Context: an optimization exercise on an open-source flow, tuned for small area and a short achievable clock period. The choices shown serve that exercise and are no tape-out recipe.
RTL that was checked went through simulation tests only; none was proved equivalent to the original.
Not every run is shown, and edits may drop behaviour that the tests do not exercise.
Only the layout flow was run in runs 4 to 10; the RTL was not checked for function there.

[flow/config.mk]
export PLATFORM = sky130hd
export DESIGN_NAME = full_mult
export DESIGN_NICKNAME = full_mult
export VERILOG_FILES = /design/flow/design.v
export SDC_FILE = /design/flow/constraint.sdc
export NUM_CORES = 4
export LEC_CHECK = 0
export ABC_CLOCK_PERIOD_IN_PS = 4000
export CAP_MARGIN = 20
export CORE_MARGIN = 2
export CORE_UTILIZATION = 60
export CTS_BUF_LIST = sky130_fd_sc_hd__clkbuf_16
export CTS_CLUSTER_DIAMETER = 60
export CTS_CLUSTER_SIZE = 30
export PLACE_DENSITY = 0.75
export SETUP_SLACK_MARGIN = 5
export SLEW_MARGIN = 20
[flow/constraint.sdc]
create_clock -name core_clock -period 9.0 [get_ports {src_clk}]
set_input_delay 1.8000 -clock core_clock [delete_from_list [all_inputs] [get_ports {src_clk}]]
set_output_delay 1.8000 -clock core_clock [all_outputs]
set_load 0.01 [all_outputs]
[flow/design.v]
module mulcs8 (input [7:0] a, input [7:0] b, output [7:0] h0, output [7:0] h1, output c);
    wire t1 = (a[0] & b[6]) ^ (a[1] & b[5]);
    wire t2 = (a[0] & b[6]) & (a[1] & b[5]);
    wire t3 = ~(a[0] & b[7]) ^ (a[1] & b[6]) ^ (a[2] & b[5]);
    wire t4 = (~(a[0] & b[7]) & (a[1] & b[6])) | (~(a[0] & b[7]) & (a[2] & b[5])) | ((a[1] & b[6]) & (a[2] & b[5]));
    wire t5 = (a[3] & b[4]) ^ (a[4] & b[3]);
    wire t6 = (a[3] & b[4]) & (a[4] & b[3]);
    wire t7 = ~(a[1] & b[7]) ^ (a[2] & b[6]) ^ (a[3] & b[5]);
    wire t8 = (~(a[1] & b[7]) & (a[2] & b[6])) | (~(a[1] & b[7]) & (a[3] & b[5])) | ((a[2] & b[6]) & (a[3] & b[5]));
    wire t9 = (a[4] & b[4]) ^ (a[5] & b[3]) ^ (a[6] & b[2]);
    wire t10 = ((a[4] & b[4]) & (a[5] & b[3])) | ((a[4] & b[4]) & (a[6] & b[2])) | ((a[5] & b[3]) & (a[6] & b[2]));
    wire t11 = ~(a[2] & b[7]) ^ (a[3] & b[6]) ^ (a[4] & b[5]);
    wire t12 = (~(a[2] & b[7]) & (a[3] & b[6])) | (~(a[2] & b[7]) & (a[4] & b[5])) | ((a[3] & b[6]) & (a[4] & b[5]));
    wire t13 = (a[0] & b[4]) ^ (a[1] & b[3]);
    wire t14 = (a[0] & b[4]) & (a[1] & b[3]);
    wire t15 = (a[0] & b[5]) ^ (a[1] & b[4]) ^ (a[2] & b[3]);
    wire t16 = ((a[0] & b[5]) & (a[1] & b[4])) | ((a[0] & b[5]) & (a[2] & b[3])) | ((a[1] & b[4]) & (a[2] & b[3]));
    wire t17 = (a[3] & b[2]) ^ (a[4] & b[1]);
    wire t18 = (a[3] & b[2]) & (a[4] & b[1]);
    wire t19 = t1 ^ (a[2] & b[4]) ^ (a[3] & b[3]);
    wire t20 = (t1 & (a[2] & b[4])) | (t1 & (a[3] & b[3])) | ((a[2] & b[4]) & (a[3] & b[3]));
    wire t21 = (a[4] & b[2]) ^ (a[5] & b[1]) ^ (a[6] & b[0]);
    wire t22 = ((a[4] & b[2]) & (a[5] & b[1])) | ((a[4] & b[2]) & (a[6] & b[0])) | ((a[5] & b[1]) & (a[6] & b[0]));
    wire t23 = t3 ^ t5 ^ (a[5] & b[2]);
    wire t24 = (t3 & t5) | (t3 & (a[5] & b[2])) | (t5 & (a[5] & b[2]));
    wire t25 = (a[6] & b[1]) ^ ~(a[7] & b[0]) ^ t2;
    wire t26 = ((a[6] & b[1]) & ~(a[7] & b[0])) | ((a[6] & b[1]) & t2) | (~(a[7] & b[0]) & t2);
    wire t27 = t7 ^ t9 ^ ~(a[7] & b[1]);
    wire t28 = (t7 & t9) | (t7 & ~(a[7] & b[1])) | (t9 & ~(a[7] & b[1]));
    wire t29 = 1'b1 ^ t4 ^ t6;
    wire t30 = (1'b1 & t4) | (1'b1 & t6) | (t4 & t6);
    wire t31 = t11 ^ (a[5] & b[4]) ^ (a[6] & b[3]);
    wire t32 = (t11 & (a[5] & b[4])) | (t11 & (a[6] & b[3])) | ((a[5] & b[4]) & (a[6] & b[3]));
    wire t33 = ~(a[7] & b[2]) ^ t8 ^ t10;
    wire t34 = (~(a[7] & b[2]) & t8) | (~(a[7] & b[2]) & t10) | (t8 & t10);
    wire t35 = ~(a[3] & b[7]) ^ (a[4] & b[6]) ^ (a[5] & b[5]);
    wire t36 = (~(a[3] & b[7]) & (a[4] & b[6])) | (~(a[3] & b[7]) & (a[5] & b[5])) | ((a[4] & b[6]) & (a[5] & b[5]));
    wire t37 = (a[6] & b[4]) ^ ~(a[7] & b[3]) ^ t12;
    wire t38 = ((a[6] & b[4]) & ~(a[7] & b[3])) | ((a[6] & b[4]) & t12) | (~(a[7] & b[3]) & t12);
    wire t39 = ~(a[4] & b[7]) ^ (a[5] & b[6]) ^ (a[6] & b[5]);
    wire t40 = (~(a[4] & b[7]) & (a[5] & b[6])) | (~(a[4] & b[7]) & (a[6] & b[5])) | ((a[5] & b[6]) & (a[6] & b[5]));
    wire t41 = (a[0] & b[3]) ^ (a[1] & b[2]);
    wire t42 = (a[0] & b[3]) & (a[1] & b[2]);
    wire t43 = t13 ^ (a[2] & b[2]) ^ (a[3] & b[1]);
    wire t44 = (t13 & (a[2] & b[2])) | (t13 & (a[3] & b[1])) | ((a[2] & b[2]) & (a[3] & b[1]));
    wire t45 = t15 ^ t17 ^ (a[5] & b[0]);
    wire t46 = (t15 & t17) | (t15 & (a[5] & b[0])) | (t17 & (a[5] & b[0]));
    wire t47 = t19 ^ t21 ^ t16;
    wire t48 = (t19 & t21) | (t19 & t16) | (t21 & t16);
    wire t49 = t23 ^ t25 ^ t20;
    wire t50 = (t23 & t25) | (t23 & t20) | (t25 & t20);
    wire t51 = t27 ^ t29 ^ t24;
    wire t52 = (t27 & t29) | (t27 & t24) | (t29 & t24);
    wire t53 = t31 ^ t33 ^ t28;
    wire t54 = (t31 & t33) | (t31 & t28) | (t33 & t28);
    wire t55 = t35 ^ t37 ^ t32;
    wire t56 = (t35 & t37) | (t35 & t32) | (t37 & t32);
    wire t57 = t39 ^ ~(a[7] & b[4]) ^ t36;
    wire t58 = (t39 & ~(a[7] & b[4])) | (t39 & t36) | (~(a[7] & b[4]) & t36);
    wire t59 = ~(a[5] & b[7]) ^ (a[6] & b[6]) ^ ~(a[7] & b[5]);
    wire t60 = (~(a[5] & b[7]) & (a[6] & b[6])) | (~(a[5] & b[7]) & ~(a[7] & b[5])) | ((a[6] & b[6]) & ~(a[7] & b[5]));
    wire t61 = (a[0] & b[2]) ^ (a[1] & b[1]);
    wire t62 = (a[0] & b[2]) & (a[1] & b[1]);
    wire t63 = t41 ^ (a[2] & b[1]) ^ (a[3] & b[0]);
    wire t64 = (t41 & (a[2] & b[1])) | (t41 & (a[3] & b[0])) | ((a[2] & b[1]) & (a[3] & b[0]));
    wire t65 = t43 ^ (a[4] & b[0]) ^ t42;
    wire t66 = (t43 & (a[4] & b[0])) | (t43 & t42) | ((a[4] & b[0]) & t42);
    wire t67 = t45 ^ t14 ^ t44;
    wire t68 = (t45 & t14) | (t45 & t44) | (t14 & t44);
    wire t69 = t47 ^ t18 ^ t46;
    wire t70 = (t47 & t18) | (t47 & t46) | (t18 & t46);
    wire t71 = t49 ^ t22 ^ t48;
    wire t72 = (t49 & t22) | (t49 & t48) | (t22 & t48);
    wire t73 = t51 ^ t26 ^ t50;
    wire t74 = (t51 & t26) | (t51 & t50) | (t26 & t50);
    wire t75 = t53 ^ t30 ^ t52;
    wire t76 = (t53 & t30) | (t53 & t52) | (t30 & t52);
    wire t77 = t55 ^ t34 ^ t54;
    wire t78 = (t55 & t34) | (t55 & t54) | (t34 & t54);
    wire t79 = t57 ^ t38 ^ t56;
    wire t80 = (t57 & t38) | (t57 & t56) | (t38 & t56);
    wire t81 = t59 ^ t40 ^ t58;
    wire t82 = (t59 & t40) | (t59 & t58) | (t40 & t58);
    wire t83 = ~(a[6] & b[7]) ^ ~(a[7] & b[6]) ^ t60;
    wire t84 = (~(a[6] & b[7]) & ~(a[7] & b[6])) | (~(a[6] & b[7]) & t60) | (~(a[7] & b[6]) & t60);
    wire [15:0] r0 = {1'b1, (a[7] & b[7]), t83, t81, t79, t77, t75, t73, t71, t69, t67, t65, t63, t61, (a[0] & b[1]), (a[0] & b[0])};
    wire [15:0] r1 = {1'b0, t84, t82, t80, t78, t76, t74, t72, t70, t68, t66, t64, t62, (a[2] & b[0]), (a[1] & b[0]), 1'b0};
    wire [8:0] lo = r0[7:0] + r1[7:0];
    assign h0 = r0[15:8];
    assign h1 = r1[15:8];
    assign c = lo[8];
endmodule
module full_mult
(
    input  [3:0] we,
    input  src_clk, rst,
    input  signed [7:0] data_m1_real, data_m1_imag, data_m2_real, data_m2_imag,
    input  [6:0] Dir_M1, Dir_M2,
    output signed [7:0] coefficient
);
reg [3:0] wr_we;
reg [5:0] wr_a1, wr_a2;
reg [7:0] wr_d1r, wr_d1i, wr_d2r, wr_d2i;
always @(posedge src_clk) begin
    wr_we  <= we;
    wr_a1  <= Dir_M1[5:0];
    wr_a2  <= Dir_M2[5:0];
    wr_d1r <= data_m1_real;
    wr_d1i <= data_m1_imag;
    wr_d2r <= data_m2_real;
    wr_d2i <= data_m2_imag;
end
reg [511:0] m1r, m1i, m2r, m2i;
integer w;
always @(posedge src_clk) begin
    for (w = 0; w < 64; w = w + 1) begin
        if (wr_we[0] && wr_a1 == w) m1r[8*w +: 8] <= wr_d1r;
        if (wr_we[2] && wr_a1 == w) m1i[8*w +: 8] <= wr_d1i;
        if (wr_we[1] && wr_a2 == w) m2r[8*w +: 8] <= wr_d2r;
        if (wr_we[3] && wr_a2 == w) m2i[8*w +: 8] <= wr_d2i;
    end
end
reg [6:0] n;
reg [7:0] ih, jh;    
always @(posedge src_clk or negedge rst) begin
    if (!rst) begin
        n  <= 7'd0;
        ih <= 8'd1;
        jh <= 8'd1;
    end else begin
        n  <= n + 7'd1;
        jh <= {jh[6:0], jh[7]};
        if (n[2:0] == 3'd7) ih <= {ih[6:0], ih[7]};
    end
end
reg [7:0] byp1r, byp1i, byp2r, byp2i;
integer k;
always @(*) begin
    for (k = 0; k < 8; k = k + 1) begin
        byp1r[k] = wr_we[0] && wr_a1 == k;
        byp1i[k] = wr_we[2] && wr_a1 == k;
        byp2r[k] = wr_we[1] && wr_a2 == k;
        byp2i[k] = wr_we[3] && wr_a2 == k;
    end
end
reg [63:0] ar, ai, br, bi;
integer r;
always @(*) begin
    ar = 64'd0; ai = 64'd0; br = 64'd0; bi = 64'd0;
    for (k = 0; k < 8; k = k + 1) begin
        ar[8*k +: 8] = (m1r[8*k +: 8] & {8{ih[0] & ~byp1r[k]}})  | (wr_d1r & {8{byp1r[k]}});
        ai[8*k +: 8] = (m1i[8*k +: 8] & {8{ih[0] & ~byp1i[k]}}) | (wr_d1i & {8{byp1i[k]}});
        br[8*k +: 8] = (m2r[8*k +: 8] & {8{jh[0] & ~byp2r[k]}})  | (wr_d2r & {8{byp2r[k]}});
        bi[8*k +: 8] = (m2i[8*k +: 8] & {8{jh[0] & ~byp2i[k]}}) | (wr_d2i & {8{byp2i[k]}});
    end
    for (r = 1; r < 8; r = r + 1) begin
        ar = ar | (m1r[64*r +: 64] & {64{ih[r]}});
        ai = ai | (m1i[64*r +: 64] & {64{ih[r]}});
        br = br | (m2r[64*r +: 64] & {64{jh[r]}});
        bi = bi | (m2i[64*r +: 64] & {64{jh[r]}});
    end
end
reg [63:0] s1_ar, s1_ai, s1_bx, s1_by;
reg s1_im;
always @(posedge src_clk) begin
    s1_ar <= ar;
    s1_ai <= ai;
    s1_bx <= n[6] ? bi : br;
    s1_by <= n[6] ? br : bi;
    s1_im <= n[6];
end
reg [63:0] s2_hx0, s2_hx1, s2_hy0, s2_hy1;
reg [7:0]  s2_cx, s2_cy;
reg s2_im;
wire [63:0] hx0, hx1, hy0, hy1;
wire [7:0]  cx, cy;
genvar g;
generate
    for (g = 0; g < 8; g = g + 1) begin : lane
        mulcs8 mx (.a(s1_ar[8*g +: 8]), .b(s1_bx[8*g +: 8]),
                   .h0(hx0[8*g +: 8]), .h1(hx1[8*g +: 8]), .c(cx[g]));
        mulcs8 my (.a(s1_ai[8*g +: 8]), .b(s1_by[8*g +: 8]),
                   .h0(hy0[8*g +: 8]), .h1(hy1[8*g +: 8]), .c(cy[g]));
    end
endgenerate
always @(posedge src_clk) begin
    s2_hx0 <= hx0; s2_hx1 <= hx1; s2_cx <= cx;
    s2_hy0 <= hy0; s2_hy1 <= hy1; s2_cy <= cy;
    s2_im  <= s1_im;
end
reg [63:0] px, py;
always @(*) begin
    for (k = 0; k < 8; k = k + 1) begin
        px[8*k +: 8] = s2_hx0[8*k +: 8] + s2_hx1[8*k +: 8] + s2_cx[k];
        py[8*k +: 8] = s2_hy0[8*k +: 8] + s2_hy1[8*k +: 8] + s2_cy[k];
    end
end
reg [31:0] s3_x, s3_y;
reg s3_im;
integer q;
reg signed [8:0] sx, sy;
always @(posedge src_clk) begin
    for (q = 0; q < 4; q = q + 1) begin
        sx = $signed(px[16*q +: 8]) + $signed(px[16*q+8 +: 8]);
        sy = $signed(py[16*q +: 8]) + $signed(py[16*q+8 +: 8]);
        s3_x[8*q +: 8] <= sx[8:1];
        s3_y[8*q +: 8] <= sy[8:1];
    end
    s3_im <= s2_im;
end
reg signed [8:0] lx0, lx1, ly0, ly1, lx, ly;
reg [7:0] s4_x, s4_y;
reg s4_im;
always @(*) begin
    lx0 = $signed(s3_x[7:0])   + $signed(s3_x[15:8]);
    lx1 = $signed(s3_x[23:16]) + $signed(s3_x[31:24]);
    ly0 = $signed(s3_y[7:0])   + $signed(s3_y[15:8]);
    ly1 = $signed(s3_y[23:16]) + $signed(s3_y[31:24]);
    lx  = $signed(lx0[8:1]) + $signed(lx1[8:1]);
    ly  = $signed(ly0[8:1]) + $signed(ly1[8:1]);
end
always @(posedge src_clk) begin
    s4_x  <= lx[8:1];
    s4_y  <= ly[8:1];
    s4_im <= s3_im;
end
reg signed [8:0] fin;
reg [7:0] s5;
always @(*) begin
    if (s4_im) fin = $signed(s4_x) + $signed(s4_y);
    else       fin = $signed(s4_x) - $signed(s4_y);
end
always @(posedge src_clk)
    s5 <= fin[8:1];
assign coefficient = s5;
endmodule
[flow/run.sh]
#!/bin/bash
# synth_recipe.tcl (not shown) runs the flow's synth.tcl, then flattens the netlist and writes it again
# the make line also repeats each setting of config.mk as NAME=value (left out here)
make -C /OpenROAD-flow-scripts/flow DESIGN_CONFIG=/design/flow/config.mk WORK_HOME=/design/flow/orfs CLKGATE_MAP_FILE= SYNTH_SCRIPT=/design/flow/synth_recipe.tcl finish
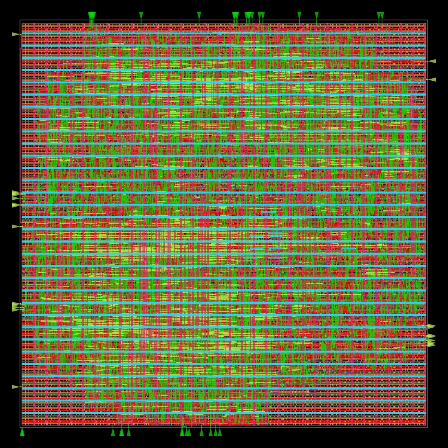
Run 1: full-chip view from the flow's report step
Top-Level Pins: 60
number of cells in the finished layout apart from fillers: 11420
Routed Wire Length: 294200 µm
Final Util: 0.6515

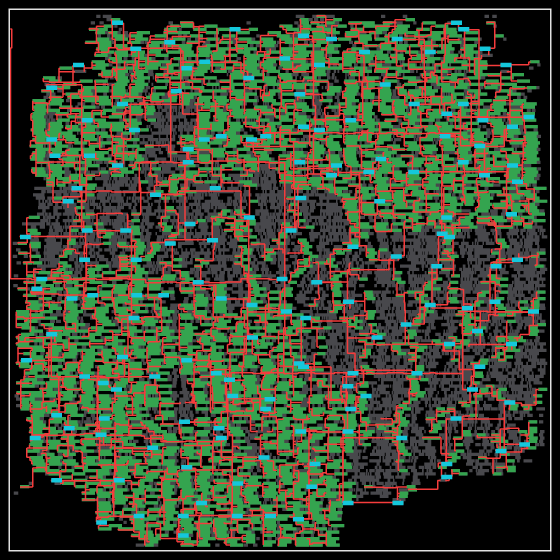
Run 1: clock wires, drivers and flops
[cyan] clock-net drivers | count: 164
[red] clock wires | length: 26.5 mm
[green] flip-flops | count: 2707
flops lie: spread over the die

==> flow_results.xml, run 1 <==
<?xml version="1.0" encoding="UTF-8"?>
<metrics>
  <group name="logic_synthesis">
    <metric name="synthMostInstantiatedCell" unit="">sky130_fd_sc_hd__edfxtp_1</metric>
    <metric name="seq_area_frac_synth" unit="">0.6191</metric>
    <metric name="synthesis.nets" unit="">9696</metric>
    <metric name="ys_async_sr_fraction" unit="">0.008496</metric>
    <metric name="synth_largest_type_area_fraction" unit="">0.5090</metric>
    <metric name="synth-compound-area-share" unit="">0.08776</metric>
    <metric name="dominant_cells_by_area_after_synthesis" unit="">sky130_fd_sc_hd__edfxtp_1 51%, sky130_fd_sc_hd__dfxtp_1 11%, sky130_fd_sc_hd__fa_1 10%, sky130_fd_sc_hd__ha_1 4.3%, sky130_fd_sc_hd__and2_1 3.3%</metric>
    <metric name="yosys.area_share.xor_xnor" unit="">0.01058</metric>
    <metric name="yosys.area_share.adder" unit="">0.1432</metric>
    <metric name="list_of_most_frequent_post_synthesis_cells" unit="">2048 x sky130_fd_sc_hd__edfxtp_1, 751 x sky130_fd_sc_hd__inv_1, 671 x sky130_fd_sc_hd__nand2_1, 647 x sky130_fd_sc_hd__and2_1, 636 x sky130_fd_sc_hd__dfxtp_1</metric>
    <metric name="ys_seq_elements" unit="">2707</metric>
  </group>
  <group name="setup_path">
    <metric name="worstPathArrival" unit="ns">4.29</metric>
    <metric name="path_class" unit="">flop to flop</metric>
    <metric name="cp-startpoint" unit="">wr_a2[2]</metric>
  </group>
  <group name="finish">
    <metric name="design_area" unit="mm²">0.1302</metric>
    <metric name="nNonClkBuffers" unit="">126</metric>
    <metric name="top_area_cell_class" unit="">registers</metric>
    <metric name="layout.non_clock_inverters" unit="">767</metric>
  </group>
  <group name="clock_tree">
    <metric name="clk-insertion-delay-late" unit="ns">0.88</metric>
    <metric name="cts_max_path_buffers" unit="">3</metric>
    <metric name="cts_tree" unit="">done</metric>
    <metric name="post-cts-setup-buffers" unit="">0</metric>
    <metric name="cts-hold-fix-buffers" unit="">0</metric>
    <metric name="clkSlewWorstSetupHoldPaths" unit="ns">0.09</metric>
  </group>
  <group name="sta">
    <metric name="post-route-period-util" unit="">0.3993</metric>
    <metric name="clock-skew-final" unit="ns">0.06720</metric>
    <metric name="slew_violations" unit="">0</metric>
    <metric name="setup_viol" unit="">0</metric>
    <metric name="achievable-frequency" unit="MHz">278.3</metric>
  </group>
  <group name="route">
    <metric name="drt-vias-per-instance" unit="">6.298</metric>
    <metric name="route.detailed.drc" unit="">0</metric>
    <metric name="route.vias.total" unit="">71930</metric>
    <metric name="drt.antenna.violating_nets" unit="">0</metric>
    <metric name="route.detailed.wl_per_inst" unit="µm">25.76</metric>
  </group>
  <group name="run_status">
    <metric name="status" unit="">finished clean</metric>
  </group>
  <group name="floorplanning">
    <metric name="floorplan.die.height" unit="µm">452.8</metric>
    <metric name="dieArea" unit="mm²">0.2050</metric>
  </group>
  <group name="flow_run">
    <metric name="maxCapViolCount" unit="">0</metric>
  </group>
  <group name="placement">
    <metric name="portbufs" unit="">57</metric>
    <metric name="place.detailed.instances" unit="">11110</metric>
  </group>
  <group name="global_route">
    <metric name="gr-total-overflow" unit="">0</metric>
    <metric name="grt_antenna_before_repair" unit="">29</metric>
    <metric name="global_route.usage.met1" unit="">0.3832</metric>
  </group>
</metrics>
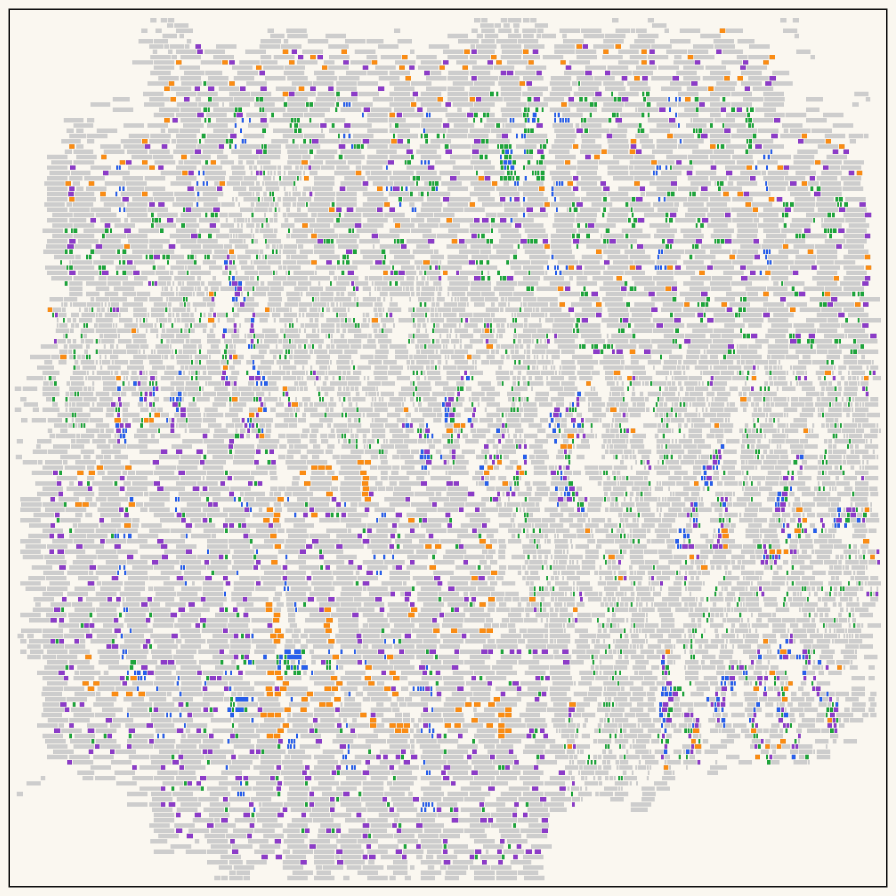
Run 1: selected gate families
| colour | family | cells | where |
|---|---|---|---|
| blue | nor cells | 448 | spread over the die |
| purple | aoi and oai cells | 945 | spread over the die |
| green | nand cells | 1128 | spread over the die |
| orange | non-inverting ao/oa cells | 350 | spread over the die |

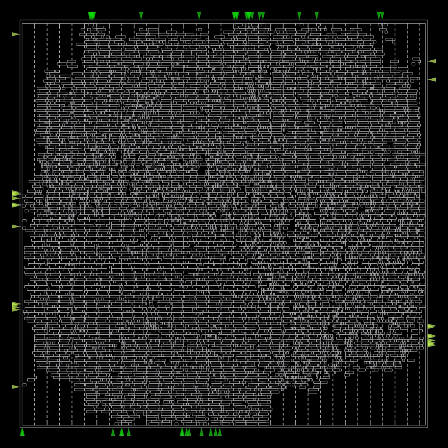
Run 1: placement view
flip-flop and latch share of the layout cell area: 0.5753
number of sequential cells: 2707
filler cell count: 13980
Core Footprint: 0.1999 mm²
cell row count: 164

==> run 1 -> run 2 <==
--- a/flow/config.mk
+++ b/flow/config.mk
@@ -9,9 +9,9 @@
 export CAP_MARGIN = 20
 export CORE_MARGIN = 2
-export CORE_UTILIZATION = 60
+export CORE_UTILIZATION = 45
 export CTS_BUF_LIST = sky130_fd_sc_hd__clkbuf_16
 export CTS_CLUSTER_DIAMETER = 60
 export CTS_CLUSTER_SIZE = 30
-export PLACE_DENSITY = 0.75
+export PLACE_DENSITY = 0.6
 export SETUP_SLACK_MARGIN = 5
 export SLEW_MARGIN = 20
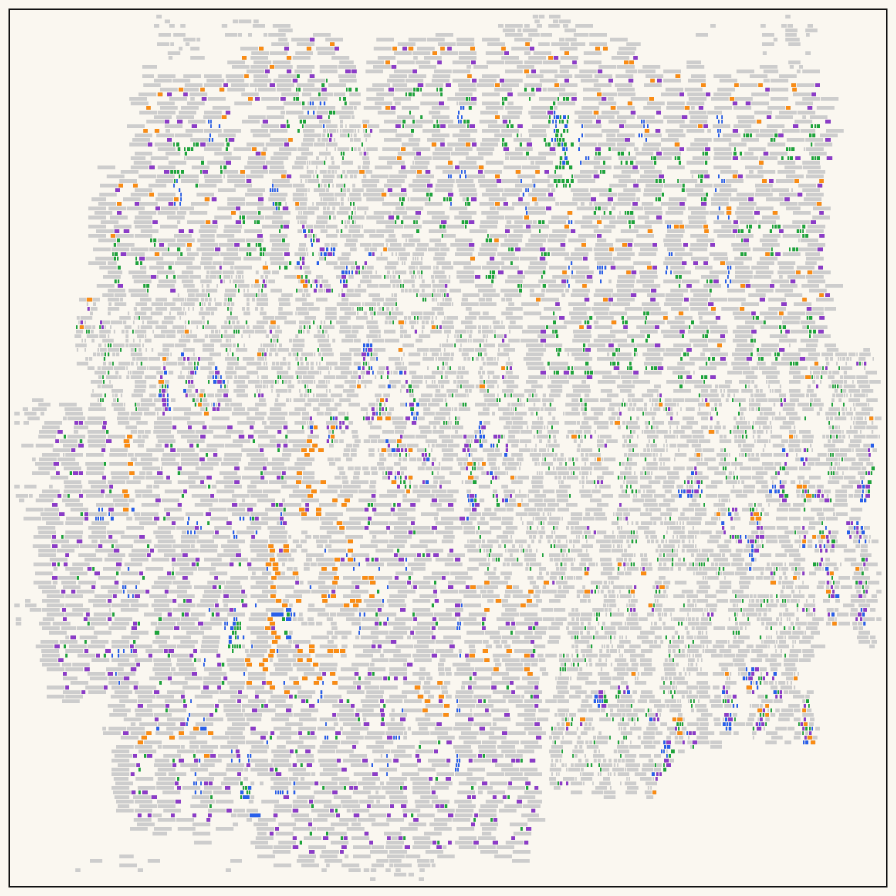
Run 2: selected gate families
| colour | family | cells | where |
|---|---|---|---|
| purple | aoi and oai cells | 945 | spread over the die |
| blue | nor cells | 448 | spread over the die |
| orange | non-inverting ao/oa cells | 350 | spread over the die |
| green | nand cells | 1128 | spread over the die |
number of cells in the finished layout apart from fillers: 12380
share of cell area taken by multi-input logic gates: 0.3170

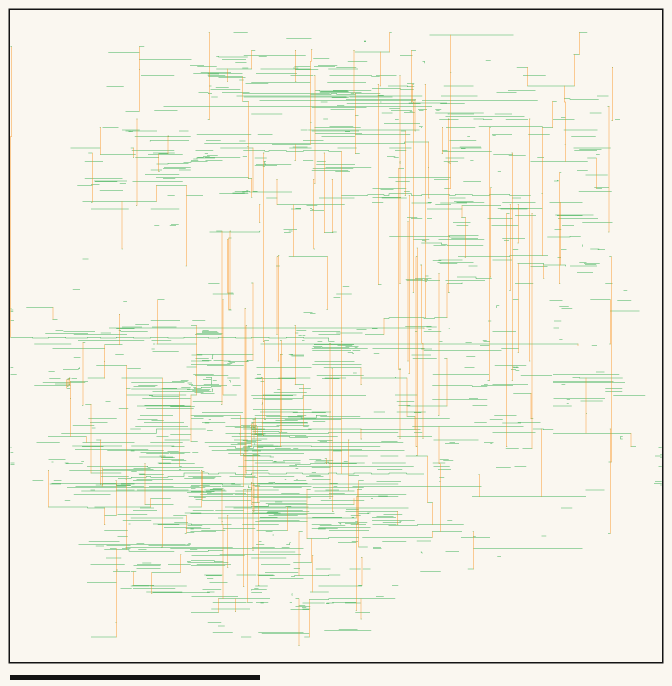
Run 2: signal wires by layer
Bar = 200 µm. Two of the layers only.
| colour | layer | wire length |
|---|---|---|
| green | M3 | 23.0 mm |
| orange | M4 | 10200 µm |
aggregate global-route resource usage: 0.2276
DR vias: 70990

==> flow_results.xml, run 2 <==
<?xml version="1.0" encoding="UTF-8"?>
<metrics>
  <group name="flow_run">
    <metric name="maxCapViolCount" unit="">0</metric>
  </group>
  <group name="clock_tree">
    <metric name="clk-insertion-delay-late" unit="ns">0.93</metric>
    <metric name="cts-hold-fix-buffers" unit="">0</metric>
    <metric name="ctsResizeCount" unit="">0</metric>
    <metric name="cts_tree" unit="">done</metric>
    <metric name="post-cts-setup-buffers" unit="">0</metric>
    <metric name="clkSlewWorstSetupHoldPaths" unit="ns">0.09</metric>
    <metric name="cts_max_path_buffers" unit="">4</metric>
  </group>
  <group name="logic_synthesis">
    <metric name="synthDistinctLibCells" unit="">59</metric>
    <metric name="ys_async_sr_fraction" unit="">0.008496</metric>
    <metric name="syn_inst" unit="">8625</metric>
    <metric name="synthesis.nets" unit="">9696</metric>
    <metric name="synth_largest_type_area_fraction" unit="">0.5090</metric>
    <metric name="yosys.area_share.adder" unit="">0.1432</metric>
    <metric name="dominant_cells_by_area_after_synthesis" unit="">sky130_fd_sc_hd__edfxtp_1 51%, sky130_fd_sc_hd__dfxtp_1 11%, sky130_fd_sc_hd__fa_1 10%, sky130_fd_sc_hd__ha_1 4.3%, sky130_fd_sc_hd__and2_1 3.3%</metric>
    <metric name="yosys.area.top_type" unit="">sky130_fd_sc_hd__edfxtp_1</metric>
    <metric name="seq_area_frac_synth" unit="">0.6191</metric>
    <metric name="synth-compound-area-share" unit="">0.08776</metric>
    <metric name="ys_warn_count" unit="">1</metric>
    <metric name="synth-simple-area-share" unit="">0.09241</metric>
    <metric name="synthMostInstantiatedCell" unit="">sky130_fd_sc_hd__edfxtp_1</metric>
    <metric name="primary_flip_flop_cell_chosen_by_synthesis_mapping" unit="">sky130_fd_sc_hd__edfxtp_1</metric>
    <metric name="ys_seq_elements" unit="">2707</metric>
    <metric name="list_of_most_frequent_post_synthesis_cells" unit="">2048 x sky130_fd_sc_hd__edfxtp_1, 751 x sky130_fd_sc_hd__inv_1, 671 x sky130_fd_sc_hd__nand2_1, 647 x sky130_fd_sc_hd__and2_1, 636 x sky130_fd_sc_hd__dfxtp_1</metric>
    <metric name="yosys.area_share.xor_xnor" unit="">0.01058</metric>
  </group>
  <group name="setup_path">
    <metric name="worstPathRequired" unit="ns">9.71</metric>
    <metric name="worst-path-max-fanout" unit="">17</metric>
    <metric name="timing.critical_path.max_delay_family" unit="">simple AND/OR/NAND/NOR gates</metric>
    <metric name="critical_path.endpoint" unit="">s1_bx[59]</metric>
    <metric name="timing.critical_path.buf_inv" unit="">0</metric>
    <metric name="critical_path.endpoint_type" unit="">flop</metric>
    <metric name="path_class" unit="">flop to flop</metric>
    <metric name="worstPathCellList" unit="">nand4b_1, nor2_2, nor2b_1, a221o_1, mux2_2</metric>
    <metric name="cp-startpoint" unit="">wr_a2[2]</metric>
    <metric name="worstPathArrival" unit="ns">4.46</metric>
  </group>
  <group name="sta">
    <metric name="achievable-frequency" unit="MHz">266.8</metric>
    <metric name="post-route-period-util" unit="">0.4165</metric>
    <metric name="setup_tns_final" unit="ns">0</metric>
    <metric name="hold-worst-slack" unit="ns">0.3336</metric>
    <metric name="timing.max_slew.rel_slack" unit="">0.2079</metric>
    <metric name="grt_setup_unrepaired" unit="">no</metric>
    <metric name="clock-skew-final" unit="ns">0.06451</metric>
    <metric name="finalWorstPathRequiredPeriod" unit="ns">3.748</metric>
    <metric name="hold_violations" unit="">0</metric>
    <metric name="worst_slew_pin_slew" unit="ns">1.183</metric>
    <metric name="setup_viol" unit="">0</metric>
    <metric name="finalWorstSetupSlack" unit="ns">5.252</metric>
    <metric name="slew_violations" unit="">0</metric>
  </group>
  <group name="worst_hold_path">
    <metric name="hold_path.startpoint" unit="">s2_im</metric>
    <metric name="timing.hold.worst_endpoint" unit="">s3_im</metric>
    <metric name="worst_hold_path_type" unit="">flop to flop</metric>
  </group>
  <group name="route">
    <metric name="route.detailed.wl_per_inst" unit="µm">25.28</metric>
    <metric name="drt_iter0_drc" unit="">7853</metric>
    <metric name="routed_wirelength" unit="µm">312900</metric>
    <metric name="drt.antenna.violating_nets" unit="">0</metric>
    <metric name="drt-pass1-iter-count" unit="">8</metric>
    <metric name="met1Wirelength" unit="µm">129200</metric>
    <metric name="route.detailed.drc" unit="">0</metric>
    <metric name="drt-vias-per-instance" unit="">5.736</metric>
  </group>
  <group name="finish">
    <metric name="final.fill_count" unit="">22670</metric>
    <metric name="layout_commonest_cell" unit="">sky130_fd_sc_hd__edfxtp_1</metric>
    <metric name="layout-drive-gt1-share" unit="">0.07071</metric>
    <metric name="synthToLayoutAreaGrowth" unit="%">9.664</metric>
    <metric name="final_cell_mix" unit="">2048 x sky130_fd_sc_hd__edfxtp_1, 761 x sky130_fd_sc_hd__inv_1, 671 x sky130_fd_sc_hd__nand2_1</metric>
    <metric name="area_taken_by_multi_input_logic_gates" unit="mm²">0.04200</metric>
    <metric name="top_area_cell_class" unit="">registers</metric>
    <metric name="number_of_sequential_cells" unit="">2707</metric>
    <metric name="sequential_cell_area" unit="mm²">0.07491</metric>
    <metric name="final_net_count" unit="">9721</metric>
    <metric name="flip_flop_and_latch_share_of_the_layout_cell_area" unit="">0.5653</metric>
    <metric name="layout.non_clock_inverters" unit="">767</metric>
    <metric name="final-nonclk-buf-share" unit="">0.008640</metric>
    <metric name="clock_tree_area_fraction" unit="">0.05354</metric>
    <metric name="nNonClkBuffers" unit="">133</metric>
    <metric name="n_antenna_cell" unit="">13</metric>
  </group>
  <group name="floorplanning">
    <metric name="chipWidth" unit="µm">522.2</metric>
    <metric name="floorplan.tapcells" unit="">3552</metric>
    <metric name="row_count" unit="">190</metric>
    <metric name="dieArea" unit="mm²">0.2727</metric>
    <metric name="core" unit="mm²">0.2674</metric>
    <metric name="floorplan.initialDensity" unit="">0.4518</metric>
    <metric name="boundaryPins" unit="">60</metric>
  </group>
  <group name="run_status">
    <metric name="status" unit="">finished clean</metric>
  </group>
  <group name="placement">
    <metric name="place.detailed.instances" unit="">12010</metric>
    <metric name="pre_cts_slack" unit="ns">5.209</metric>
    <metric name="place_congestion" unit="">0.8647</metric>
    <metric name="placement_stage_cell_area" unit="mm²">0.1254</metric>
    <metric name="hpwl" unit="µm">208300</metric>
    <metric name="portbufs" unit="">57</metric>
  </group>
  <group name="global_route">
    <metric name="gr-total-overflow" unit="">0</metric>
    <metric name="grt_antenna_before_repair" unit="">18</metric>
    <metric name="global_route.usage.met1" unit="">0.3103</metric>
    <metric name="via_count_of_the_first_global_routing_pass" unit="">70990</metric>
    <metric name="gr-usage-met2" unit="">0.3744</metric>
    <metric name="gr-usage-met3" unit="">0.03696</metric>
  </group>
</metrics>
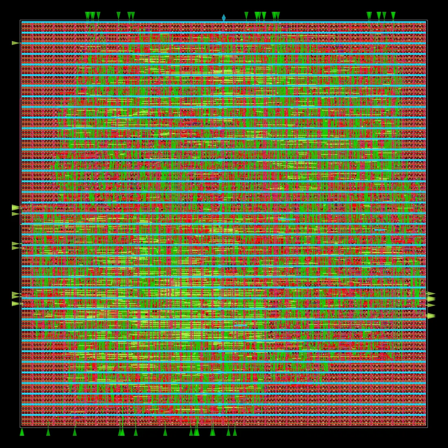
Run 2: full-chip view from the flow's report step
final instance area: 0.1325 mm²
die height: 522.2 µm
Final Util: 0.4954

==> run 2 -> run 3 <==
--- a/flow/config.mk
+++ b/flow/config.mk
@@ -6,5 +6,5 @@
 export NUM_CORES = 4
 export LEC_CHECK = 0
-export ABC_CLOCK_PERIOD_IN_PS = 4000
+export ABC_CLOCK_PERIOD_IN_PS = 2500
 export CAP_MARGIN = 20
 export CORE_MARGIN = 2
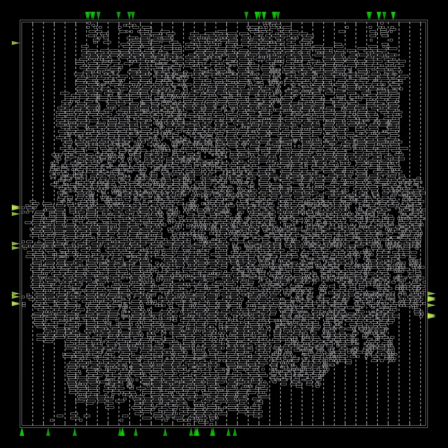
Run 3: placement view
cell row count: 190
filler cell count: 22670
number of tap instances: 3552
flip-flop and latch share of the layout cell area: 0.5653

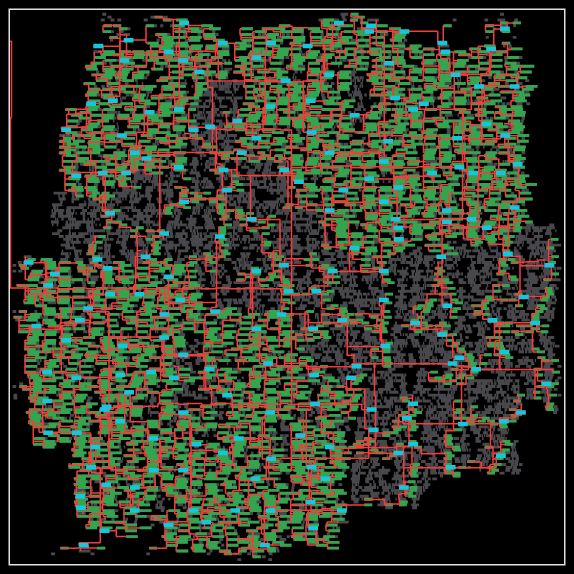
Run 3: clock wires, drivers and flops
[red] clock wires | length: 29.1 mm
[cyan] clock-net drivers | count: 191
[green] flip-flops | count: 2707
flops lie: spread over the die
routed clock nets: 192

==> flow_results.xml, run 3 <==
<?xml version="1.0" encoding="UTF-8"?>
<metrics>
  <group name="run_status">
    <metric name="status" unit="">finished clean</metric>
  </group>
  <group name="setup_path">
    <metric name="path_class" unit="">flop to flop</metric>
    <metric name="timing.critical_path.max_delay_family" unit="">simple AND/OR/NAND/NOR gates</metric>
    <metric name="worst-path-max-fanout" unit="">17</metric>
    <metric name="cp-startpoint" unit="">wr_a2[2]</metric>
    <metric name="worstPathCellList" unit="">nand4b_1, nor2_2, nor2b_1, a221o_1, mux2_2</metric>
  </group>
  <group name="placement">
    <metric name="pre_cts_slack" unit="ns">5.209</metric>
    <metric name="portbufs" unit="">57</metric>
    <metric name="hpwl" unit="µm">208300</metric>
    <metric name="place_congestion" unit="">0.8647</metric>
  </group>
  <group name="finish">
    <metric name="area_taken_by_multi_input_logic_gates" unit="mm²">0.04200</metric>
    <metric name="layout.non_clock_inverters" unit="">767</metric>
    <metric name="design_area" unit="mm²">0.1325</metric>
    <metric name="final_net_count" unit="">9721</metric>
    <metric name="n_antenna_cell" unit="">13</metric>
    <metric name="sequential_cell_area" unit="mm²">0.07491</metric>
    <metric name="final_cell_mix" unit="">2048 x sky130_fd_sc_hd__edfxtp_1, 761 x sky130_fd_sc_hd__inv_1, 671 x sky130_fd_sc_hd__nand2_1</metric>
    <metric name="layout_commonest_cell" unit="">sky130_fd_sc_hd__edfxtp_1</metric>
    <metric name="share_of_cell_area_taken_by_multi_input_logic_gates" unit="">0.3170</metric>
    <metric name="clock_tree_area_fraction" unit="">0.05354</metric>
    <metric name="final_util" unit="">0.4954</metric>
    <metric name="synthToLayoutAreaGrowth" unit="%">9.664</metric>
    <metric name="nNonClkBuffers" unit="">133</metric>
    <metric name="finish.cell_count_without_fillers" unit="">12380</metric>
    <metric name="layout-drive-gt1-share" unit="">0.07071</metric>
    <metric name="top_area_cell_class" unit="">registers</metric>
  </group>
  <group name="logic_synthesis">
    <metric name="synthesis.nets" unit="">9696</metric>
    <metric name="synth-simple-area-share" unit="">0.09241</metric>
    <metric name="dominant_cells_by_area_after_synthesis" unit="">sky130_fd_sc_hd__edfxtp_1 51%, sky130_fd_sc_hd__dfxtp_1 11%, sky130_fd_sc_hd__fa_1 10%, sky130_fd_sc_hd__ha_1 4.3%, sky130_fd_sc_hd__and2_1 3.3%</metric>
    <metric name="synthMostInstantiatedCell" unit="">sky130_fd_sc_hd__edfxtp_1</metric>
    <metric name="yosys.area.top_type" unit="">sky130_fd_sc_hd__edfxtp_1</metric>
    <metric name="synthDistinctLibCells" unit="">59</metric>
    <metric name="primary_flip_flop_cell_chosen_by_synthesis_mapping" unit="">sky130_fd_sc_hd__edfxtp_1</metric>
    <metric name="ys_async_sr_fraction" unit="">0.008496</metric>
    <metric name="syn_inst" unit="">8625</metric>
    <metric name="ys_seq_elements" unit="">2707</metric>
    <metric name="ys_warn_count" unit="">1</metric>
    <metric name="synth_largest_type_area_fraction" unit="">0.5090</metric>
    <metric name="yosys.area_share.adder" unit="">0.1432</metric>
    <metric name="seq_area_frac_synth" unit="">0.6191</metric>
    <metric name="synth-compound-area-share" unit="">0.08776</metric>
  </group>
  <group name="route">
    <metric name="route.vias.total" unit="">70990</metric>
    <metric name="drt_iter0_drc" unit="">7853</metric>
    <metric name="route.detailed.drc" unit="">0</metric>
    <metric name="route.detailed.wl_per_inst" unit="µm">25.28</metric>
    <metric name="drt.antenna.violating_nets" unit="">0</metric>
    <metric name="met1Wirelength" unit="µm">129200</metric>
    <metric name="routed_wirelength" unit="µm">312900</metric>
    <metric name="drt-vias-per-instance" unit="">5.736</metric>
    <metric name="drt-pass1-iter-count" unit="">8</metric>
  </group>
  <group name="sta">
    <metric name="hold_violations" unit="">0</metric>
    <metric name="worst_slew_pin_slew" unit="ns">1.183</metric>
    <metric name="finalWorstSetupSlack" unit="ns">5.252</metric>
    <metric name="timing.max_slew.rel_slack" unit="">0.2079</metric>
    <metric name="post-route-period-util" unit="">0.4165</metric>
    <metric name="hold-worst-slack" unit="ns">0.3336</metric>
    <metric name="slew_violations" unit="">0</metric>
    <metric name="setup_viol" unit="">0</metric>
    <metric name="clock-skew-final" unit="ns">0.06451</metric>
  </group>
  <group name="flow_run">
    <metric name="maxCapViolCount" unit="">0</metric>
  </group>
  <group name="clock_tree">
    <metric name="cts_tree" unit="">done</metric>
    <metric name="cts_max_path_buffers" unit="">4</metric>
    <metric name="clkSlewWorstSetupHoldPaths" unit="ns">0.09</metric>
    <metric name="cts-hold-fix-buffers" unit="">0</metric>
    <metric name="ctsResizeCount" unit="">0</metric>
  </group>
  <group name="worst_hold_path">
    <metric name="timing.hold.worst_endpoint" unit="">s3_im</metric>
    <metric name="hold_path.startpoint" unit="">s2_im</metric>
    <metric name="worst_hold_path_type" unit="">flop to flop</metric>
  </group>
  <group name="global_route">
    <metric name="gr-total-overflow" unit="">0</metric>
    <metric name="grt_antenna_before_repair" unit="">18</metric>
    <metric name="global_route.usage.met1" unit="">0.3103</metric>
    <metric name="via_count_of_the_first_global_routing_pass" unit="">70990</metric>
    <metric name="gr-usage-met2" unit="">0.3744</metric>
    <metric name="gr-usage-met3" unit="">0.03696</metric>
  </group>
  <group name="floorplanning">
    <metric name="floorplan.die.height" unit="µm">522.2</metric>
    <metric name="dieArea" unit="mm²">0.2727</metric>
    <metric name="core" unit="mm²">0.2674</metric>
    <metric name="floorplan.initialDensity" unit="">0.4518</metric>
  </group>
</metrics>
==> run 3 -> run 4 <==
--- a/flow/design.v
+++ b/flow/design.v
@@ -99,4 +99,5 @@
     output signed [7:0] coefficient
 );
+reg [511:0] m1r, m1i, m2r, m2i;
 reg [3:0] wr_we;
 reg [5:0] wr_a1, wr_a2;
@@ -111,8 +112,13 @@
     wr_d2i <= data_m2_imag;
 end
-reg [511:0] m1r, m1i, m2r, m2i;
 integer w;
 always @(posedge src_clk) begin
-    for (w = 0; w < 64; w = w + 1) begin
+    for (w = 0; w < 8; w = w + 1) begin
+        if (we[0] && Dir_M1[5:0] == w) m1r[8*w +: 8] <= data_m1_real;
+        if (we[2] && Dir_M1[5:0] == w) m1i[8*w +: 8] <= data_m1_imag;
+        if (we[1] && Dir_M2[5:0] == w) m2r[8*w +: 8] <= data_m2_real;
+        if (we[3] && Dir_M2[5:0] == w) m2i[8*w +: 8] <= data_m2_imag;
+    end
+    for (w = 8; w < 64; w = w + 1) begin
         if (wr_we[0] && wr_a1 == w) m1r[8*w +: 8] <= wr_d1r;
         if (wr_we[2] && wr_a1 == w) m1i[8*w +: 8] <= wr_d1i;
@@ -134,25 +140,9 @@
     end
 end
-reg [7:0] byp1r, byp1i, byp2r, byp2i;
-integer k;
-always @(*) begin
-    for (k = 0; k < 8; k = k + 1) begin
-        byp1r[k] = wr_we[0] && wr_a1 == k;
-        byp1i[k] = wr_we[2] && wr_a1 == k;
-        byp2r[k] = wr_we[1] && wr_a2 == k;
-        byp2i[k] = wr_we[3] && wr_a2 == k;
-    end
-end
 reg [63:0] ar, ai, br, bi;
 integer r;
 always @(*) begin
     ar = 64'd0; ai = 64'd0; br = 64'd0; bi = 64'd0;
-    for (k = 0; k < 8; k = k + 1) begin
-        ar[8*k +: 8] = (m1r[8*k +: 8] & {8{ih[0] & ~byp1r[k]}})  | (wr_d1r & {8{byp1r[k]}});
-        ai[8*k +: 8] = (m1i[8*k +: 8] & {8{ih[0] & ~byp1i[k]}}) | (wr_d1i & {8{byp1i[k]}});
-        br[8*k +: 8] = (m2r[8*k +: 8] & {8{jh[0] & ~byp2r[k]}})  | (wr_d2r & {8{byp2r[k]}});
-        bi[8*k +: 8] = (m2i[8*k +: 8] & {8{jh[0] & ~byp2i[k]}}) | (wr_d2i & {8{byp2i[k]}});
-    end
-    for (r = 1; r < 8; r = r + 1) begin
+    for (r = 0; r < 8; r = r + 1) begin
         ar = ar | (m1r[64*r +: 64] & {64{ih[r]}});
         ai = ai | (m1i[64*r +: 64] & {64{ih[r]}});
@@ -190,4 +180,5 @@
 end
 reg [63:0] px, py;
+integer k;
 always @(*) begin
     for (k = 0; k < 8; k = k + 1) begin
--- a/flow/config.mk
+++ b/flow/config.mk
@@ -6,5 +6,5 @@
 export NUM_CORES = 4
 export LEC_CHECK = 0
-export ABC_CLOCK_PERIOD_IN_PS = 2500
+export ABC_CLOCK_PERIOD_IN_PS = 4000
 export CAP_MARGIN = 20
 export CORE_MARGIN = 2
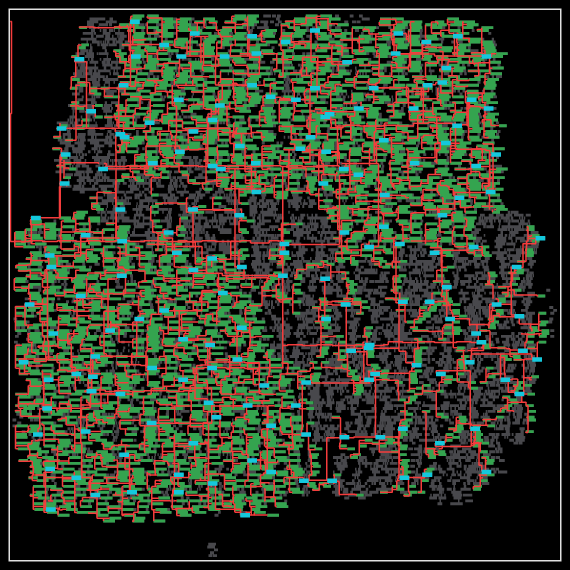
Run 4: clock wires, drivers and flops
[red] clock wires | length: 28.1 mm
[cyan] clock-net drivers | count: 171
[green] flip-flops | count: 2707
routed clock nets: 172

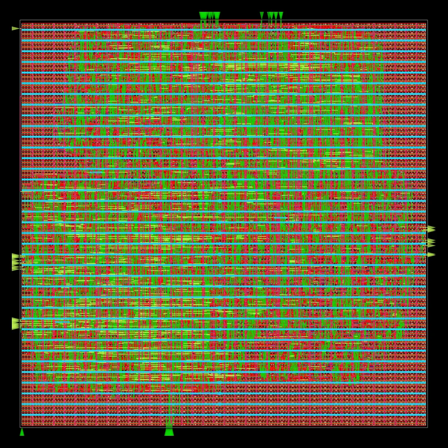
Run 4: full-chip view from the flow's report step
die height: 518.4 µm
final instance area: 0.1298 mm²
area enclosed by the die boundary: 0.2688 mm²
Die Wd: 518.4 µm

==> flow_results.xml, run 4 <==
<?xml version="1.0" encoding="UTF-8"?>
<metrics>
  <group name="logic_synthesis">
    <metric name="synth_largest_type_area_fraction" unit="">0.5164</metric>
    <metric name="yosys.area.top_type" unit="">sky130_fd_sc_hd__edfxtp_1</metric>
    <metric name="yosys.area_share.adder" unit="">0.1453</metric>
    <metric name="ys_seq_elements" unit="">2707</metric>
    <metric name="seq_area_frac_synth" unit="">0.6282</metric>
    <metric name="yosys.area_share.xor_xnor" unit="">0.01096</metric>
    <metric name="syn_inst" unit="">8535</metric>
    <metric name="list_of_most_frequent_post_synthesis_cells" unit="">2048 x sky130_fd_sc_hd__edfxtp_1, 1024 x sky130_fd_sc_hd__a22oi_1, 739 x sky130_fd_sc_hd__inv_1, 636 x sky130_fd_sc_hd__dfxtp_1, 633 x sky130_fd_sc_hd__and2_1</metric>
    <metric name="ys_warn_count" unit="">1</metric>
  </group>
  <group name="finish">
    <metric name="finish.cell_count_without_fillers" unit="">12230</metric>
    <metric name="final_net_count" unit="">9607</metric>
    <metric name="clock_tree_area_fraction" unit="">0.04910</metric>
    <metric name="final_cell_mix" unit="">2048 x sky130_fd_sc_hd__edfxtp_1, 1024 x sky130_fd_sc_hd__a22oi_1, 750 x sky130_fd_sc_hd__inv_1</metric>
  </group>
  <group name="sta">
    <metric name="grt_setup_unrepaired" unit="">no</metric>
    <metric name="timing.max_slew.rel_slack" unit="">0.1948</metric>
    <metric name="slew_violations" unit="">0</metric>
    <metric name="clock-skew-final" unit="ns">0.07816</metric>
    <metric name="setup_tns_final" unit="ns">0</metric>
  </group>
  <group name="worst_hold_path">
    <metric name="timing.hold.worst_endpoint" unit="">s4_im</metric>
  </group>
  <group name="global_route">
    <metric name="gr-total-overflow" unit="">0</metric>
    <metric name="grt.total_usage" unit="">0.2332</metric>
  </group>
  <group name="floorplanning">
    <metric name="floorplan.tapcells" unit="">3515</metric>
  </group>
  <group name="clock_tree">
    <metric name="cts_max_path_buffers" unit="">3</metric>
    <metric name="post-cts-setup-buffers" unit="">0</metric>
    <metric name="cts_tree" unit="">done</metric>
    <metric name="clkSlewWorstSetupHoldPaths" unit="ns">0.10</metric>
  </group>
  <group name="setup_path">
    <metric name="critical_path.endpoint" unit="">s1_bx[55]</metric>
    <metric name="worstPathRequired" unit="ns">9.62</metric>
    <metric name="critical_path.endpoint_type" unit="">flop</metric>
    <metric name="worstPathCellList" unit="">buf_4, buf_4, a22oi_1, nand4_1, nor2_1, a21oi_1</metric>
    <metric name="cp-startpoint" unit="">jh[0]</metric>
  </group>
  <group name="route">
    <metric name="drt-pass1-iter-count" unit="">5</metric>
    <metric name="met1Wirelength" unit="µm">133300</metric>
  </group>
  <group name="flow_run">
    <metric name="maxCapViolCount" unit="">0</metric>
  </group>
  <group name="placement">
    <metric name="place_congestion" unit="">0.8596</metric>
    <metric name="place.detailed.instances" unit="">11880</metric>
  </group>
  <group name="run_status">
    <metric name="status" unit="">finished clean</metric>
  </group>
</metrics>
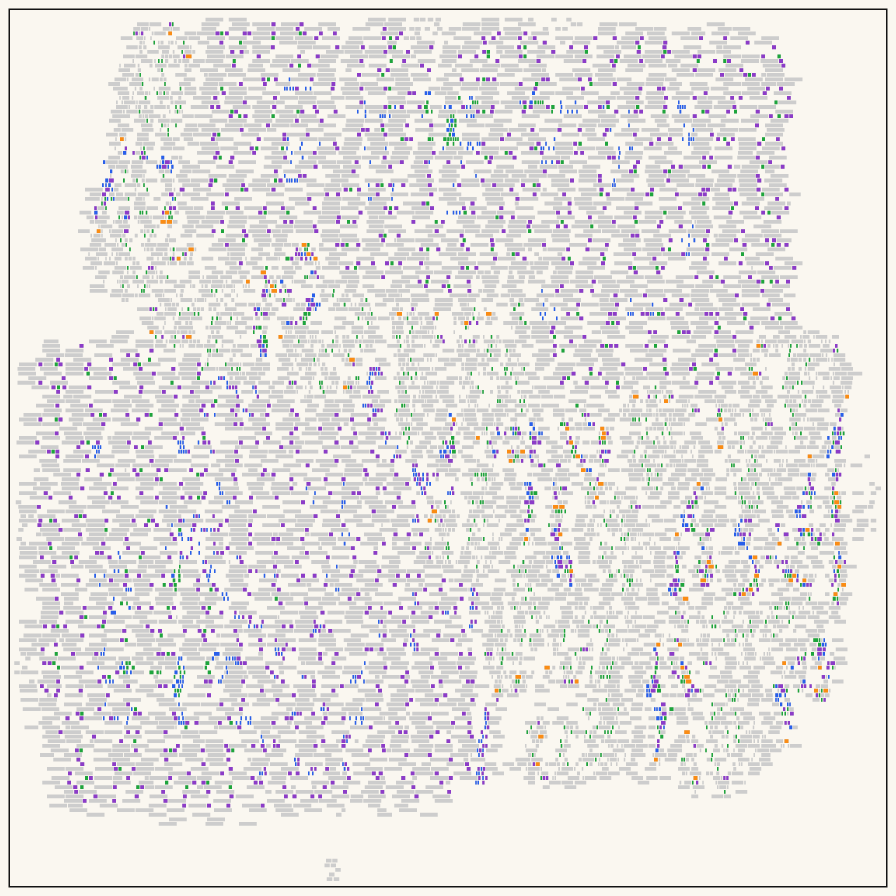
Run 4: selected gate families
| colour | family | cells | most used |
|---|---|---|---|
| orange | non-inverting ao/oa cells | 95 | a21o_1 |
| green | nand cells | 813 | nand2_1 |
| purple | aoi and oai cells | 1437 | a22oi_1 |
| blue | nor cells | 581 | nor2_1 |

Run 4, placement view:
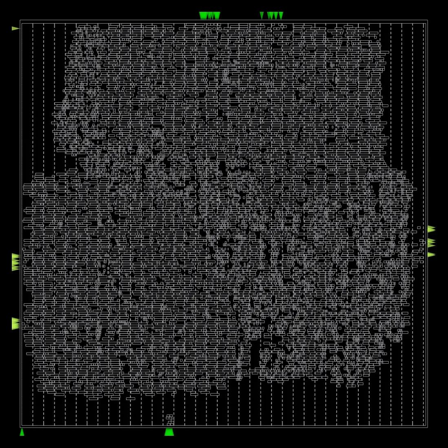

==> run 4 -> run 5 <==
--- a/flow/design.v
+++ b/flow/design.v
@@ -100,29 +100,11 @@
 );
 reg [511:0] m1r, m1i, m2r, m2i;
-reg [3:0] wr_we;
-reg [5:0] wr_a1, wr_a2;
-reg [7:0] wr_d1r, wr_d1i, wr_d2r, wr_d2i;
-always @(posedge src_clk) begin
-    wr_we  <= we;
-    wr_a1  <= Dir_M1[5:0];
-    wr_a2  <= Dir_M2[5:0];
-    wr_d1r <= data_m1_real;
-    wr_d1i <= data_m1_imag;
-    wr_d2r <= data_m2_real;
-    wr_d2i <= data_m2_imag;
-end
 integer w;
 always @(posedge src_clk) begin
-    for (w = 0; w < 8; w = w + 1) begin
+    for (w = 0; w < 64; w = w + 1) begin
         if (we[0] && Dir_M1[5:0] == w) m1r[8*w +: 8] <= data_m1_real;
         if (we[2] && Dir_M1[5:0] == w) m1i[8*w +: 8] <= data_m1_imag;
         if (we[1] && Dir_M2[5:0] == w) m2r[8*w +: 8] <= data_m2_real;
         if (we[3] && Dir_M2[5:0] == w) m2i[8*w +: 8] <= data_m2_imag;
-    end
-    for (w = 8; w < 64; w = w + 1) begin
-        if (wr_we[0] && wr_a1 == w) m1r[8*w +: 8] <= wr_d1r;
-        if (wr_we[2] && wr_a1 == w) m1i[8*w +: 8] <= wr_d1i;
-        if (wr_we[1] && wr_a2 == w) m2r[8*w +: 8] <= wr_d2r;
-        if (wr_we[3] && wr_a2 == w) m2i[8*w +: 8] <= wr_d2i;
     end
 end
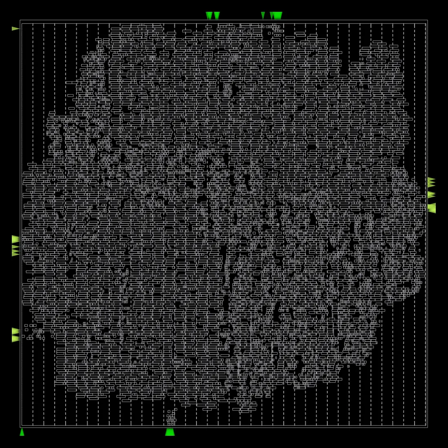
Run 5: placement view
cell row count: 187
Final Util: 0.4937
flip-flop and latch share of the layout cell area: 0.5754
Core Footprint: 0.2602 mm²
number of tap instances: 3496

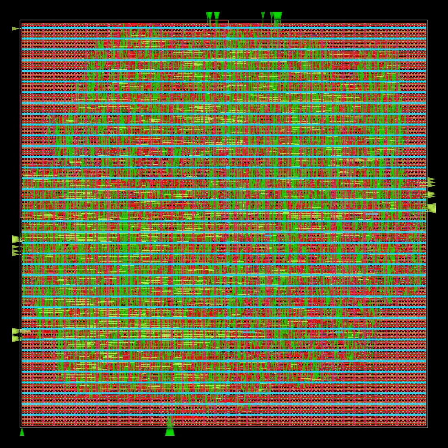
Run 5: full-chip view from the flow's report step
final instance area: 0.1284 mm²
number of cells in the finished layout apart from fillers: 12160

==> flow_results.xml, run 5 <==
<?xml version="1.0" encoding="UTF-8"?>
<metrics>
  <group name="sta">
    <metric name="timing.max_slew.rel_slack" unit="">0.1528</metric>
    <metric name="setup_tns_final" unit="ns">0</metric>
    <metric name="finalWorstSetupSlack" unit="ns">5.133</metric>
    <metric name="worst_slew_pin_slew" unit="ns">1.254</metric>
  </group>
  <group name="finish">
    <metric name="layout.non_clock_inverters" unit="">726</metric>
    <metric name="layout-drive-gt1-share" unit="">0.05122</metric>
    <metric name="n_antenna_cell" unit="">54</metric>
    <metric name="top_area_cell_class" unit="">registers</metric>
    <metric name="final_net_count" unit="">9539</metric>
    <metric name="nNonClkBuffers" unit="">121</metric>
    <metric name="area_taken_by_multi_input_logic_gates" unit="mm²">0.04019</metric>
    <metric name="final_cell_mix" unit="">2048 x sky130_fd_sc_hd__edfxtp_1, 1024 x sky130_fd_sc_hd__a22oi_1, 729 x sky130_fd_sc_hd__inv_1</metric>
  </group>
  <group name="global_route">
    <metric name="gr-usage-met2" unit="">0.3670</metric>
    <metric name="grt.total_usage" unit="">0.2239</metric>
    <metric name="gr-total-overflow" unit="">0</metric>
  </group>
  <group name="floorplanning">
    <metric name="floorplan.die.height" unit="µm">515.9</metric>
    <metric name="dieArea" unit="mm²">0.2661</metric>
    <metric name="boundaryPins" unit="">60</metric>
    <metric name="chipWidth" unit="µm">515.9</metric>
  </group>
  <group name="setup_path">
    <metric name="worstPathCellList" unit="">clkdlybuf4s50_1, nor2b_1, nand3_1, nor2_1</metric>
    <metric name="cp-startpoint" unit="">Dir_M2[1]</metric>
    <metric name="worstPathRequired" unit="ns">9.46</metric>
    <metric name="worst-path-max-fanout" unit="">8</metric>
    <metric name="critical_path.endpoint" unit="">m2r[497]</metric>
    <metric name="worstPathArrival" unit="ns">4.32</metric>
  </group>
  <group name="logic_synthesis">
    <metric name="synth-simple-area-share" unit="">0.08965</metric>
    <metric name="synth-compound-area-share" unit="">0.09169</metric>
    <metric name="ys_async_sr_fraction" unit="">0.008650</metric>
    <metric name="ys_warn_count" unit="">1</metric>
    <metric name="primary_flip_flop_cell_chosen_by_synthesis_mapping" unit="">sky130_fd_sc_hd__edfxtp_1</metric>
  </group>
  <group name="route">
    <metric name="route.detailed.wl_per_inst" unit="µm">24.57</metric>
    <metric name="routed_wirelength" unit="µm">298800</metric>
    <metric name="drt_iter0_drc" unit="">6516</metric>
  </group>
  <group name="placement">
    <metric name="portbufs" unit="">57</metric>
    <metric name="place_congestion" unit="">0.8705</metric>
    <metric name="hpwl" unit="µm">200300</metric>
    <metric name="placement_stage_cell_area" unit="mm²">0.1221</metric>
  </group>
  <group name="clock_tree">
    <metric name="clk-insertion-delay-late" unit="ns">0.88</metric>
    <metric name="cts_tree" unit="">done</metric>
    <metric name="ctsResizeCount" unit="">0</metric>
    <metric name="clkSlewWorstSetupHoldPaths" unit="ns">0.08</metric>
    <metric name="post-cts-setup-buffers" unit="">0</metric>
  </group>
  <group name="worst_hold_path">
    <metric name="worst_hold_path_type" unit="">flop to flop</metric>
  </group>
  <group name="flow_run">
    <metric name="maxCapViolCount" unit="">0</metric>
  </group>
  <group name="run_status">
    <metric name="status" unit="">finished clean</metric>
  </group>
</metrics>
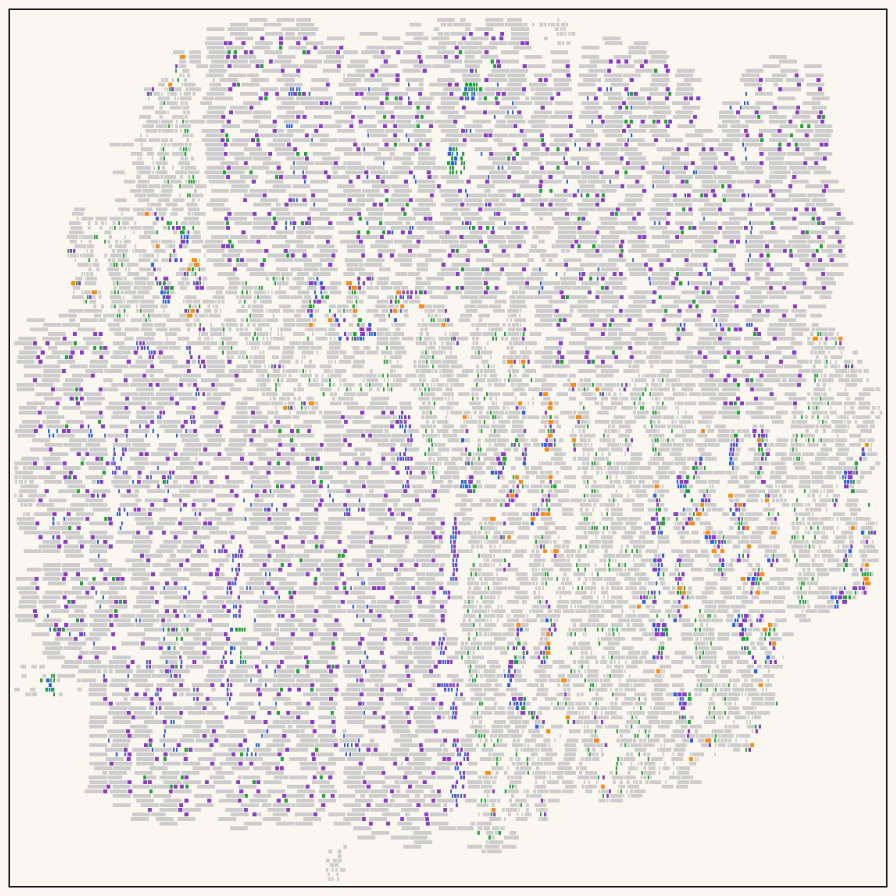
Run 5: selected gate families
share of cell area taken by multi-input logic gates: 0.3129
most common cell after layout, fill and taps aside: sky130_fd_sc_hd__edfxtp_1

==> run 5 -> run 6 <==
--- a/flow/config.mk
+++ b/flow/config.mk
@@ -10,7 +10,6 @@
 export CORE_MARGIN = 2
 export CORE_UTILIZATION = 45
-export CTS_BUF_LIST = sky130_fd_sc_hd__clkbuf_16
-export CTS_CLUSTER_DIAMETER = 60
-export CTS_CLUSTER_SIZE = 30
+export CTS_BUF_LIST = sky130_fd_sc_hd__clkbuf_8
+export CTS_CLUSTER_SIZE = 20
 export PLACE_DENSITY = 0.6
 export SETUP_SLACK_MARGIN = 5
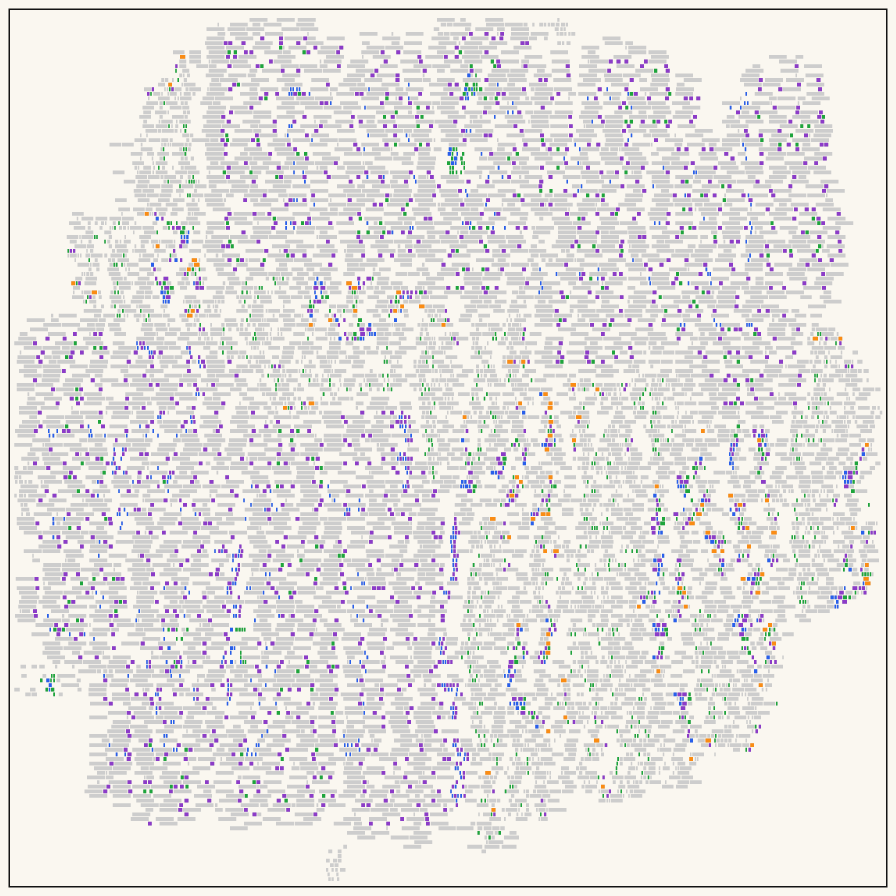
Run 6: selected gate families
number of cells in the finished layout apart from fillers: 12620
share of cell area taken by multi-input logic gates: 0.3075

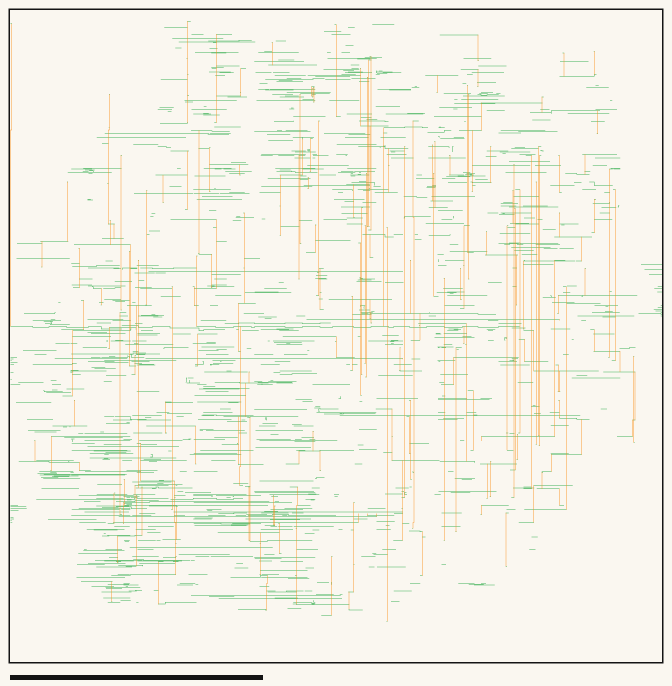
Run 6: signal wires by layer
Bar = 200 µm. Two of the layers only.
DR vias: 69970
Routed Wire Length: 304100 µm
Wirelength per Cell: 24.09 µm
aggregate global-route resource usage: 0.2269

==> flow_results.xml, run 6 <==
<?xml version="1.0" encoding="UTF-8"?>
<metrics>
  <group name="run_status">
    <metric name="status" unit="">finished clean</metric>
  </group>
  <group name="sta">
    <metric name="hold_violations" unit="">0</metric>
    <metric name="worst_slew_pin_slew" unit="ns">1.221</metric>
    <metric name="hold-worst-slack" unit="ns">0.3163</metric>
    <metric name="post-route-period-util" unit="">0.4176</metric>
    <metric name="finalWorstSetupSlack" unit="ns">5.241</metric>
    <metric name="achievable-frequency" unit="MHz">266.1</metric>
    <metric name="setup_tns_final" unit="ns">0</metric>
    <metric name="setup_viol" unit="">0</metric>
    <metric name="slew_violations" unit="">0</metric>
  </group>
  <group name="setup_path">
    <metric name="worstPathArrival" unit="ns">4.35</metric>
    <metric name="worstPathCellList" unit="">clkdlybuf4s50_1, nor2b_1, nand3_1, nor2_1</metric>
    <metric name="cp-startpoint" unit="">Dir_M1[0]</metric>
    <metric name="critical_path.endpoint_type" unit="">flop</metric>
    <metric name="critical_path.endpoint" unit="">m1r[110]</metric>
    <metric name="timing.critical_path.buf_inv" unit="">1</metric>
    <metric name="worst-path-max-fanout" unit="">8</metric>
    <metric name="path_class" unit="">input port to flop</metric>
  </group>
  <group name="finish">
    <metric name="layout-drive-gt1-share" unit="">0.07874</metric>
    <metric name="final_cell_mix" unit="">2048 x sky130_fd_sc_hd__edfxtp_1, 1024 x sky130_fd_sc_hd__a22oi_1, 847 x sky130_fd_sc_hd__inv_1</metric>
    <metric name="number_of_sequential_cells" unit="">2659</metric>
    <metric name="n_antenna_cell" unit="">45</metric>
    <metric name="synthToLayoutAreaGrowth" unit="%">10.84</metric>
    <metric name="layout.non_clock_inverters" unit="">726</metric>
    <metric name="area_taken_by_multi_input_logic_gates" unit="mm²">0.04019</metric>
    <metric name="clock_tree_area_fraction" unit="">0.06483</metric>
    <metric name="final_net_count" unit="">9798</metric>
    <metric name="nNonClkBuffers" unit="">121</metric>
    <metric name="flip_flop_and_latch_share_of_the_layout_cell_area" unit="">0.5656</metric>
    <metric name="top_area_cell_class" unit="">registers</metric>
    <metric name="final.fill_count" unit="">22290</metric>
  </group>
  <group name="global_route">
    <metric name="global_route.usage.met1" unit="">0.3066</metric>
    <metric name="via_count_of_the_first_global_routing_pass" unit="">71000</metric>
    <metric name="gr-total-overflow" unit="">0</metric>
    <metric name="gr-usage-met3" unit="">0.03542</metric>
  </group>
  <group name="route">
    <metric name="drt-pass1-iter-count" unit="">5</metric>
    <metric name="drt.antenna.violating_nets" unit="">0</metric>
    <metric name="met1Wirelength" unit="µm">127700</metric>
    <metric name="drt-vias-per-instance" unit="">5.543</metric>
  </group>
  <group name="logic_synthesis">
    <metric name="synth_largest_type_area_fraction" unit="">0.5216</metric>
    <metric name="synth-simple-area-share" unit="">0.08965</metric>
    <metric name="dominant_cells_by_area_after_synthesis" unit="">sky130_fd_sc_hd__edfxtp_1 52%, sky130_fd_sc_hd__fa_1 10%, sky130_fd_sc_hd__dfxtp_1 10%, sky130_fd_sc_hd__a22oi_1 6.5%, sky130_fd_sc_hd__ha_1 4.4%</metric>
    <metric name="primary_flip_flop_cell_chosen_by_synthesis_mapping" unit="">sky130_fd_sc_hd__edfxtp_1</metric>
    <metric name="yosys.area_share.adder" unit="">0.1468</metric>
    <metric name="yosys.area_share.xor_xnor" unit="">0.01174</metric>
    <metric name="ys_async_sr_fraction" unit="">0.008650</metric>
    <metric name="syn_inst" unit="">8447</metric>
    <metric name="synthDistinctLibCells" unit="">53</metric>
    <metric name="synthMostInstantiatedCell" unit="">sky130_fd_sc_hd__edfxtp_1</metric>
    <metric name="ys_warn_count" unit="">1</metric>
  </group>
  <group name="floorplanning">
    <metric name="dieArea" unit="mm²">0.2661</metric>
    <metric name="row_count" unit="">187</metric>
    <metric name="floorplan.tapcells" unit="">3496</metric>
    <metric name="floorplan.die.height" unit="µm">515.9</metric>
    <metric name="floorplan.initialDensity" unit="">0.4531</metric>
    <metric name="boundaryPins" unit="">60</metric>
  </group>
  <group name="flow_run">
    <metric name="maxCapViolCount" unit="">0</metric>
  </group>
  <group name="clock_tree">
    <metric name="cts-hold-fix-buffers" unit="">0</metric>
    <metric name="ctsResizeCount" unit="">0</metric>
    <metric name="cts_tree" unit="">done</metric>
    <metric name="cts_max_path_buffers" unit="">4</metric>
    <metric name="clkSlewWorstSetupHoldPaths" unit="ns">0.07</metric>
  </group>
  <group name="placement">
    <metric name="placement_stage_cell_area" unit="mm²">0.1221</metric>
    <metric name="hpwl" unit="µm">200300</metric>
    <metric name="pre_cts_slack" unit="ns">4.271</metric>
    <metric name="place.detailed.instances" unit="">11790</metric>
  </group>
  <group name="worst_hold_path">
    <metric name="timing.hold.worst_endpoint" unit="">s4_im</metric>
    <metric name="worst_hold_path_type" unit="">flop to flop</metric>
  </group>
</metrics>
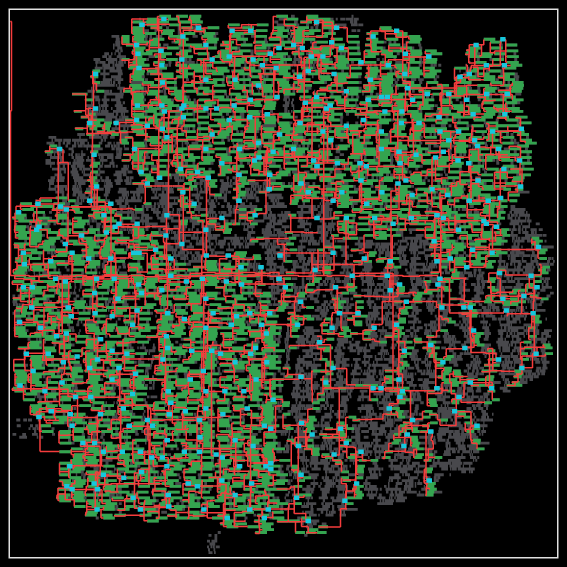
Run 6: clock wires, drivers and flops
[red] clock wires | length: 32.9 mm
[green] flip-flops | count: 2659
[cyan] clock-net drivers | count: 427
routed clock nets: 428
flops lie: spread over the die
clock network latency to the later pin of the worst-skew pair: 1.05 ns
Clock Skews: 0.07801 ns

==> run 6 -> run 7 <==
--- a/flow/config.mk
+++ b/flow/config.mk
@@ -9,8 +9,9 @@
 export CAP_MARGIN = 20
 export CORE_MARGIN = 2
-export CORE_UTILIZATION = 45
-export CTS_BUF_LIST = sky130_fd_sc_hd__clkbuf_8
-export CTS_CLUSTER_SIZE = 20
-export PLACE_DENSITY = 0.6
+export CORE_UTILIZATION = 55
+export CTS_BUF_LIST = sky130_fd_sc_hd__clkbuf_8 sky130_fd_sc_hd__clkbuf_16
+export CTS_CLUSTER_DIAMETER = 60
+export CTS_CLUSTER_SIZE = 30
+export PLACE_DENSITY = 0.7
 export SETUP_SLACK_MARGIN = 5
 export SLEW_MARGIN = 20
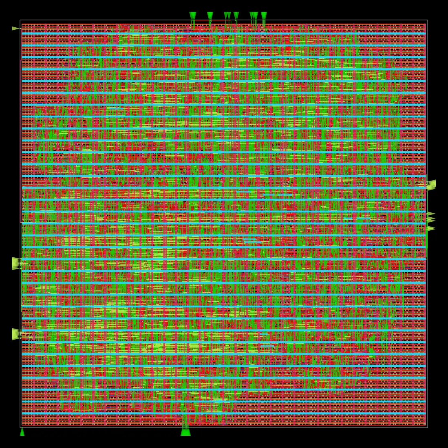
Run 7: full-chip view from the flow's report step
Routed Wire Length: 285900 µm
final instance area: 0.1274 mm²
number of cells in the finished layout apart from fillers: 11460

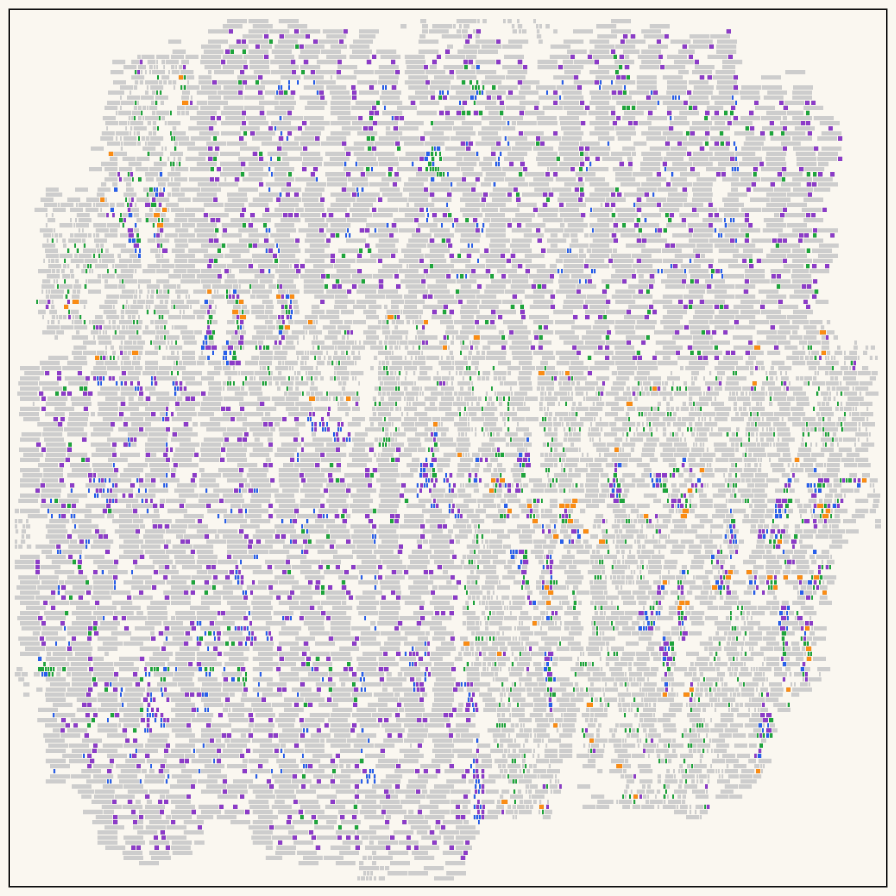
Run 7: selected gate families
| colour | family | cells | most used |
|---|---|---|---|
| green | nand cells | 805 | nand2_1 |
| purple | aoi and oai cells | 1437 | a22oi_1 |
| blue | nor cells | 557 | nor2_1 |
| orange | non-inverting ao/oa cells | 96 | a21o_1 |

==> flow_results.xml, run 7 <==
<?xml version="1.0" encoding="UTF-8"?>
<metrics>
  <group name="floorplanning">
    <metric name="core" unit="mm²">0.2125</metric>
    <metric name="chipWidth" unit="µm">467.0</metric>
    <metric name="boundaryPins" unit="">60</metric>
    <metric name="dieArea" unit="mm²">0.2181</metric>
    <metric name="row_count" unit="">169</metric>
    <metric name="floorplan.die.height" unit="µm">467.0</metric>
    <metric name="floorplan.initialDensity" unit="">0.5548</metric>
  </group>
  <group name="placement">
    <metric name="hpwl" unit="µm">191200</metric>
    <metric name="pre_cts_slack" unit="ns">4.336</metric>
    <metric name="portbufs" unit="">57</metric>
  </group>
  <group name="finish">
    <metric name="final_cell_mix" unit="">2048 x sky130_fd_sc_hd__edfxtp_1, 1024 x sky130_fd_sc_hd__a22oi_1, 734 x sky130_fd_sc_hd__inv_1</metric>
    <metric name="final.fill_count" unit="">15930</metric>
    <metric name="final-nonclk-buf-share" unit="">0.006894</metric>
    <metric name="final_util" unit="">0.5996</metric>
    <metric name="share_of_cell_area_taken_by_multi_input_logic_gates" unit="">0.3155</metric>
    <metric name="layout-drive-gt1-share" unit="">0.04955</metric>
    <metric name="layout.non_clock_inverters" unit="">726</metric>
    <metric name="nNonClkBuffers" unit="">119</metric>
    <metric name="top_area_cell_class" unit="">registers</metric>
    <metric name="sequential_cell_area" unit="mm²">0.07391</metric>
    <metric name="clock_tree_area_fraction" unit="">0.04769</metric>
    <metric name="final_net_count" unit="">9531</metric>
    <metric name="n_antenna_cell" unit="">38</metric>
    <metric name="area_taken_by_multi_input_logic_gates" unit="mm²">0.04019</metric>
  </group>
  <group name="global_route">
    <metric name="grt.total_usage" unit="">0.2626</metric>
    <metric name="gr-usage-met3" unit="">0.04260</metric>
    <metric name="gr-total-overflow" unit="">0</metric>
    <metric name="grt_antenna_before_repair" unit="">29</metric>
    <metric name="gr-usage-met2" unit="">0.4261</metric>
    <metric name="via_count_of_the_first_global_routing_pass" unit="">68850</metric>
  </group>
  <group name="route">
    <metric name="drt_iter0_drc" unit="">7392</metric>
    <metric name="route.vias.total" unit="">68950</metric>
    <metric name="drt.antenna.violating_nets" unit="">0</metric>
    <metric name="route.detailed.wl_per_inst" unit="µm">24.96</metric>
    <metric name="met1Wirelength" unit="µm">114200</metric>
    <metric name="drt-pass1-iter-count" unit="">6</metric>
    <metric name="route.detailed.drc" unit="">0</metric>
  </group>
  <group name="setup_path">
    <metric name="timing.critical_path.buf_inv" unit="">1</metric>
    <metric name="timing.critical_path.max_delay_family" unit="">simple AND/OR/NAND/NOR gates</metric>
    <metric name="worstPathArrival" unit="ns">4.37</metric>
    <metric name="worst-path-max-fanout" unit="">16</metric>
    <metric name="critical_path.endpoint" unit="">m1r[270]</metric>
    <metric name="worstPathRequired" unit="ns">9.43</metric>
    <metric name="path_class" unit="">input port to flop</metric>
  </group>
  <group name="logic_synthesis">
    <metric name="ys_warn_count" unit="">1</metric>
    <metric name="syn_inst" unit="">8447</metric>
    <metric name="synth-compound-area-share" unit="">0.09169</metric>
    <metric name="yosys.area_share.adder" unit="">0.1468</metric>
    <metric name="synthDistinctLibCells" unit="">53</metric>
    <metric name="dominant_cells_by_area_after_synthesis" unit="">sky130_fd_sc_hd__edfxtp_1 52%, sky130_fd_sc_hd__fa_1 10%, sky130_fd_sc_hd__dfxtp_1 10%, sky130_fd_sc_hd__a22oi_1 6.5%, sky130_fd_sc_hd__ha_1 4.4%</metric>
    <metric name="synth-simple-area-share" unit="">0.08965</metric>
    <metric name="synthesis.nets" unit="">9518</metric>
    <metric name="ys_seq_elements" unit="">2659</metric>
    <metric name="yosys.area.top_type" unit="">sky130_fd_sc_hd__edfxtp_1</metric>
    <metric name="seq_area_frac_synth" unit="">0.6264</metric>
    <metric name="ys_async_sr_fraction" unit="">0.008650</metric>
  </group>
  <group name="sta">
    <metric name="achievable-frequency" unit="MHz">253.4</metric>
    <metric name="slew_violations" unit="">0</metric>
    <metric name="finalWorstSetupSlack" unit="ns">5.054</metric>
    <metric name="clock-skew-final" unit="ns">0.07722</metric>
    <metric name="grt_setup_unrepaired" unit="">no</metric>
    <metric name="finalWorstPathRequiredPeriod" unit="ns">3.946</metric>
    <metric name="post-route-period-util" unit="">0.4385</metric>
    <metric name="hold-worst-slack" unit="ns">0.3349</metric>
    <metric name="worst_slew_pin_slew" unit="ns">1.196</metric>
    <metric name="hold_violations" unit="">0</metric>
    <metric name="timing.max_slew.rel_slack" unit="">0.2005</metric>
    <metric name="setup_tns_final" unit="ns">0</metric>
  </group>
  <group name="clock_tree">
    <metric name="cts-hold-fix-buffers" unit="">0</metric>
    <metric name="clk-insertion-delay-late" unit="ns">0.88</metric>
    <metric name="post-cts-setup-buffers" unit="">0</metric>
    <metric name="clkSlewWorstSetupHoldPaths" unit="ns">0.09</metric>
  </group>
  <group name="worst_hold_path">
    <metric name="hold_path.startpoint" unit="">s3_im</metric>
    <metric name="worst_hold_path_type" unit="">flop to flop</metric>
    <metric name="timing.hold.worst_endpoint" unit="">s4_im</metric>
  </group>
  <group name="run_status">
    <metric name="status" unit="">finished clean</metric>
  </group>
</metrics>
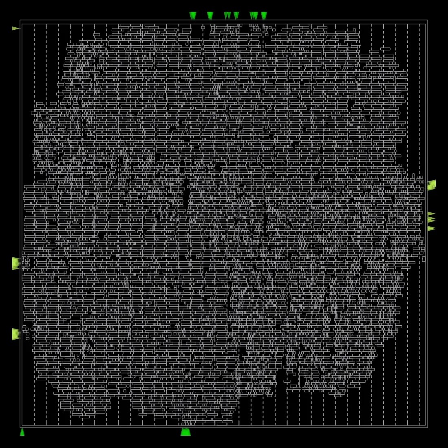
Run 7: placement view
number of sequential cells: 2659
flip-flop and latch share of the layout cell area: 0.5801
number of tap instances: 2821

==> run 7 -> run 8 <==
--- a/flow/design.v
+++ b/flow/design.v
@@ -1,3 +1,3 @@
-module mulcs8 (input [7:0] a, input [7:0] b, output [7:0] h0, output [7:0] h1, output c);
+module mulhi8 (input [7:0] a, input [7:0] b, output [7:0] p);
     wire t1 = (a[0] & b[6]) ^ (a[1] & b[5]);
     wire t2 = (a[0] & b[6]) & (a[1] & b[5]);
@@ -86,8 +86,6 @@
     wire [15:0] r0 = {1'b1, (a[7] & b[7]), t83, t81, t79, t77, t75, t73, t71, t69, t67, t65, t63, t61, (a[0] & b[1]), (a[0] & b[0])};
     wire [15:0] r1 = {1'b0, t84, t82, t80, t78, t76, t74, t72, t70, t68, t66, t64, t62, (a[2] & b[0]), (a[1] & b[0]), 1'b0};
-    wire [8:0] lo = r0[7:0] + r1[7:0];
-    assign h0 = r0[15:8];
-    assign h1 = r1[15:8];
-    assign c = lo[8];
+    wire [15:0] s = r0 + r1;
+    assign p = s[15:8];
 endmodule
 module full_mult
@@ -142,30 +140,18 @@
     s1_im <= n[6];
 end
-reg [63:0] s2_hx0, s2_hx1, s2_hy0, s2_hy1;
-reg [7:0]  s2_cx, s2_cy;
+reg [63:0] s2_px, s2_py;
 reg s2_im;
-wire [63:0] hx0, hx1, hy0, hy1;
-wire [7:0]  cx, cy;
+wire [63:0] px, py;
 genvar g;
 generate
     for (g = 0; g < 8; g = g + 1) begin : lane
-        mulcs8 mx (.a(s1_ar[8*g +: 8]), .b(s1_bx[8*g +: 8]),
-                   .h0(hx0[8*g +: 8]), .h1(hx1[8*g +: 8]), .c(cx[g]));
-        mulcs8 my (.a(s1_ai[8*g +: 8]), .b(s1_by[8*g +: 8]),
-                   .h0(hy0[8*g +: 8]), .h1(hy1[8*g +: 8]), .c(cy[g]));
+        mulhi8 mx (.a(s1_ar[8*g +: 8]), .b(s1_bx[8*g +: 8]), .p(px[8*g +: 8]));
+        mulhi8 my (.a(s1_ai[8*g +: 8]), .b(s1_by[8*g +: 8]), .p(py[8*g +: 8]));
     end
 endgenerate
 always @(posedge src_clk) begin
-    s2_hx0 <= hx0; s2_hx1 <= hx1; s2_cx <= cx;
-    s2_hy0 <= hy0; s2_hy1 <= hy1; s2_cy <= cy;
-    s2_im  <= s1_im;
-end
-reg [63:0] px, py;
-integer k;
-always @(*) begin
-    for (k = 0; k < 8; k = k + 1) begin
-        px[8*k +: 8] = s2_hx0[8*k +: 8] + s2_hx1[8*k +: 8] + s2_cx[k];
-        py[8*k +: 8] = s2_hy0[8*k +: 8] + s2_hy1[8*k +: 8] + s2_cy[k];
-    end
+    s2_px <= px;
+    s2_py <= py;
+    s2_im <= s1_im;
 end
 reg [31:0] s3_x, s3_y;
@@ -175,6 +161,6 @@
 always @(posedge src_clk) begin
     for (q = 0; q < 4; q = q + 1) begin
-        sx = $signed(px[16*q +: 8]) + $signed(px[16*q+8 +: 8]);
-        sy = $signed(py[16*q +: 8]) + $signed(py[16*q+8 +: 8]);
+        sx = $signed(s2_px[16*q +: 8]) + $signed(s2_px[16*q+8 +: 8]);
+        sy = $signed(s2_py[16*q +: 8]) + $signed(s2_py[16*q+8 +: 8]);
         s3_x[8*q +: 8] <= sx[8:1];
         s3_y[8*q +: 8] <= sy[8:1];
--- a/flow/config.mk
+++ b/flow/config.mk
@@ -9,9 +9,6 @@
 export CAP_MARGIN = 20
 export CORE_MARGIN = 2
-export CORE_UTILIZATION = 55
-export CTS_BUF_LIST = sky130_fd_sc_hd__clkbuf_8 sky130_fd_sc_hd__clkbuf_16
-export CTS_CLUSTER_DIAMETER = 60
-export CTS_CLUSTER_SIZE = 30
-export PLACE_DENSITY = 0.7
+export CORE_UTILIZATION = 45
+export PLACE_DENSITY = 0.6
 export SETUP_SLACK_MARGIN = 5
 export SLEW_MARGIN = 20
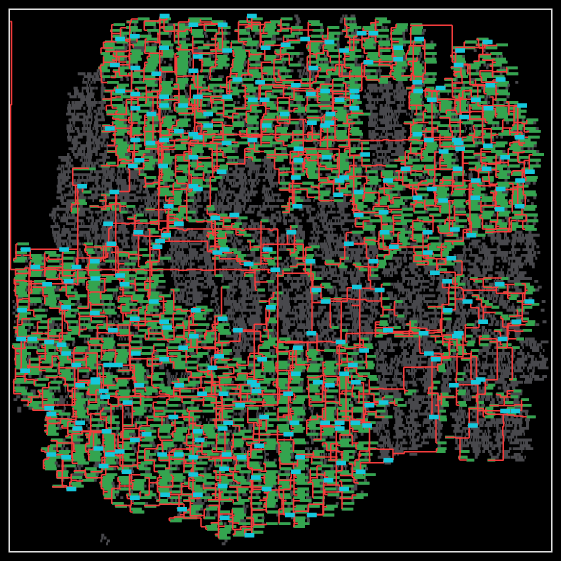
Run 8: clock wires, drivers and flops
[red] clock wires | length: 29.5 mm
[cyan] clock-net drivers | count: 290
[green] flip-flops | count: 2547
routed clock nets: 291

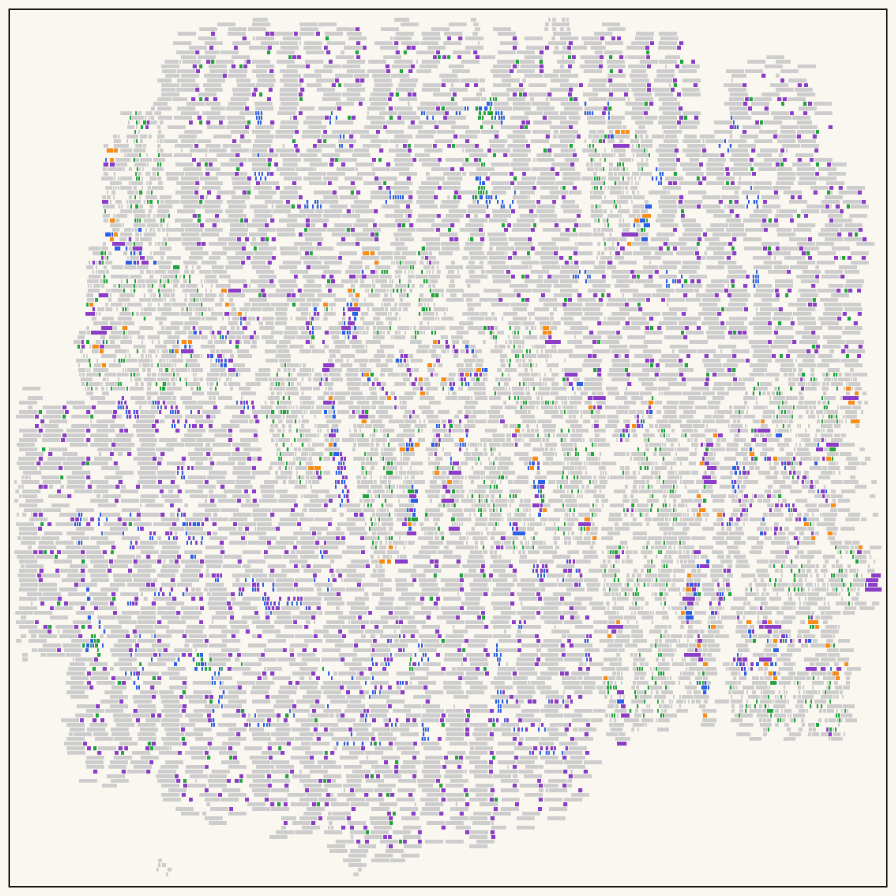
Run 8: selected gate families
| colour | family | cells | most used |
|---|---|---|---|
| orange | non-inverting ao/oa cells | 108 | a21o_1 |
| purple | aoi and oai cells | 1459 | a22oi_1 |
| blue | nor cells | 575 | nor2_1 |
| green | nand cells | 834 | nand2_1 |

==> flow_results.xml, run 8 <==
<?xml version="1.0" encoding="UTF-8"?>
<metrics>
  <group name="logic_synthesis">
    <metric name="ys_seq_elements" unit="">2547</metric>
    <metric name="synth-simple-area-share" unit="">0.08494</metric>
    <metric name="seq_area_frac_synth" unit="">0.6209</metric>
    <metric name="synth_largest_type_area_fraction" unit="">0.5333</metric>
    <metric name="ys_async_sr_fraction" unit="">0.009030</metric>
    <metric name="primary_flip_flop_cell_chosen_by_synthesis_mapping" unit="">sky130_fd_sc_hd__edfxtp_1</metric>
    <metric name="synthesis.nets" unit="">9472</metric>
    <metric name="syn_inst" unit="">8417</metric>
    <metric name="dominant_cells_by_area_after_synthesis" unit="">sky130_fd_sc_hd__edfxtp_1 53%, sky130_fd_sc_hd__fa_1 10%, sky130_fd_sc_hd__dfxtp_1 8.3%, sky130_fd_sc_hd__a22oi_1 6.7%, sky130_fd_sc_hd__ha_1 4.6%</metric>
    <metric name="yosys.area_share.adder" unit="">0.1463</metric>
    <metric name="synthDistinctLibCells" unit="">65</metric>
  </group>
  <group name="finish">
    <metric name="finish.cell_count_without_fillers" unit="">12360</metric>
    <metric name="final_net_count" unit="">9816</metric>
    <metric name="final-nonclk-buf-share" unit="">0.01934</metric>
    <metric name="clock_tree_area_fraction" unit="">0.06844</metric>
    <metric name="area_taken_by_multi_input_logic_gates" unit="mm²">0.04122</metric>
    <metric name="flip_flop_and_latch_share_of_the_layout_cell_area" unit="">0.5451</metric>
    <metric name="design_area" unit="mm²">0.1327</metric>
    <metric name="top_area_cell_class" unit="">registers</metric>
    <metric name="final_util" unit="">0.5217</metric>
    <metric name="final_cell_mix" unit="">2048 x sky130_fd_sc_hd__edfxtp_1, 1024 x sky130_fd_sc_hd__a22oi_1, 846 x sky130_fd_sc_hd__inv_1</metric>
    <metric name="layout_commonest_cell" unit="">sky130_fd_sc_hd__edfxtp_1</metric>
    <metric name="synthToLayoutAreaGrowth" unit="%">15.07</metric>
    <metric name="number_of_sequential_cells" unit="">2547</metric>
  </group>
  <group name="sta">
    <metric name="finalWorstPathRequiredPeriod" unit="ns">4.471</metric>
    <metric name="slew_violations" unit="">0</metric>
    <metric name="hold-worst-slack" unit="ns">0.3255</metric>
    <metric name="worst_slew_pin_slew" unit="ns">1.173</metric>
    <metric name="clock-skew-final" unit="ns">0.1024</metric>
    <metric name="timing.max_slew.rel_slack" unit="">0.2160</metric>
    <metric name="setup_viol" unit="">0</metric>
    <metric name="finalWorstSetupSlack" unit="ns">4.529</metric>
    <metric name="setup_tns_final" unit="ns">0</metric>
    <metric name="grt_setup_unrepaired" unit="">yes</metric>
    <metric name="hold_violations" unit="">0</metric>
  </group>
  <group name="setup_path">
    <metric name="critical_path.endpoint" unit="">s2_px[54]</metric>
    <metric name="critical_path.endpoint_type" unit="">flop</metric>
    <metric name="worst-path-max-fanout" unit="">8</metric>
    <metric name="worstPathArrival" unit="ns">5.24</metric>
  </group>
  <group name="route">
    <metric name="drt-vias-per-instance" unit="">5.634</metric>
    <metric name="routed_wirelength" unit="µm">306800</metric>
    <metric name="route.vias.total" unit="">69630</metric>
    <metric name="route.detailed.wl_per_inst" unit="µm">24.82</metric>
  </group>
  <group name="floorplanning">
    <metric name="floorplan.initialDensity" unit="">0.4533</metric>
    <metric name="chipWidth" unit="µm">510.2</metric>
    <metric name="dieArea" unit="mm²">0.2603</metric>
    <metric name="row_count" unit="">185</metric>
    <metric name="core" unit="mm²">0.2544</metric>
  </group>
  <group name="clock_tree">
    <metric name="clk-insertion-delay-late" unit="ns">0.96</metric>
    <metric name="cts_max_path_buffers" unit="">4</metric>
    <metric name="cts_tree" unit="">done</metric>
    <metric name="ctsResizeCount" unit="">432</metric>
  </group>
  <group name="global_route">
    <metric name="gr-total-overflow" unit="">0</metric>
    <metric name="via_count_of_the_first_global_routing_pass" unit="">71110</metric>
    <metric name="grt.total_usage" unit="">0.2344</metric>
    <metric name="global_route.usage.met1" unit="">0.3151</metric>
    <metric name="gr-usage-met2" unit="">0.3846</metric>
  </group>
  <group name="placement">
    <metric name="placement_stage_cell_area" unit="mm²">0.1197</metric>
    <metric name="place_congestion" unit="">0.8639</metric>
    <metric name="pre_cts_slack" unit="ns">4.021</metric>
    <metric name="place.detailed.instances" unit="">11630</metric>
  </group>
  <group name="run_status">
    <metric name="status" unit="">finished clean</metric>
  </group>
</metrics>
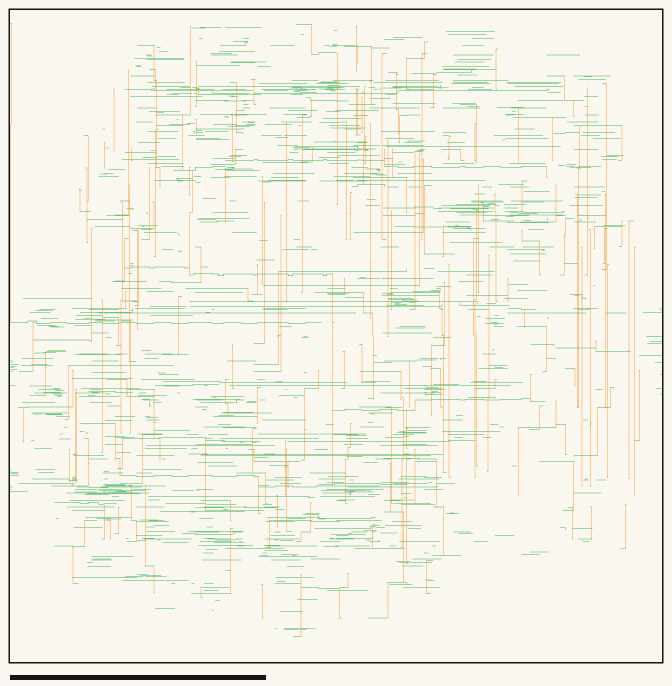
Run 8: signal wires by layer
Bar = 200 µm. Two of the layers only.
| colour | layer | wire length |
|---|---|---|
| green | M3 | 21.3 mm |
| orange | M4 | 11100 µm |

==> run 8 -> run 9 <==
--- a/flow/design.v
+++ b/flow/design.v
@@ -1,3 +1,3 @@
-module mulhi8 (input [7:0] a, input [7:0] b, output [7:0] p);
+module mulcs8 (input [7:0] a, input [7:0] b, output [7:0] h0, output [7:0] h1, output c);
     wire t1 = (a[0] & b[6]) ^ (a[1] & b[5]);
     wire t2 = (a[0] & b[6]) & (a[1] & b[5]);
@@ -86,6 +86,8 @@
     wire [15:0] r0 = {1'b1, (a[7] & b[7]), t83, t81, t79, t77, t75, t73, t71, t69, t67, t65, t63, t61, (a[0] & b[1]), (a[0] & b[0])};
     wire [15:0] r1 = {1'b0, t84, t82, t80, t78, t76, t74, t72, t70, t68, t66, t64, t62, (a[2] & b[0]), (a[1] & b[0]), 1'b0};
-    wire [15:0] s = r0 + r1;
-    assign p = s[15:8];
+    wire [8:0] lo = r0[7:0] + r1[7:0];
+    assign h0 = r0[15:8];
+    assign h1 = r1[15:8];
+    assign c = lo[8];
 endmodule
 module full_mult
@@ -98,7 +100,19 @@
 );
 reg [511:0] m1r, m1i, m2r, m2i;
+reg [3:0] wr_we;
+reg [5:0] wr_a1, wr_a2;
+reg [7:0] wr_d1r, wr_d1i, wr_d2r, wr_d2i;
+always @(posedge src_clk) begin
+    wr_we  <= we;
+    wr_a1  <= Dir_M1[5:0];
+    wr_a2  <= Dir_M2[5:0];
+    wr_d1r <= data_m1_real;
+    wr_d1i <= data_m1_imag;
+    wr_d2r <= data_m2_real;
+    wr_d2i <= data_m2_imag;
+end
 integer w;
 always @(posedge src_clk) begin
-    for (w = 0; w < 64; w = w + 1) begin
+    for (w = 0; w < 8; w = w + 1) begin
         if (we[0] && Dir_M1[5:0] == w) m1r[8*w +: 8] <= data_m1_real;
         if (we[2] && Dir_M1[5:0] == w) m1i[8*w +: 8] <= data_m1_imag;
@@ -106,16 +120,30 @@
         if (we[3] && Dir_M2[5:0] == w) m2i[8*w +: 8] <= data_m2_imag;
     end
+    for (w = 8; w < 64; w = w + 1) begin
+        if (wr_we[0] && wr_a1 == w) m1r[8*w +: 8] <= wr_d1r;
+        if (wr_we[2] && wr_a1 == w) m1i[8*w +: 8] <= wr_d1i;
+        if (wr_we[1] && wr_a2 == w) m2r[8*w +: 8] <= wr_d2r;
+        if (wr_we[3] && wr_a2 == w) m2i[8*w +: 8] <= wr_d2i;
+    end
 end
 reg [6:0] n;
-reg [7:0] ih, jh;    
+reg [7:0] ih, jh, ih2, jh2;
+reg sw;
+wire [6:0] n_next = n + 7'd1;
 always @(posedge src_clk or negedge rst) begin
     if (!rst) begin
-        n  <= 7'd0;
-        ih <= 8'd1;
-        jh <= 8'd1;
+        n   <= 7'd0;
+        ih  <= 8'd1;
+        jh  <= 8'd1;
+        ih2 <= 8'd1;
+        jh2 <= 8'd1;
+        sw  <= 1'b0;
     end else begin
-        n  <= n + 7'd1;
-        jh <= {jh[6:0], jh[7]};
+        n   <= n_next;
+        jh  <= {jh[6:0], jh[7]};
         if (n[2:0] == 3'd7) ih <= {ih[6:0], ih[7]};
+        ih2 <= 8'd1 << n_next[5:3];
+        jh2 <= 8'd1 << n_next[2:0];
+        if (n[5:0] == 6'd63) sw <= ~sw;
     end
 end
@@ -126,7 +154,7 @@
     for (r = 0; r < 8; r = r + 1) begin
         ar = ar | (m1r[64*r +: 64] & {64{ih[r]}});
-        ai = ai | (m1i[64*r +: 64] & {64{ih[r]}});
+        ai = ai | (m1i[64*r +: 64] & {64{ih2[r]}});
         br = br | (m2r[64*r +: 64] & {64{jh[r]}});
-        bi = bi | (m2i[64*r +: 64] & {64{jh[r]}});
+        bi = bi | (m2i[64*r +: 64] & {64{jh2[r]}});
     end
 end
@@ -136,22 +164,34 @@
     s1_ar <= ar;
     s1_ai <= ai;
-    s1_bx <= n[6] ? bi : br;
+    s1_bx <= sw ? bi : br;
     s1_by <= n[6] ? br : bi;
     s1_im <= n[6];
 end
-reg [63:0] s2_px, s2_py;
+reg [63:0] s2_hx0, s2_hx1, s2_hy0, s2_hy1;
+reg [7:0]  s2_cx, s2_cy;
 reg s2_im;
-wire [63:0] px, py;
+wire [63:0] hx0, hx1, hy0, hy1;
+wire [7:0]  cx, cy;
 genvar g;
 generate
     for (g = 0; g < 8; g = g + 1) begin : lane
-        mulhi8 mx (.a(s1_ar[8*g +: 8]), .b(s1_bx[8*g +: 8]), .p(px[8*g +: 8]));
-        mulhi8 my (.a(s1_ai[8*g +: 8]), .b(s1_by[8*g +: 8]), .p(py[8*g +: 8]));
+        mulcs8 mx (.a(s1_ar[8*g +: 8]), .b(s1_bx[8*g +: 8]),
+                   .h0(hx0[8*g +: 8]), .h1(hx1[8*g +: 8]), .c(cx[g]));
+        mulcs8 my (.a(s1_ai[8*g +: 8]), .b(s1_by[8*g +: 8]),
+                   .h0(hy0[8*g +: 8]), .h1(hy1[8*g +: 8]), .c(cy[g]));
     end
 endgenerate
 always @(posedge src_clk) begin
-    s2_px <= px;
-    s2_py <= py;
-    s2_im <= s1_im;
+    s2_hx0 <= hx0; s2_hx1 <= hx1; s2_cx <= cx;
+    s2_hy0 <= hy0; s2_hy1 <= hy1; s2_cy <= cy;
+    s2_im  <= s1_im;
+end
+reg [63:0] px, py;
+integer k;
+always @(*) begin
+    for (k = 0; k < 8; k = k + 1) begin
+        px[8*k +: 8] = s2_hx0[8*k +: 8] + s2_hx1[8*k +: 8] + s2_cx[k];
+        py[8*k +: 8] = s2_hy0[8*k +: 8] + s2_hy1[8*k +: 8] + s2_cy[k];
+    end
 end
 reg [31:0] s3_x, s3_y;
@@ -161,6 +201,6 @@
 always @(posedge src_clk) begin
     for (q = 0; q < 4; q = q + 1) begin
-        sx = $signed(s2_px[16*q +: 8]) + $signed(s2_px[16*q+8 +: 8]);
-        sy = $signed(s2_py[16*q +: 8]) + $signed(s2_py[16*q+8 +: 8]);
+        sx = $signed(px[16*q +: 8]) + $signed(px[16*q+8 +: 8]);
+        sy = $signed(py[16*q +: 8]) + $signed(py[16*q+8 +: 8]);
         s3_x[8*q +: 8] <= sx[8:1];
         s3_y[8*q +: 8] <= sy[8:1];
@@ -168,6 +208,6 @@
     s3_im <= s2_im;
 end
-reg signed [8:0] lx0, lx1, ly0, ly1, lx, ly;
-reg [7:0] s4_x, s4_y;
+reg signed [8:0] lx0, lx1, ly0, ly1;
+reg [31:0] s4;
 reg s4_im;
 always @(*) begin
@@ -176,17 +216,16 @@
     ly0 = $signed(s3_y[7:0])   + $signed(s3_y[15:8]);
     ly1 = $signed(s3_y[23:16]) + $signed(s3_y[31:24]);
-    lx  = $signed(lx0[8:1]) + $signed(lx1[8:1]);
-    ly  = $signed(ly0[8:1]) + $signed(ly1[8:1]);
-end
-always @(posedge src_clk) begin
-    s4_x  <= lx[8:1];
-    s4_y  <= ly[8:1];
+end
+always @(posedge src_clk) begin
+    s4    <= {ly1[8:1], ly0[8:1], lx1[8:1], lx0[8:1]};
     s4_im <= s3_im;
 end
-reg signed [8:0] fin;
+reg signed [8:0] lx, ly, fin;
 reg [7:0] s5;
 always @(*) begin
-    if (s4_im) fin = $signed(s4_x) + $signed(s4_y);
-    else       fin = $signed(s4_x) - $signed(s4_y);
+    lx = $signed(s4[7:0])   + $signed(s4[15:8]);
+    ly = $signed(s4[23:16]) + $signed(s4[31:24]);
+    if (s4_im) fin = $signed(lx[8:1]) + $signed(ly[8:1]);
+    else       fin = $signed(lx[8:1]) - $signed(ly[8:1]);
 end
 always @(posedge src_clk)
--- a/flow/config.mk
+++ b/flow/config.mk
@@ -9,6 +9,9 @@
 export CAP_MARGIN = 20
 export CORE_MARGIN = 2
-export CORE_UTILIZATION = 45
-export PLACE_DENSITY = 0.6
+export CORE_UTILIZATION = 60
+export CTS_BUF_LIST = sky130_fd_sc_hd__clkbuf_16
+export CTS_CLUSTER_DIAMETER = 60
+export CTS_CLUSTER_SIZE = 30
+export PLACE_DENSITY = 0.75
 export SETUP_SLACK_MARGIN = 5
 export SLEW_MARGIN = 20
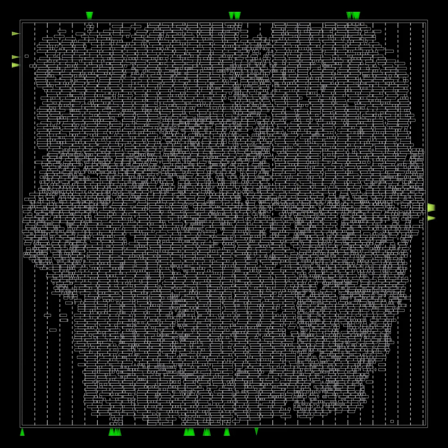
Run 9: placement view
number of sequential cells: 2740
Core Footprint: 0.1972 mm²
cell row count: 163
Final Util: 0.6502

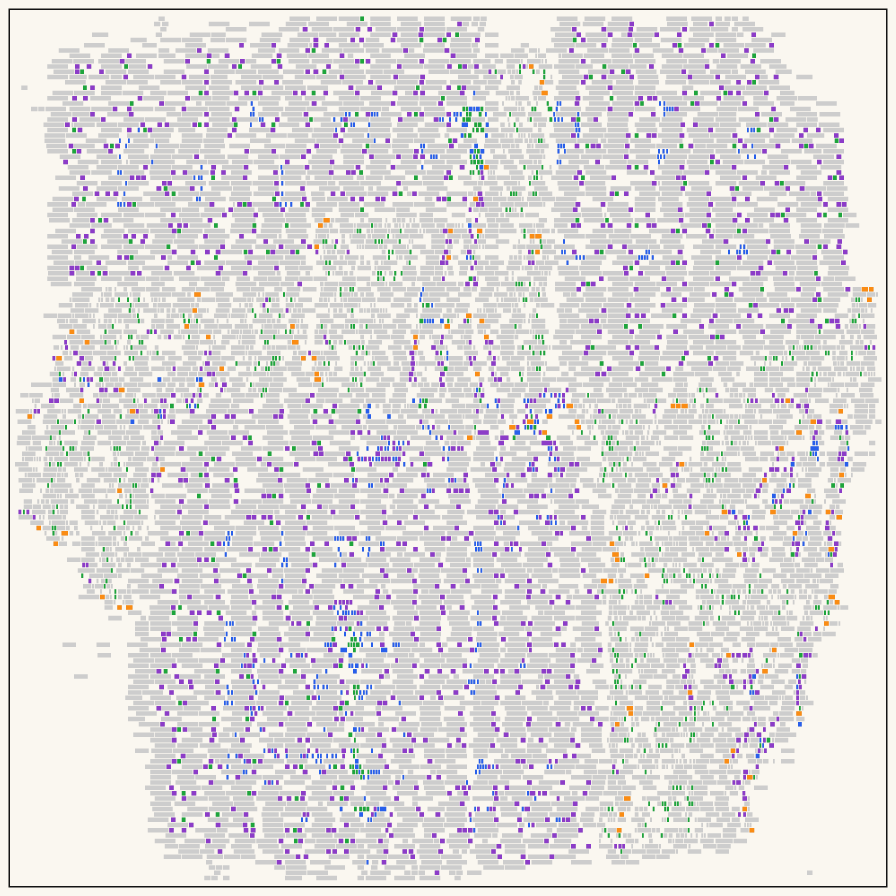
Run 9: selected gate families
| colour | family | cells | most used |
|---|---|---|---|
| purple | aoi and oai cells | 1462 | a22oi_1 |
| blue | nor cells | 481 | nor2_1 |
| orange | non-inverting ao/oa cells | 106 | a21o_1 |
| green | nand cells | 743 | nand2_1 |

==> flow_results.xml, run 9 <==
<?xml version="1.0" encoding="UTF-8"?>
<metrics>
  <group name="finish">
    <metric name="top_area_cell_class" unit="">registers</metric>
    <metric name="layout_commonest_cell" unit="">sky130_fd_sc_hd__edfxtp_1</metric>
    <metric name="finish.cell_count_without_fillers" unit="">11170</metric>
    <metric name="area_taken_by_multi_input_logic_gates" unit="mm²">0.03950</metric>
    <metric name="layout-drive-gt1-share" unit="">0.05037</metric>
    <metric name="clock_tree_area_fraction" unit="">0.04693</metric>
    <metric name="final-nonclk-buf-share" unit="">0.006186</metric>
    <metric name="share_of_cell_area_taken_by_multi_input_logic_gates" unit="">0.3080</metric>
    <metric name="sequential_cell_area" unit="mm²">0.07574</metric>
    <metric name="final_net_count" unit="">9456</metric>
    <metric name="layout.non_clock_inverters" unit="">759</metric>
  </group>
  <group name="logic_synthesis">
    <metric name="yosys.area_share.xor_xnor" unit="">0.01258</metric>
    <metric name="synthesis.nets" unit="">9493</metric>
    <metric name="synth_largest_type_area_fraction" unit="">0.5172</metric>
    <metric name="synthDistinctLibCells" unit="">53</metric>
    <metric name="synth-compound-area-share" unit="">0.09241</metric>
    <metric name="list_of_most_frequent_post_synthesis_cells" unit="">2048 x sky130_fd_sc_hd__edfxtp_1, 1024 x sky130_fd_sc_hd__a22oi_1, 758 x sky130_fd_sc_hd__inv_1, 652 x sky130_fd_sc_hd__dfxtp_1, 607 x sky130_fd_sc_hd__fa_1</metric>
    <metric name="ys_warn_count" unit="">1</metric>
    <metric name="syn_inst" unit="">8418</metric>
    <metric name="ys_seq_elements" unit="">2740</metric>
    <metric name="synthMostInstantiatedCell" unit="">sky130_fd_sc_hd__edfxtp_1</metric>
    <metric name="synth-simple-area-share" unit="">0.07923</metric>
  </group>
  <group name="placement">
    <metric name="hpwl" unit="µm">197000</metric>
    <metric name="pre_cts_slack" unit="ns">4.872</metric>
    <metric name="place_congestion" unit="">0.8979</metric>
  </group>
  <group name="route">
    <metric name="drt.antenna.violating_nets" unit="">0</metric>
    <metric name="drt-vias-per-instance" unit="">6.190</metric>
    <metric name="route.detailed.wl_per_inst" unit="µm">26.73</metric>
    <metric name="route.vias.total" unit="">69160</metric>
  </group>
  <group name="sta">
    <metric name="setup_tns_final" unit="ns">0</metric>
    <metric name="post-route-period-util" unit="">0.4097</metric>
    <metric name="timing.max_slew.rel_slack" unit="">0.1651</metric>
    <metric name="hold-worst-slack" unit="ns">0.3349</metric>
  </group>
  <group name="setup_path">
    <metric name="critical_path.endpoint" unit="">s5[7]</metric>
    <metric name="timing.critical_path.buf_inv" unit="">4</metric>
    <metric name="path_class" unit="">flop to flop</metric>
    <metric name="worstPathArrival" unit="ns">4.42</metric>
    <metric name="critical_path.endpoint_type" unit="">flop</metric>
  </group>
  <group name="clock_tree">
    <metric name="clk-insertion-delay-late" unit="ns">0.87</metric>
    <metric name="clkSlewWorstSetupHoldPaths" unit="ns">0.10</metric>
    <metric name="cts-hold-fix-buffers" unit="">0</metric>
  </group>
  <group name="global_route">
    <metric name="gr-usage-met2" unit="">0.4736</metric>
    <metric name="gr-total-overflow" unit="">0</metric>
    <metric name="global_route.usage.met1" unit="">0.3876</metric>
  </group>
  <group name="worst_hold_path">
    <metric name="worst_hold_path_type" unit="">flop to flop</metric>
  </group>
  <group name="run_status">
    <metric name="status" unit="">finished clean</metric>
  </group>
</metrics>
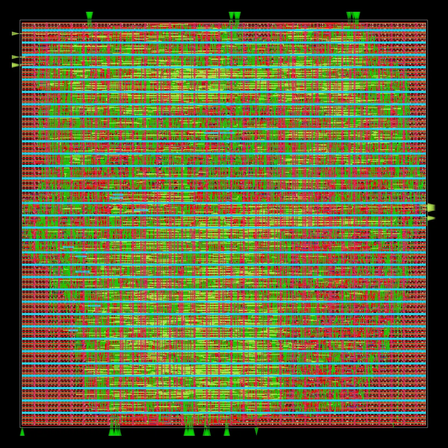
Run 9: full-chip view from the flow's report step
Routed Wire Length: 298700 µm
final instance area: 0.1282 mm²
area enclosed by the die boundary: 0.2018 mm²

==> run 9 -> run 10 <==
--- a/flow/design.v
+++ b/flow/design.v
@@ -221,14 +221,16 @@
     s4_im <= s3_im;
 end
-reg signed [8:0] lx, ly, fin;
+wire [7:0] fa = s4[7:0], fb = s4[15:8];
+wire [7:0] fc = s4[23:16] ^ {8{~s4_im}}, fd = s4[31:24] ^ {8{~s4_im}};
+wire e1 = s4[0] ^ s4[8];
+wire e2 = s4[16] ^ s4[24];
+wire signed [10:0] se1 = {10'd0, e1}, se2 = {10'd0, e2};
+wire signed [10:0] fk = s4_im ? -se1 - se2 : 11'sd2 - se1 + se2;
+reg signed [10:0] fsum;
 reg [7:0] s5;
-always @(*) begin
-    lx = $signed(s4[7:0])   + $signed(s4[15:8]);
-    ly = $signed(s4[23:16]) + $signed(s4[31:24]);
-    if (s4_im) fin = $signed(lx[8:1]) + $signed(ly[8:1]);
-    else       fin = $signed(lx[8:1]) - $signed(ly[8:1]);
-end
+always @(*)
+    fsum = $signed(fa) + $signed(fb) + $signed(fc) + $signed(fd) + fk;
 always @(posedge src_clk)
-    s5 <= fin[8:1];
+    s5 <= fsum[9:2];
 assign coefficient = s5;
 endmodule
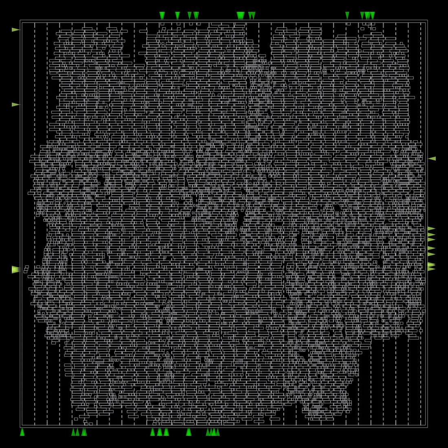
Run 10: placement view
number of cells in the finished layout apart from fillers: 11520
filler cell count: 13940
flip-flop and latch share of the layout cell area: 0.5850
Core Footprint: 0.1995 mm²
number of tap instances: 2656

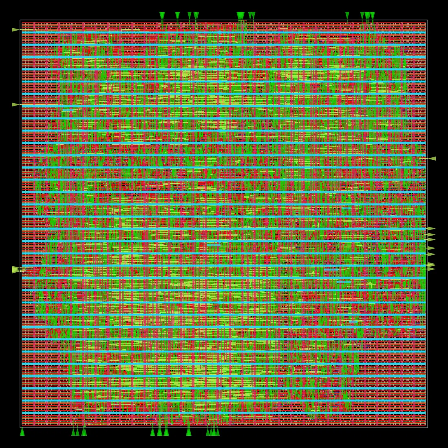
Run 10: full-chip view from the flow's report step
Die Wd: 451.8 µm
Routed Wire Length: 305600 µm
cell row count: 164

==> flow_results.xml, run 10 <==
<?xml version="1.0" encoding="UTF-8"?>
<metrics>
  <group name="clock_tree">
    <metric name="clkSlewWorstSetupHoldPaths" unit="ns">0.09</metric>
    <metric name="cts_tree" unit="">done</metric>
    <metric name="cts-hold-fix-buffers" unit="">0</metric>
    <metric name="post-cts-setup-buffers" unit="">0</metric>
  </group>
  <group name="route">
    <metric name="drt.antenna.violating_nets" unit="">0</metric>
    <metric name="met1Wirelength" unit="µm">111000</metric>
    <metric name="route.vias.total" unit="">72010</metric>
    <metric name="drt-pass1-iter-count" unit="">8</metric>
    <metric name="drt-vias-per-instance" unit="">6.249</metric>
  </group>
  <group name="setup_path">
    <metric name="critical_path.endpoint" unit="">s5[7]</metric>
    <metric name="worstPathArrival" unit="ns">4.41</metric>
    <metric name="cp-startpoint" unit="">s4_im</metric>
    <metric name="critical_path.endpoint_type" unit="">flop</metric>
    <metric name="timing.critical_path.buf_inv" unit="">4</metric>
  </group>
  <group name="global_route">
    <metric name="global_route.usage.met1" unit="">0.3896</metric>
    <metric name="grt_antenna_before_repair" unit="">28</metric>
    <metric name="gr-usage-met2" unit="">0.4851</metric>
    <metric name="gr-total-overflow" unit="">0</metric>
  </group>
  <group name="logic_synthesis">
    <metric name="ys_seq_elements" unit="">2740</metric>
    <metric name="dominant_cells_by_area_after_synthesis" unit="">sky130_fd_sc_hd__edfxtp_1 51%, sky130_fd_sc_hd__dfxtp_1 11%, sky130_fd_sc_hd__fa_1 10%, sky130_fd_sc_hd__a22oi_1 6.4%, sky130_fd_sc_hd__ha_1 4.2%</metric>
    <metric name="primary_flip_flop_cell_chosen_by_synthesis_mapping" unit="">sky130_fd_sc_hd__edfxtp_1</metric>
    <metric name="synth_largest_type_area_fraction" unit="">0.5112</metric>
    <metric name="yosys.area_share.adder" unit="">0.1469</metric>
    <metric name="list_of_most_frequent_post_synthesis_cells" unit="">2048 x sky130_fd_sc_hd__edfxtp_1, 1024 x sky130_fd_sc_hd__a22oi_1, 877 x sky130_fd_sc_hd__inv_1, 653 x sky130_fd_sc_hd__nand2_1, 652 x sky130_fd_sc_hd__dfxtp_1</metric>
    <metric name="synthDistinctLibCells" unit="">54</metric>
    <metric name="yosys.area.top_type" unit="">sky130_fd_sc_hd__edfxtp_1</metric>
    <metric name="synthesis.nets" unit="">9855</metric>
    <metric name="synth-simple-area-share" unit="">0.08539</metric>
  </group>
  <group name="sta">
    <metric name="slew_violations" unit="">0</metric>
    <metric name="timing.max_slew.rel_slack" unit="">0.1585</metric>
    <metric name="worst_slew_pin_slew" unit="ns">1.258</metric>
    <metric name="hold-worst-slack" unit="ns">0.3402</metric>
    <metric name="finalWorstPathRequiredPeriod" unit="ns">3.708</metric>
    <metric name="setup_viol" unit="">0</metric>
    <metric name="hold_violations" unit="">0</metric>
    <metric name="finalWorstSetupSlack" unit="ns">5.292</metric>
  </group>
  <group name="placement">
    <metric name="hpwl" unit="µm">201300</metric>
    <metric name="place.detailed.instances" unit="">11210</metric>
    <metric name="portbufs" unit="">57</metric>
    <metric name="placement_stage_cell_area" unit="mm²">0.1234</metric>
  </group>
  <group name="finish">
    <metric name="nNonClkBuffers" unit="">92</metric>
    <metric name="number_of_sequential_cells" unit="">2740</metric>
    <metric name="synthToLayoutAreaGrowth" unit="%">7.610</metric>
    <metric name="final_net_count" unit="">9809</metric>
    <metric name="share_of_cell_area_taken_by_multi_input_logic_gates" unit="">0.3114</metric>
    <metric name="layout.non_clock_inverters" unit="">879</metric>
    <metric name="layout_commonest_cell" unit="">sky130_fd_sc_hd__edfxtp_1</metric>
    <metric name="sequential_cell_area" unit="mm²">0.07573</metric>
    <metric name="clock_tree_area_fraction" unit="">0.04562</metric>
    <metric name="layout-drive-gt1-share" unit="">0.04676</metric>
    <metric name="n_antenna_cell" unit="">14</metric>
    <metric name="final_util" unit="">0.6491</metric>
    <metric name="area_taken_by_multi_input_logic_gates" unit="mm²">0.04032</metric>
  </group>
  <group name="run_status">
    <metric name="status" unit="">finished clean</metric>
  </group>
  <group name="worst_hold_path">
    <metric name="hold_path.startpoint" unit="">s3_im</metric>
  </group>
  <group name="flow_run">
    <metric name="maxCapViolCount" unit="">0</metric>
  </group>
  <group name="floorplanning">
    <metric name="dieArea" unit="mm²">0.2041</metric>
    <metric name="boundaryPins" unit="">60</metric>
  </group>
</metrics>
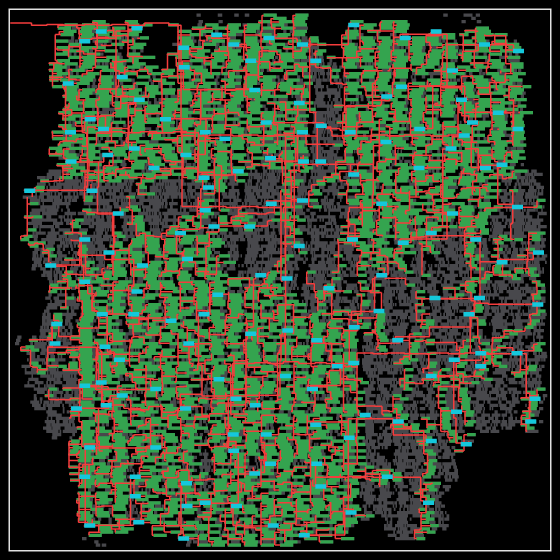
Run 10: clock wires, drivers and flops
[cyan] clock-net drivers | count: 159
[red] clock wires | length: 25.7 mm
[green] flip-flops | count: 2740
flops lie: spread over the die
routed clock nets: 160
Clock Skews: 0.06767 ns
clock network latency to the later pin of the worst-skew pair: 0.89 ns


==> gallery <==
Clock wires, drivers and flops.
shot_01.png
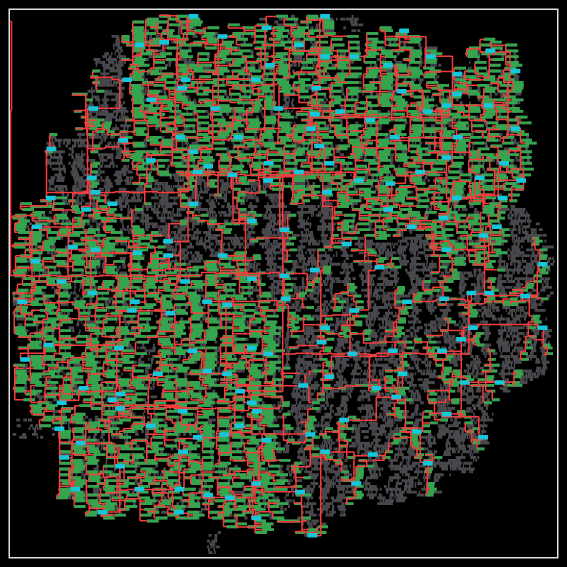
shot_02.png
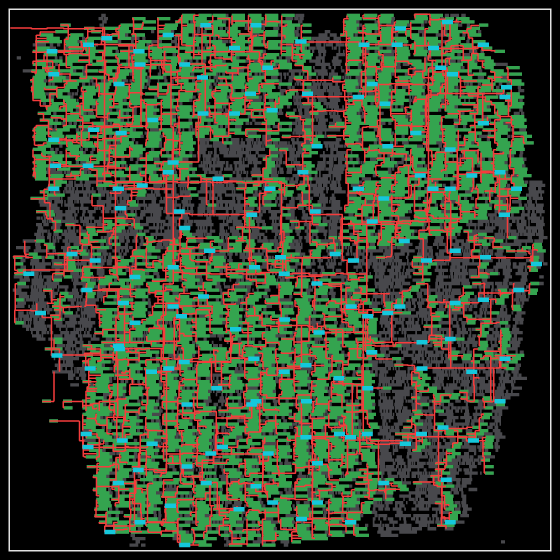
shot_02.png: run 9
shot_01.png: run 5


==> screenshots <==
Signal wires by layer.
panel A
Bar = 100 µm. Two of the layers only.
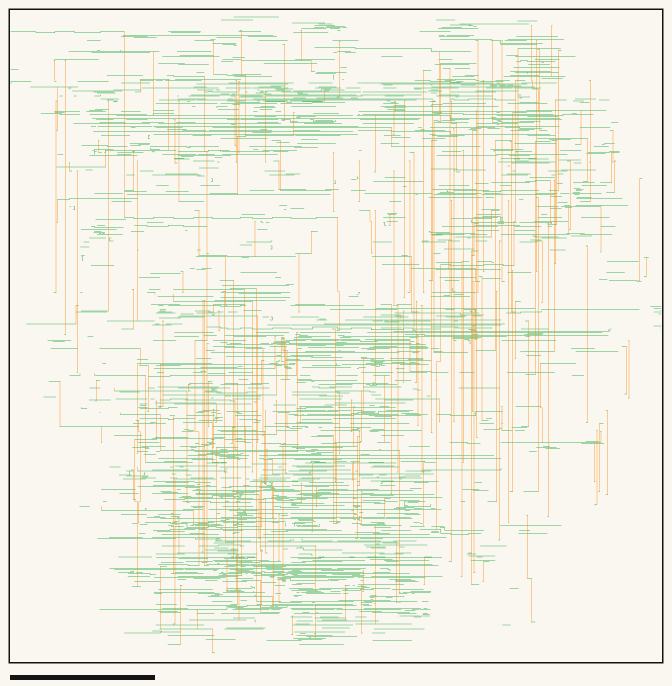
panel B
Bar = 200 µm. Two of the layers only.
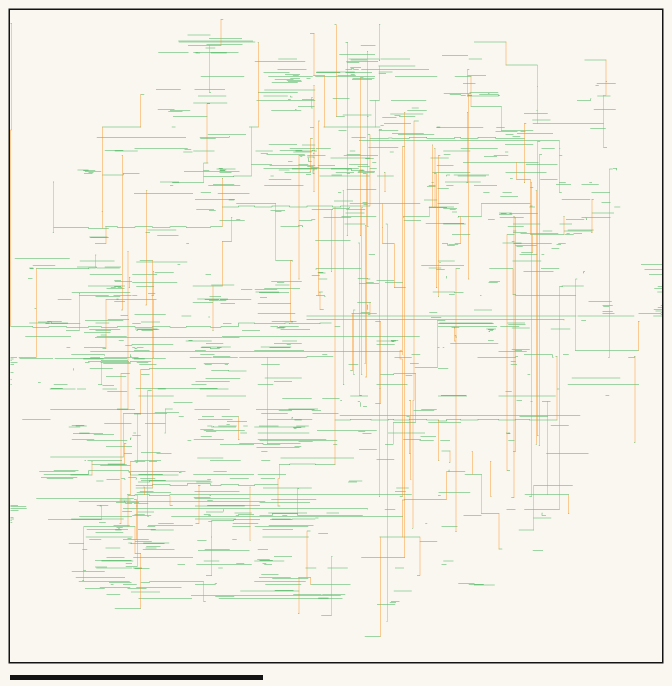
- largest die: panel B
panel A: run 9
panel B: run 5

## port drivers added, routing unchanged
The results above use ideal ports. As a check the final layouts listed here were re-extracted and re-timed, cells and wires unchanged. Step 1, drivers: a clkbuf_16 drives src_clk and a buf_2 each remaining input, both assumed. Step 2 adds t to the input delays and takes it off the output delays; t is the mean of the earliest and latest rising clock arrival at the registers after step 1. Input paths then give back, and output paths get back, about the clock's delay inside the block. Three values: ideal, step 1, step 2; two values: the first two.
run | t (ns) | setup slack, ns | worst setup path after step 2 | pins driven straight from the clock port
run 1 | 0.940 | 5.407 / 5.407 / 5.407 | register to register | 1
run 2 | 0.986 | 5.252 / 5.252 / 5.252 | register to register | 1
run 3 | 0.986 | 5.252 / 5.252 / 5.252 | register to register | 1
run 4 | 0.949 | 5.085 / 5.085 / 4.555 | input to register | 1
run 5 | 0.939 | 5.133 / 5.192 / 4.254 | input to register | 1
run 6 | 1.089 | 5.241 / 5.243 / 4.212 | input to register | 1
run 7 | 0.932 | 5.054 / 5.086 / 4.157 | input to register | 1
run 8 | 1.002 | 4.529 / 4.529 / 4.057 | input to register | 1
run 9 | 0.941 | 5.313 / 5.313 / 4.822 | input to register | 1
run 10 | 0.946 | 5.292 / 5.291 / 4.746 | input to register | 1
After both steps setup and hold are still met in every run listed. The setup slack of run 6, which loses most, moves by +0.002 ns with the drivers and by -1.029 ns with both steps.
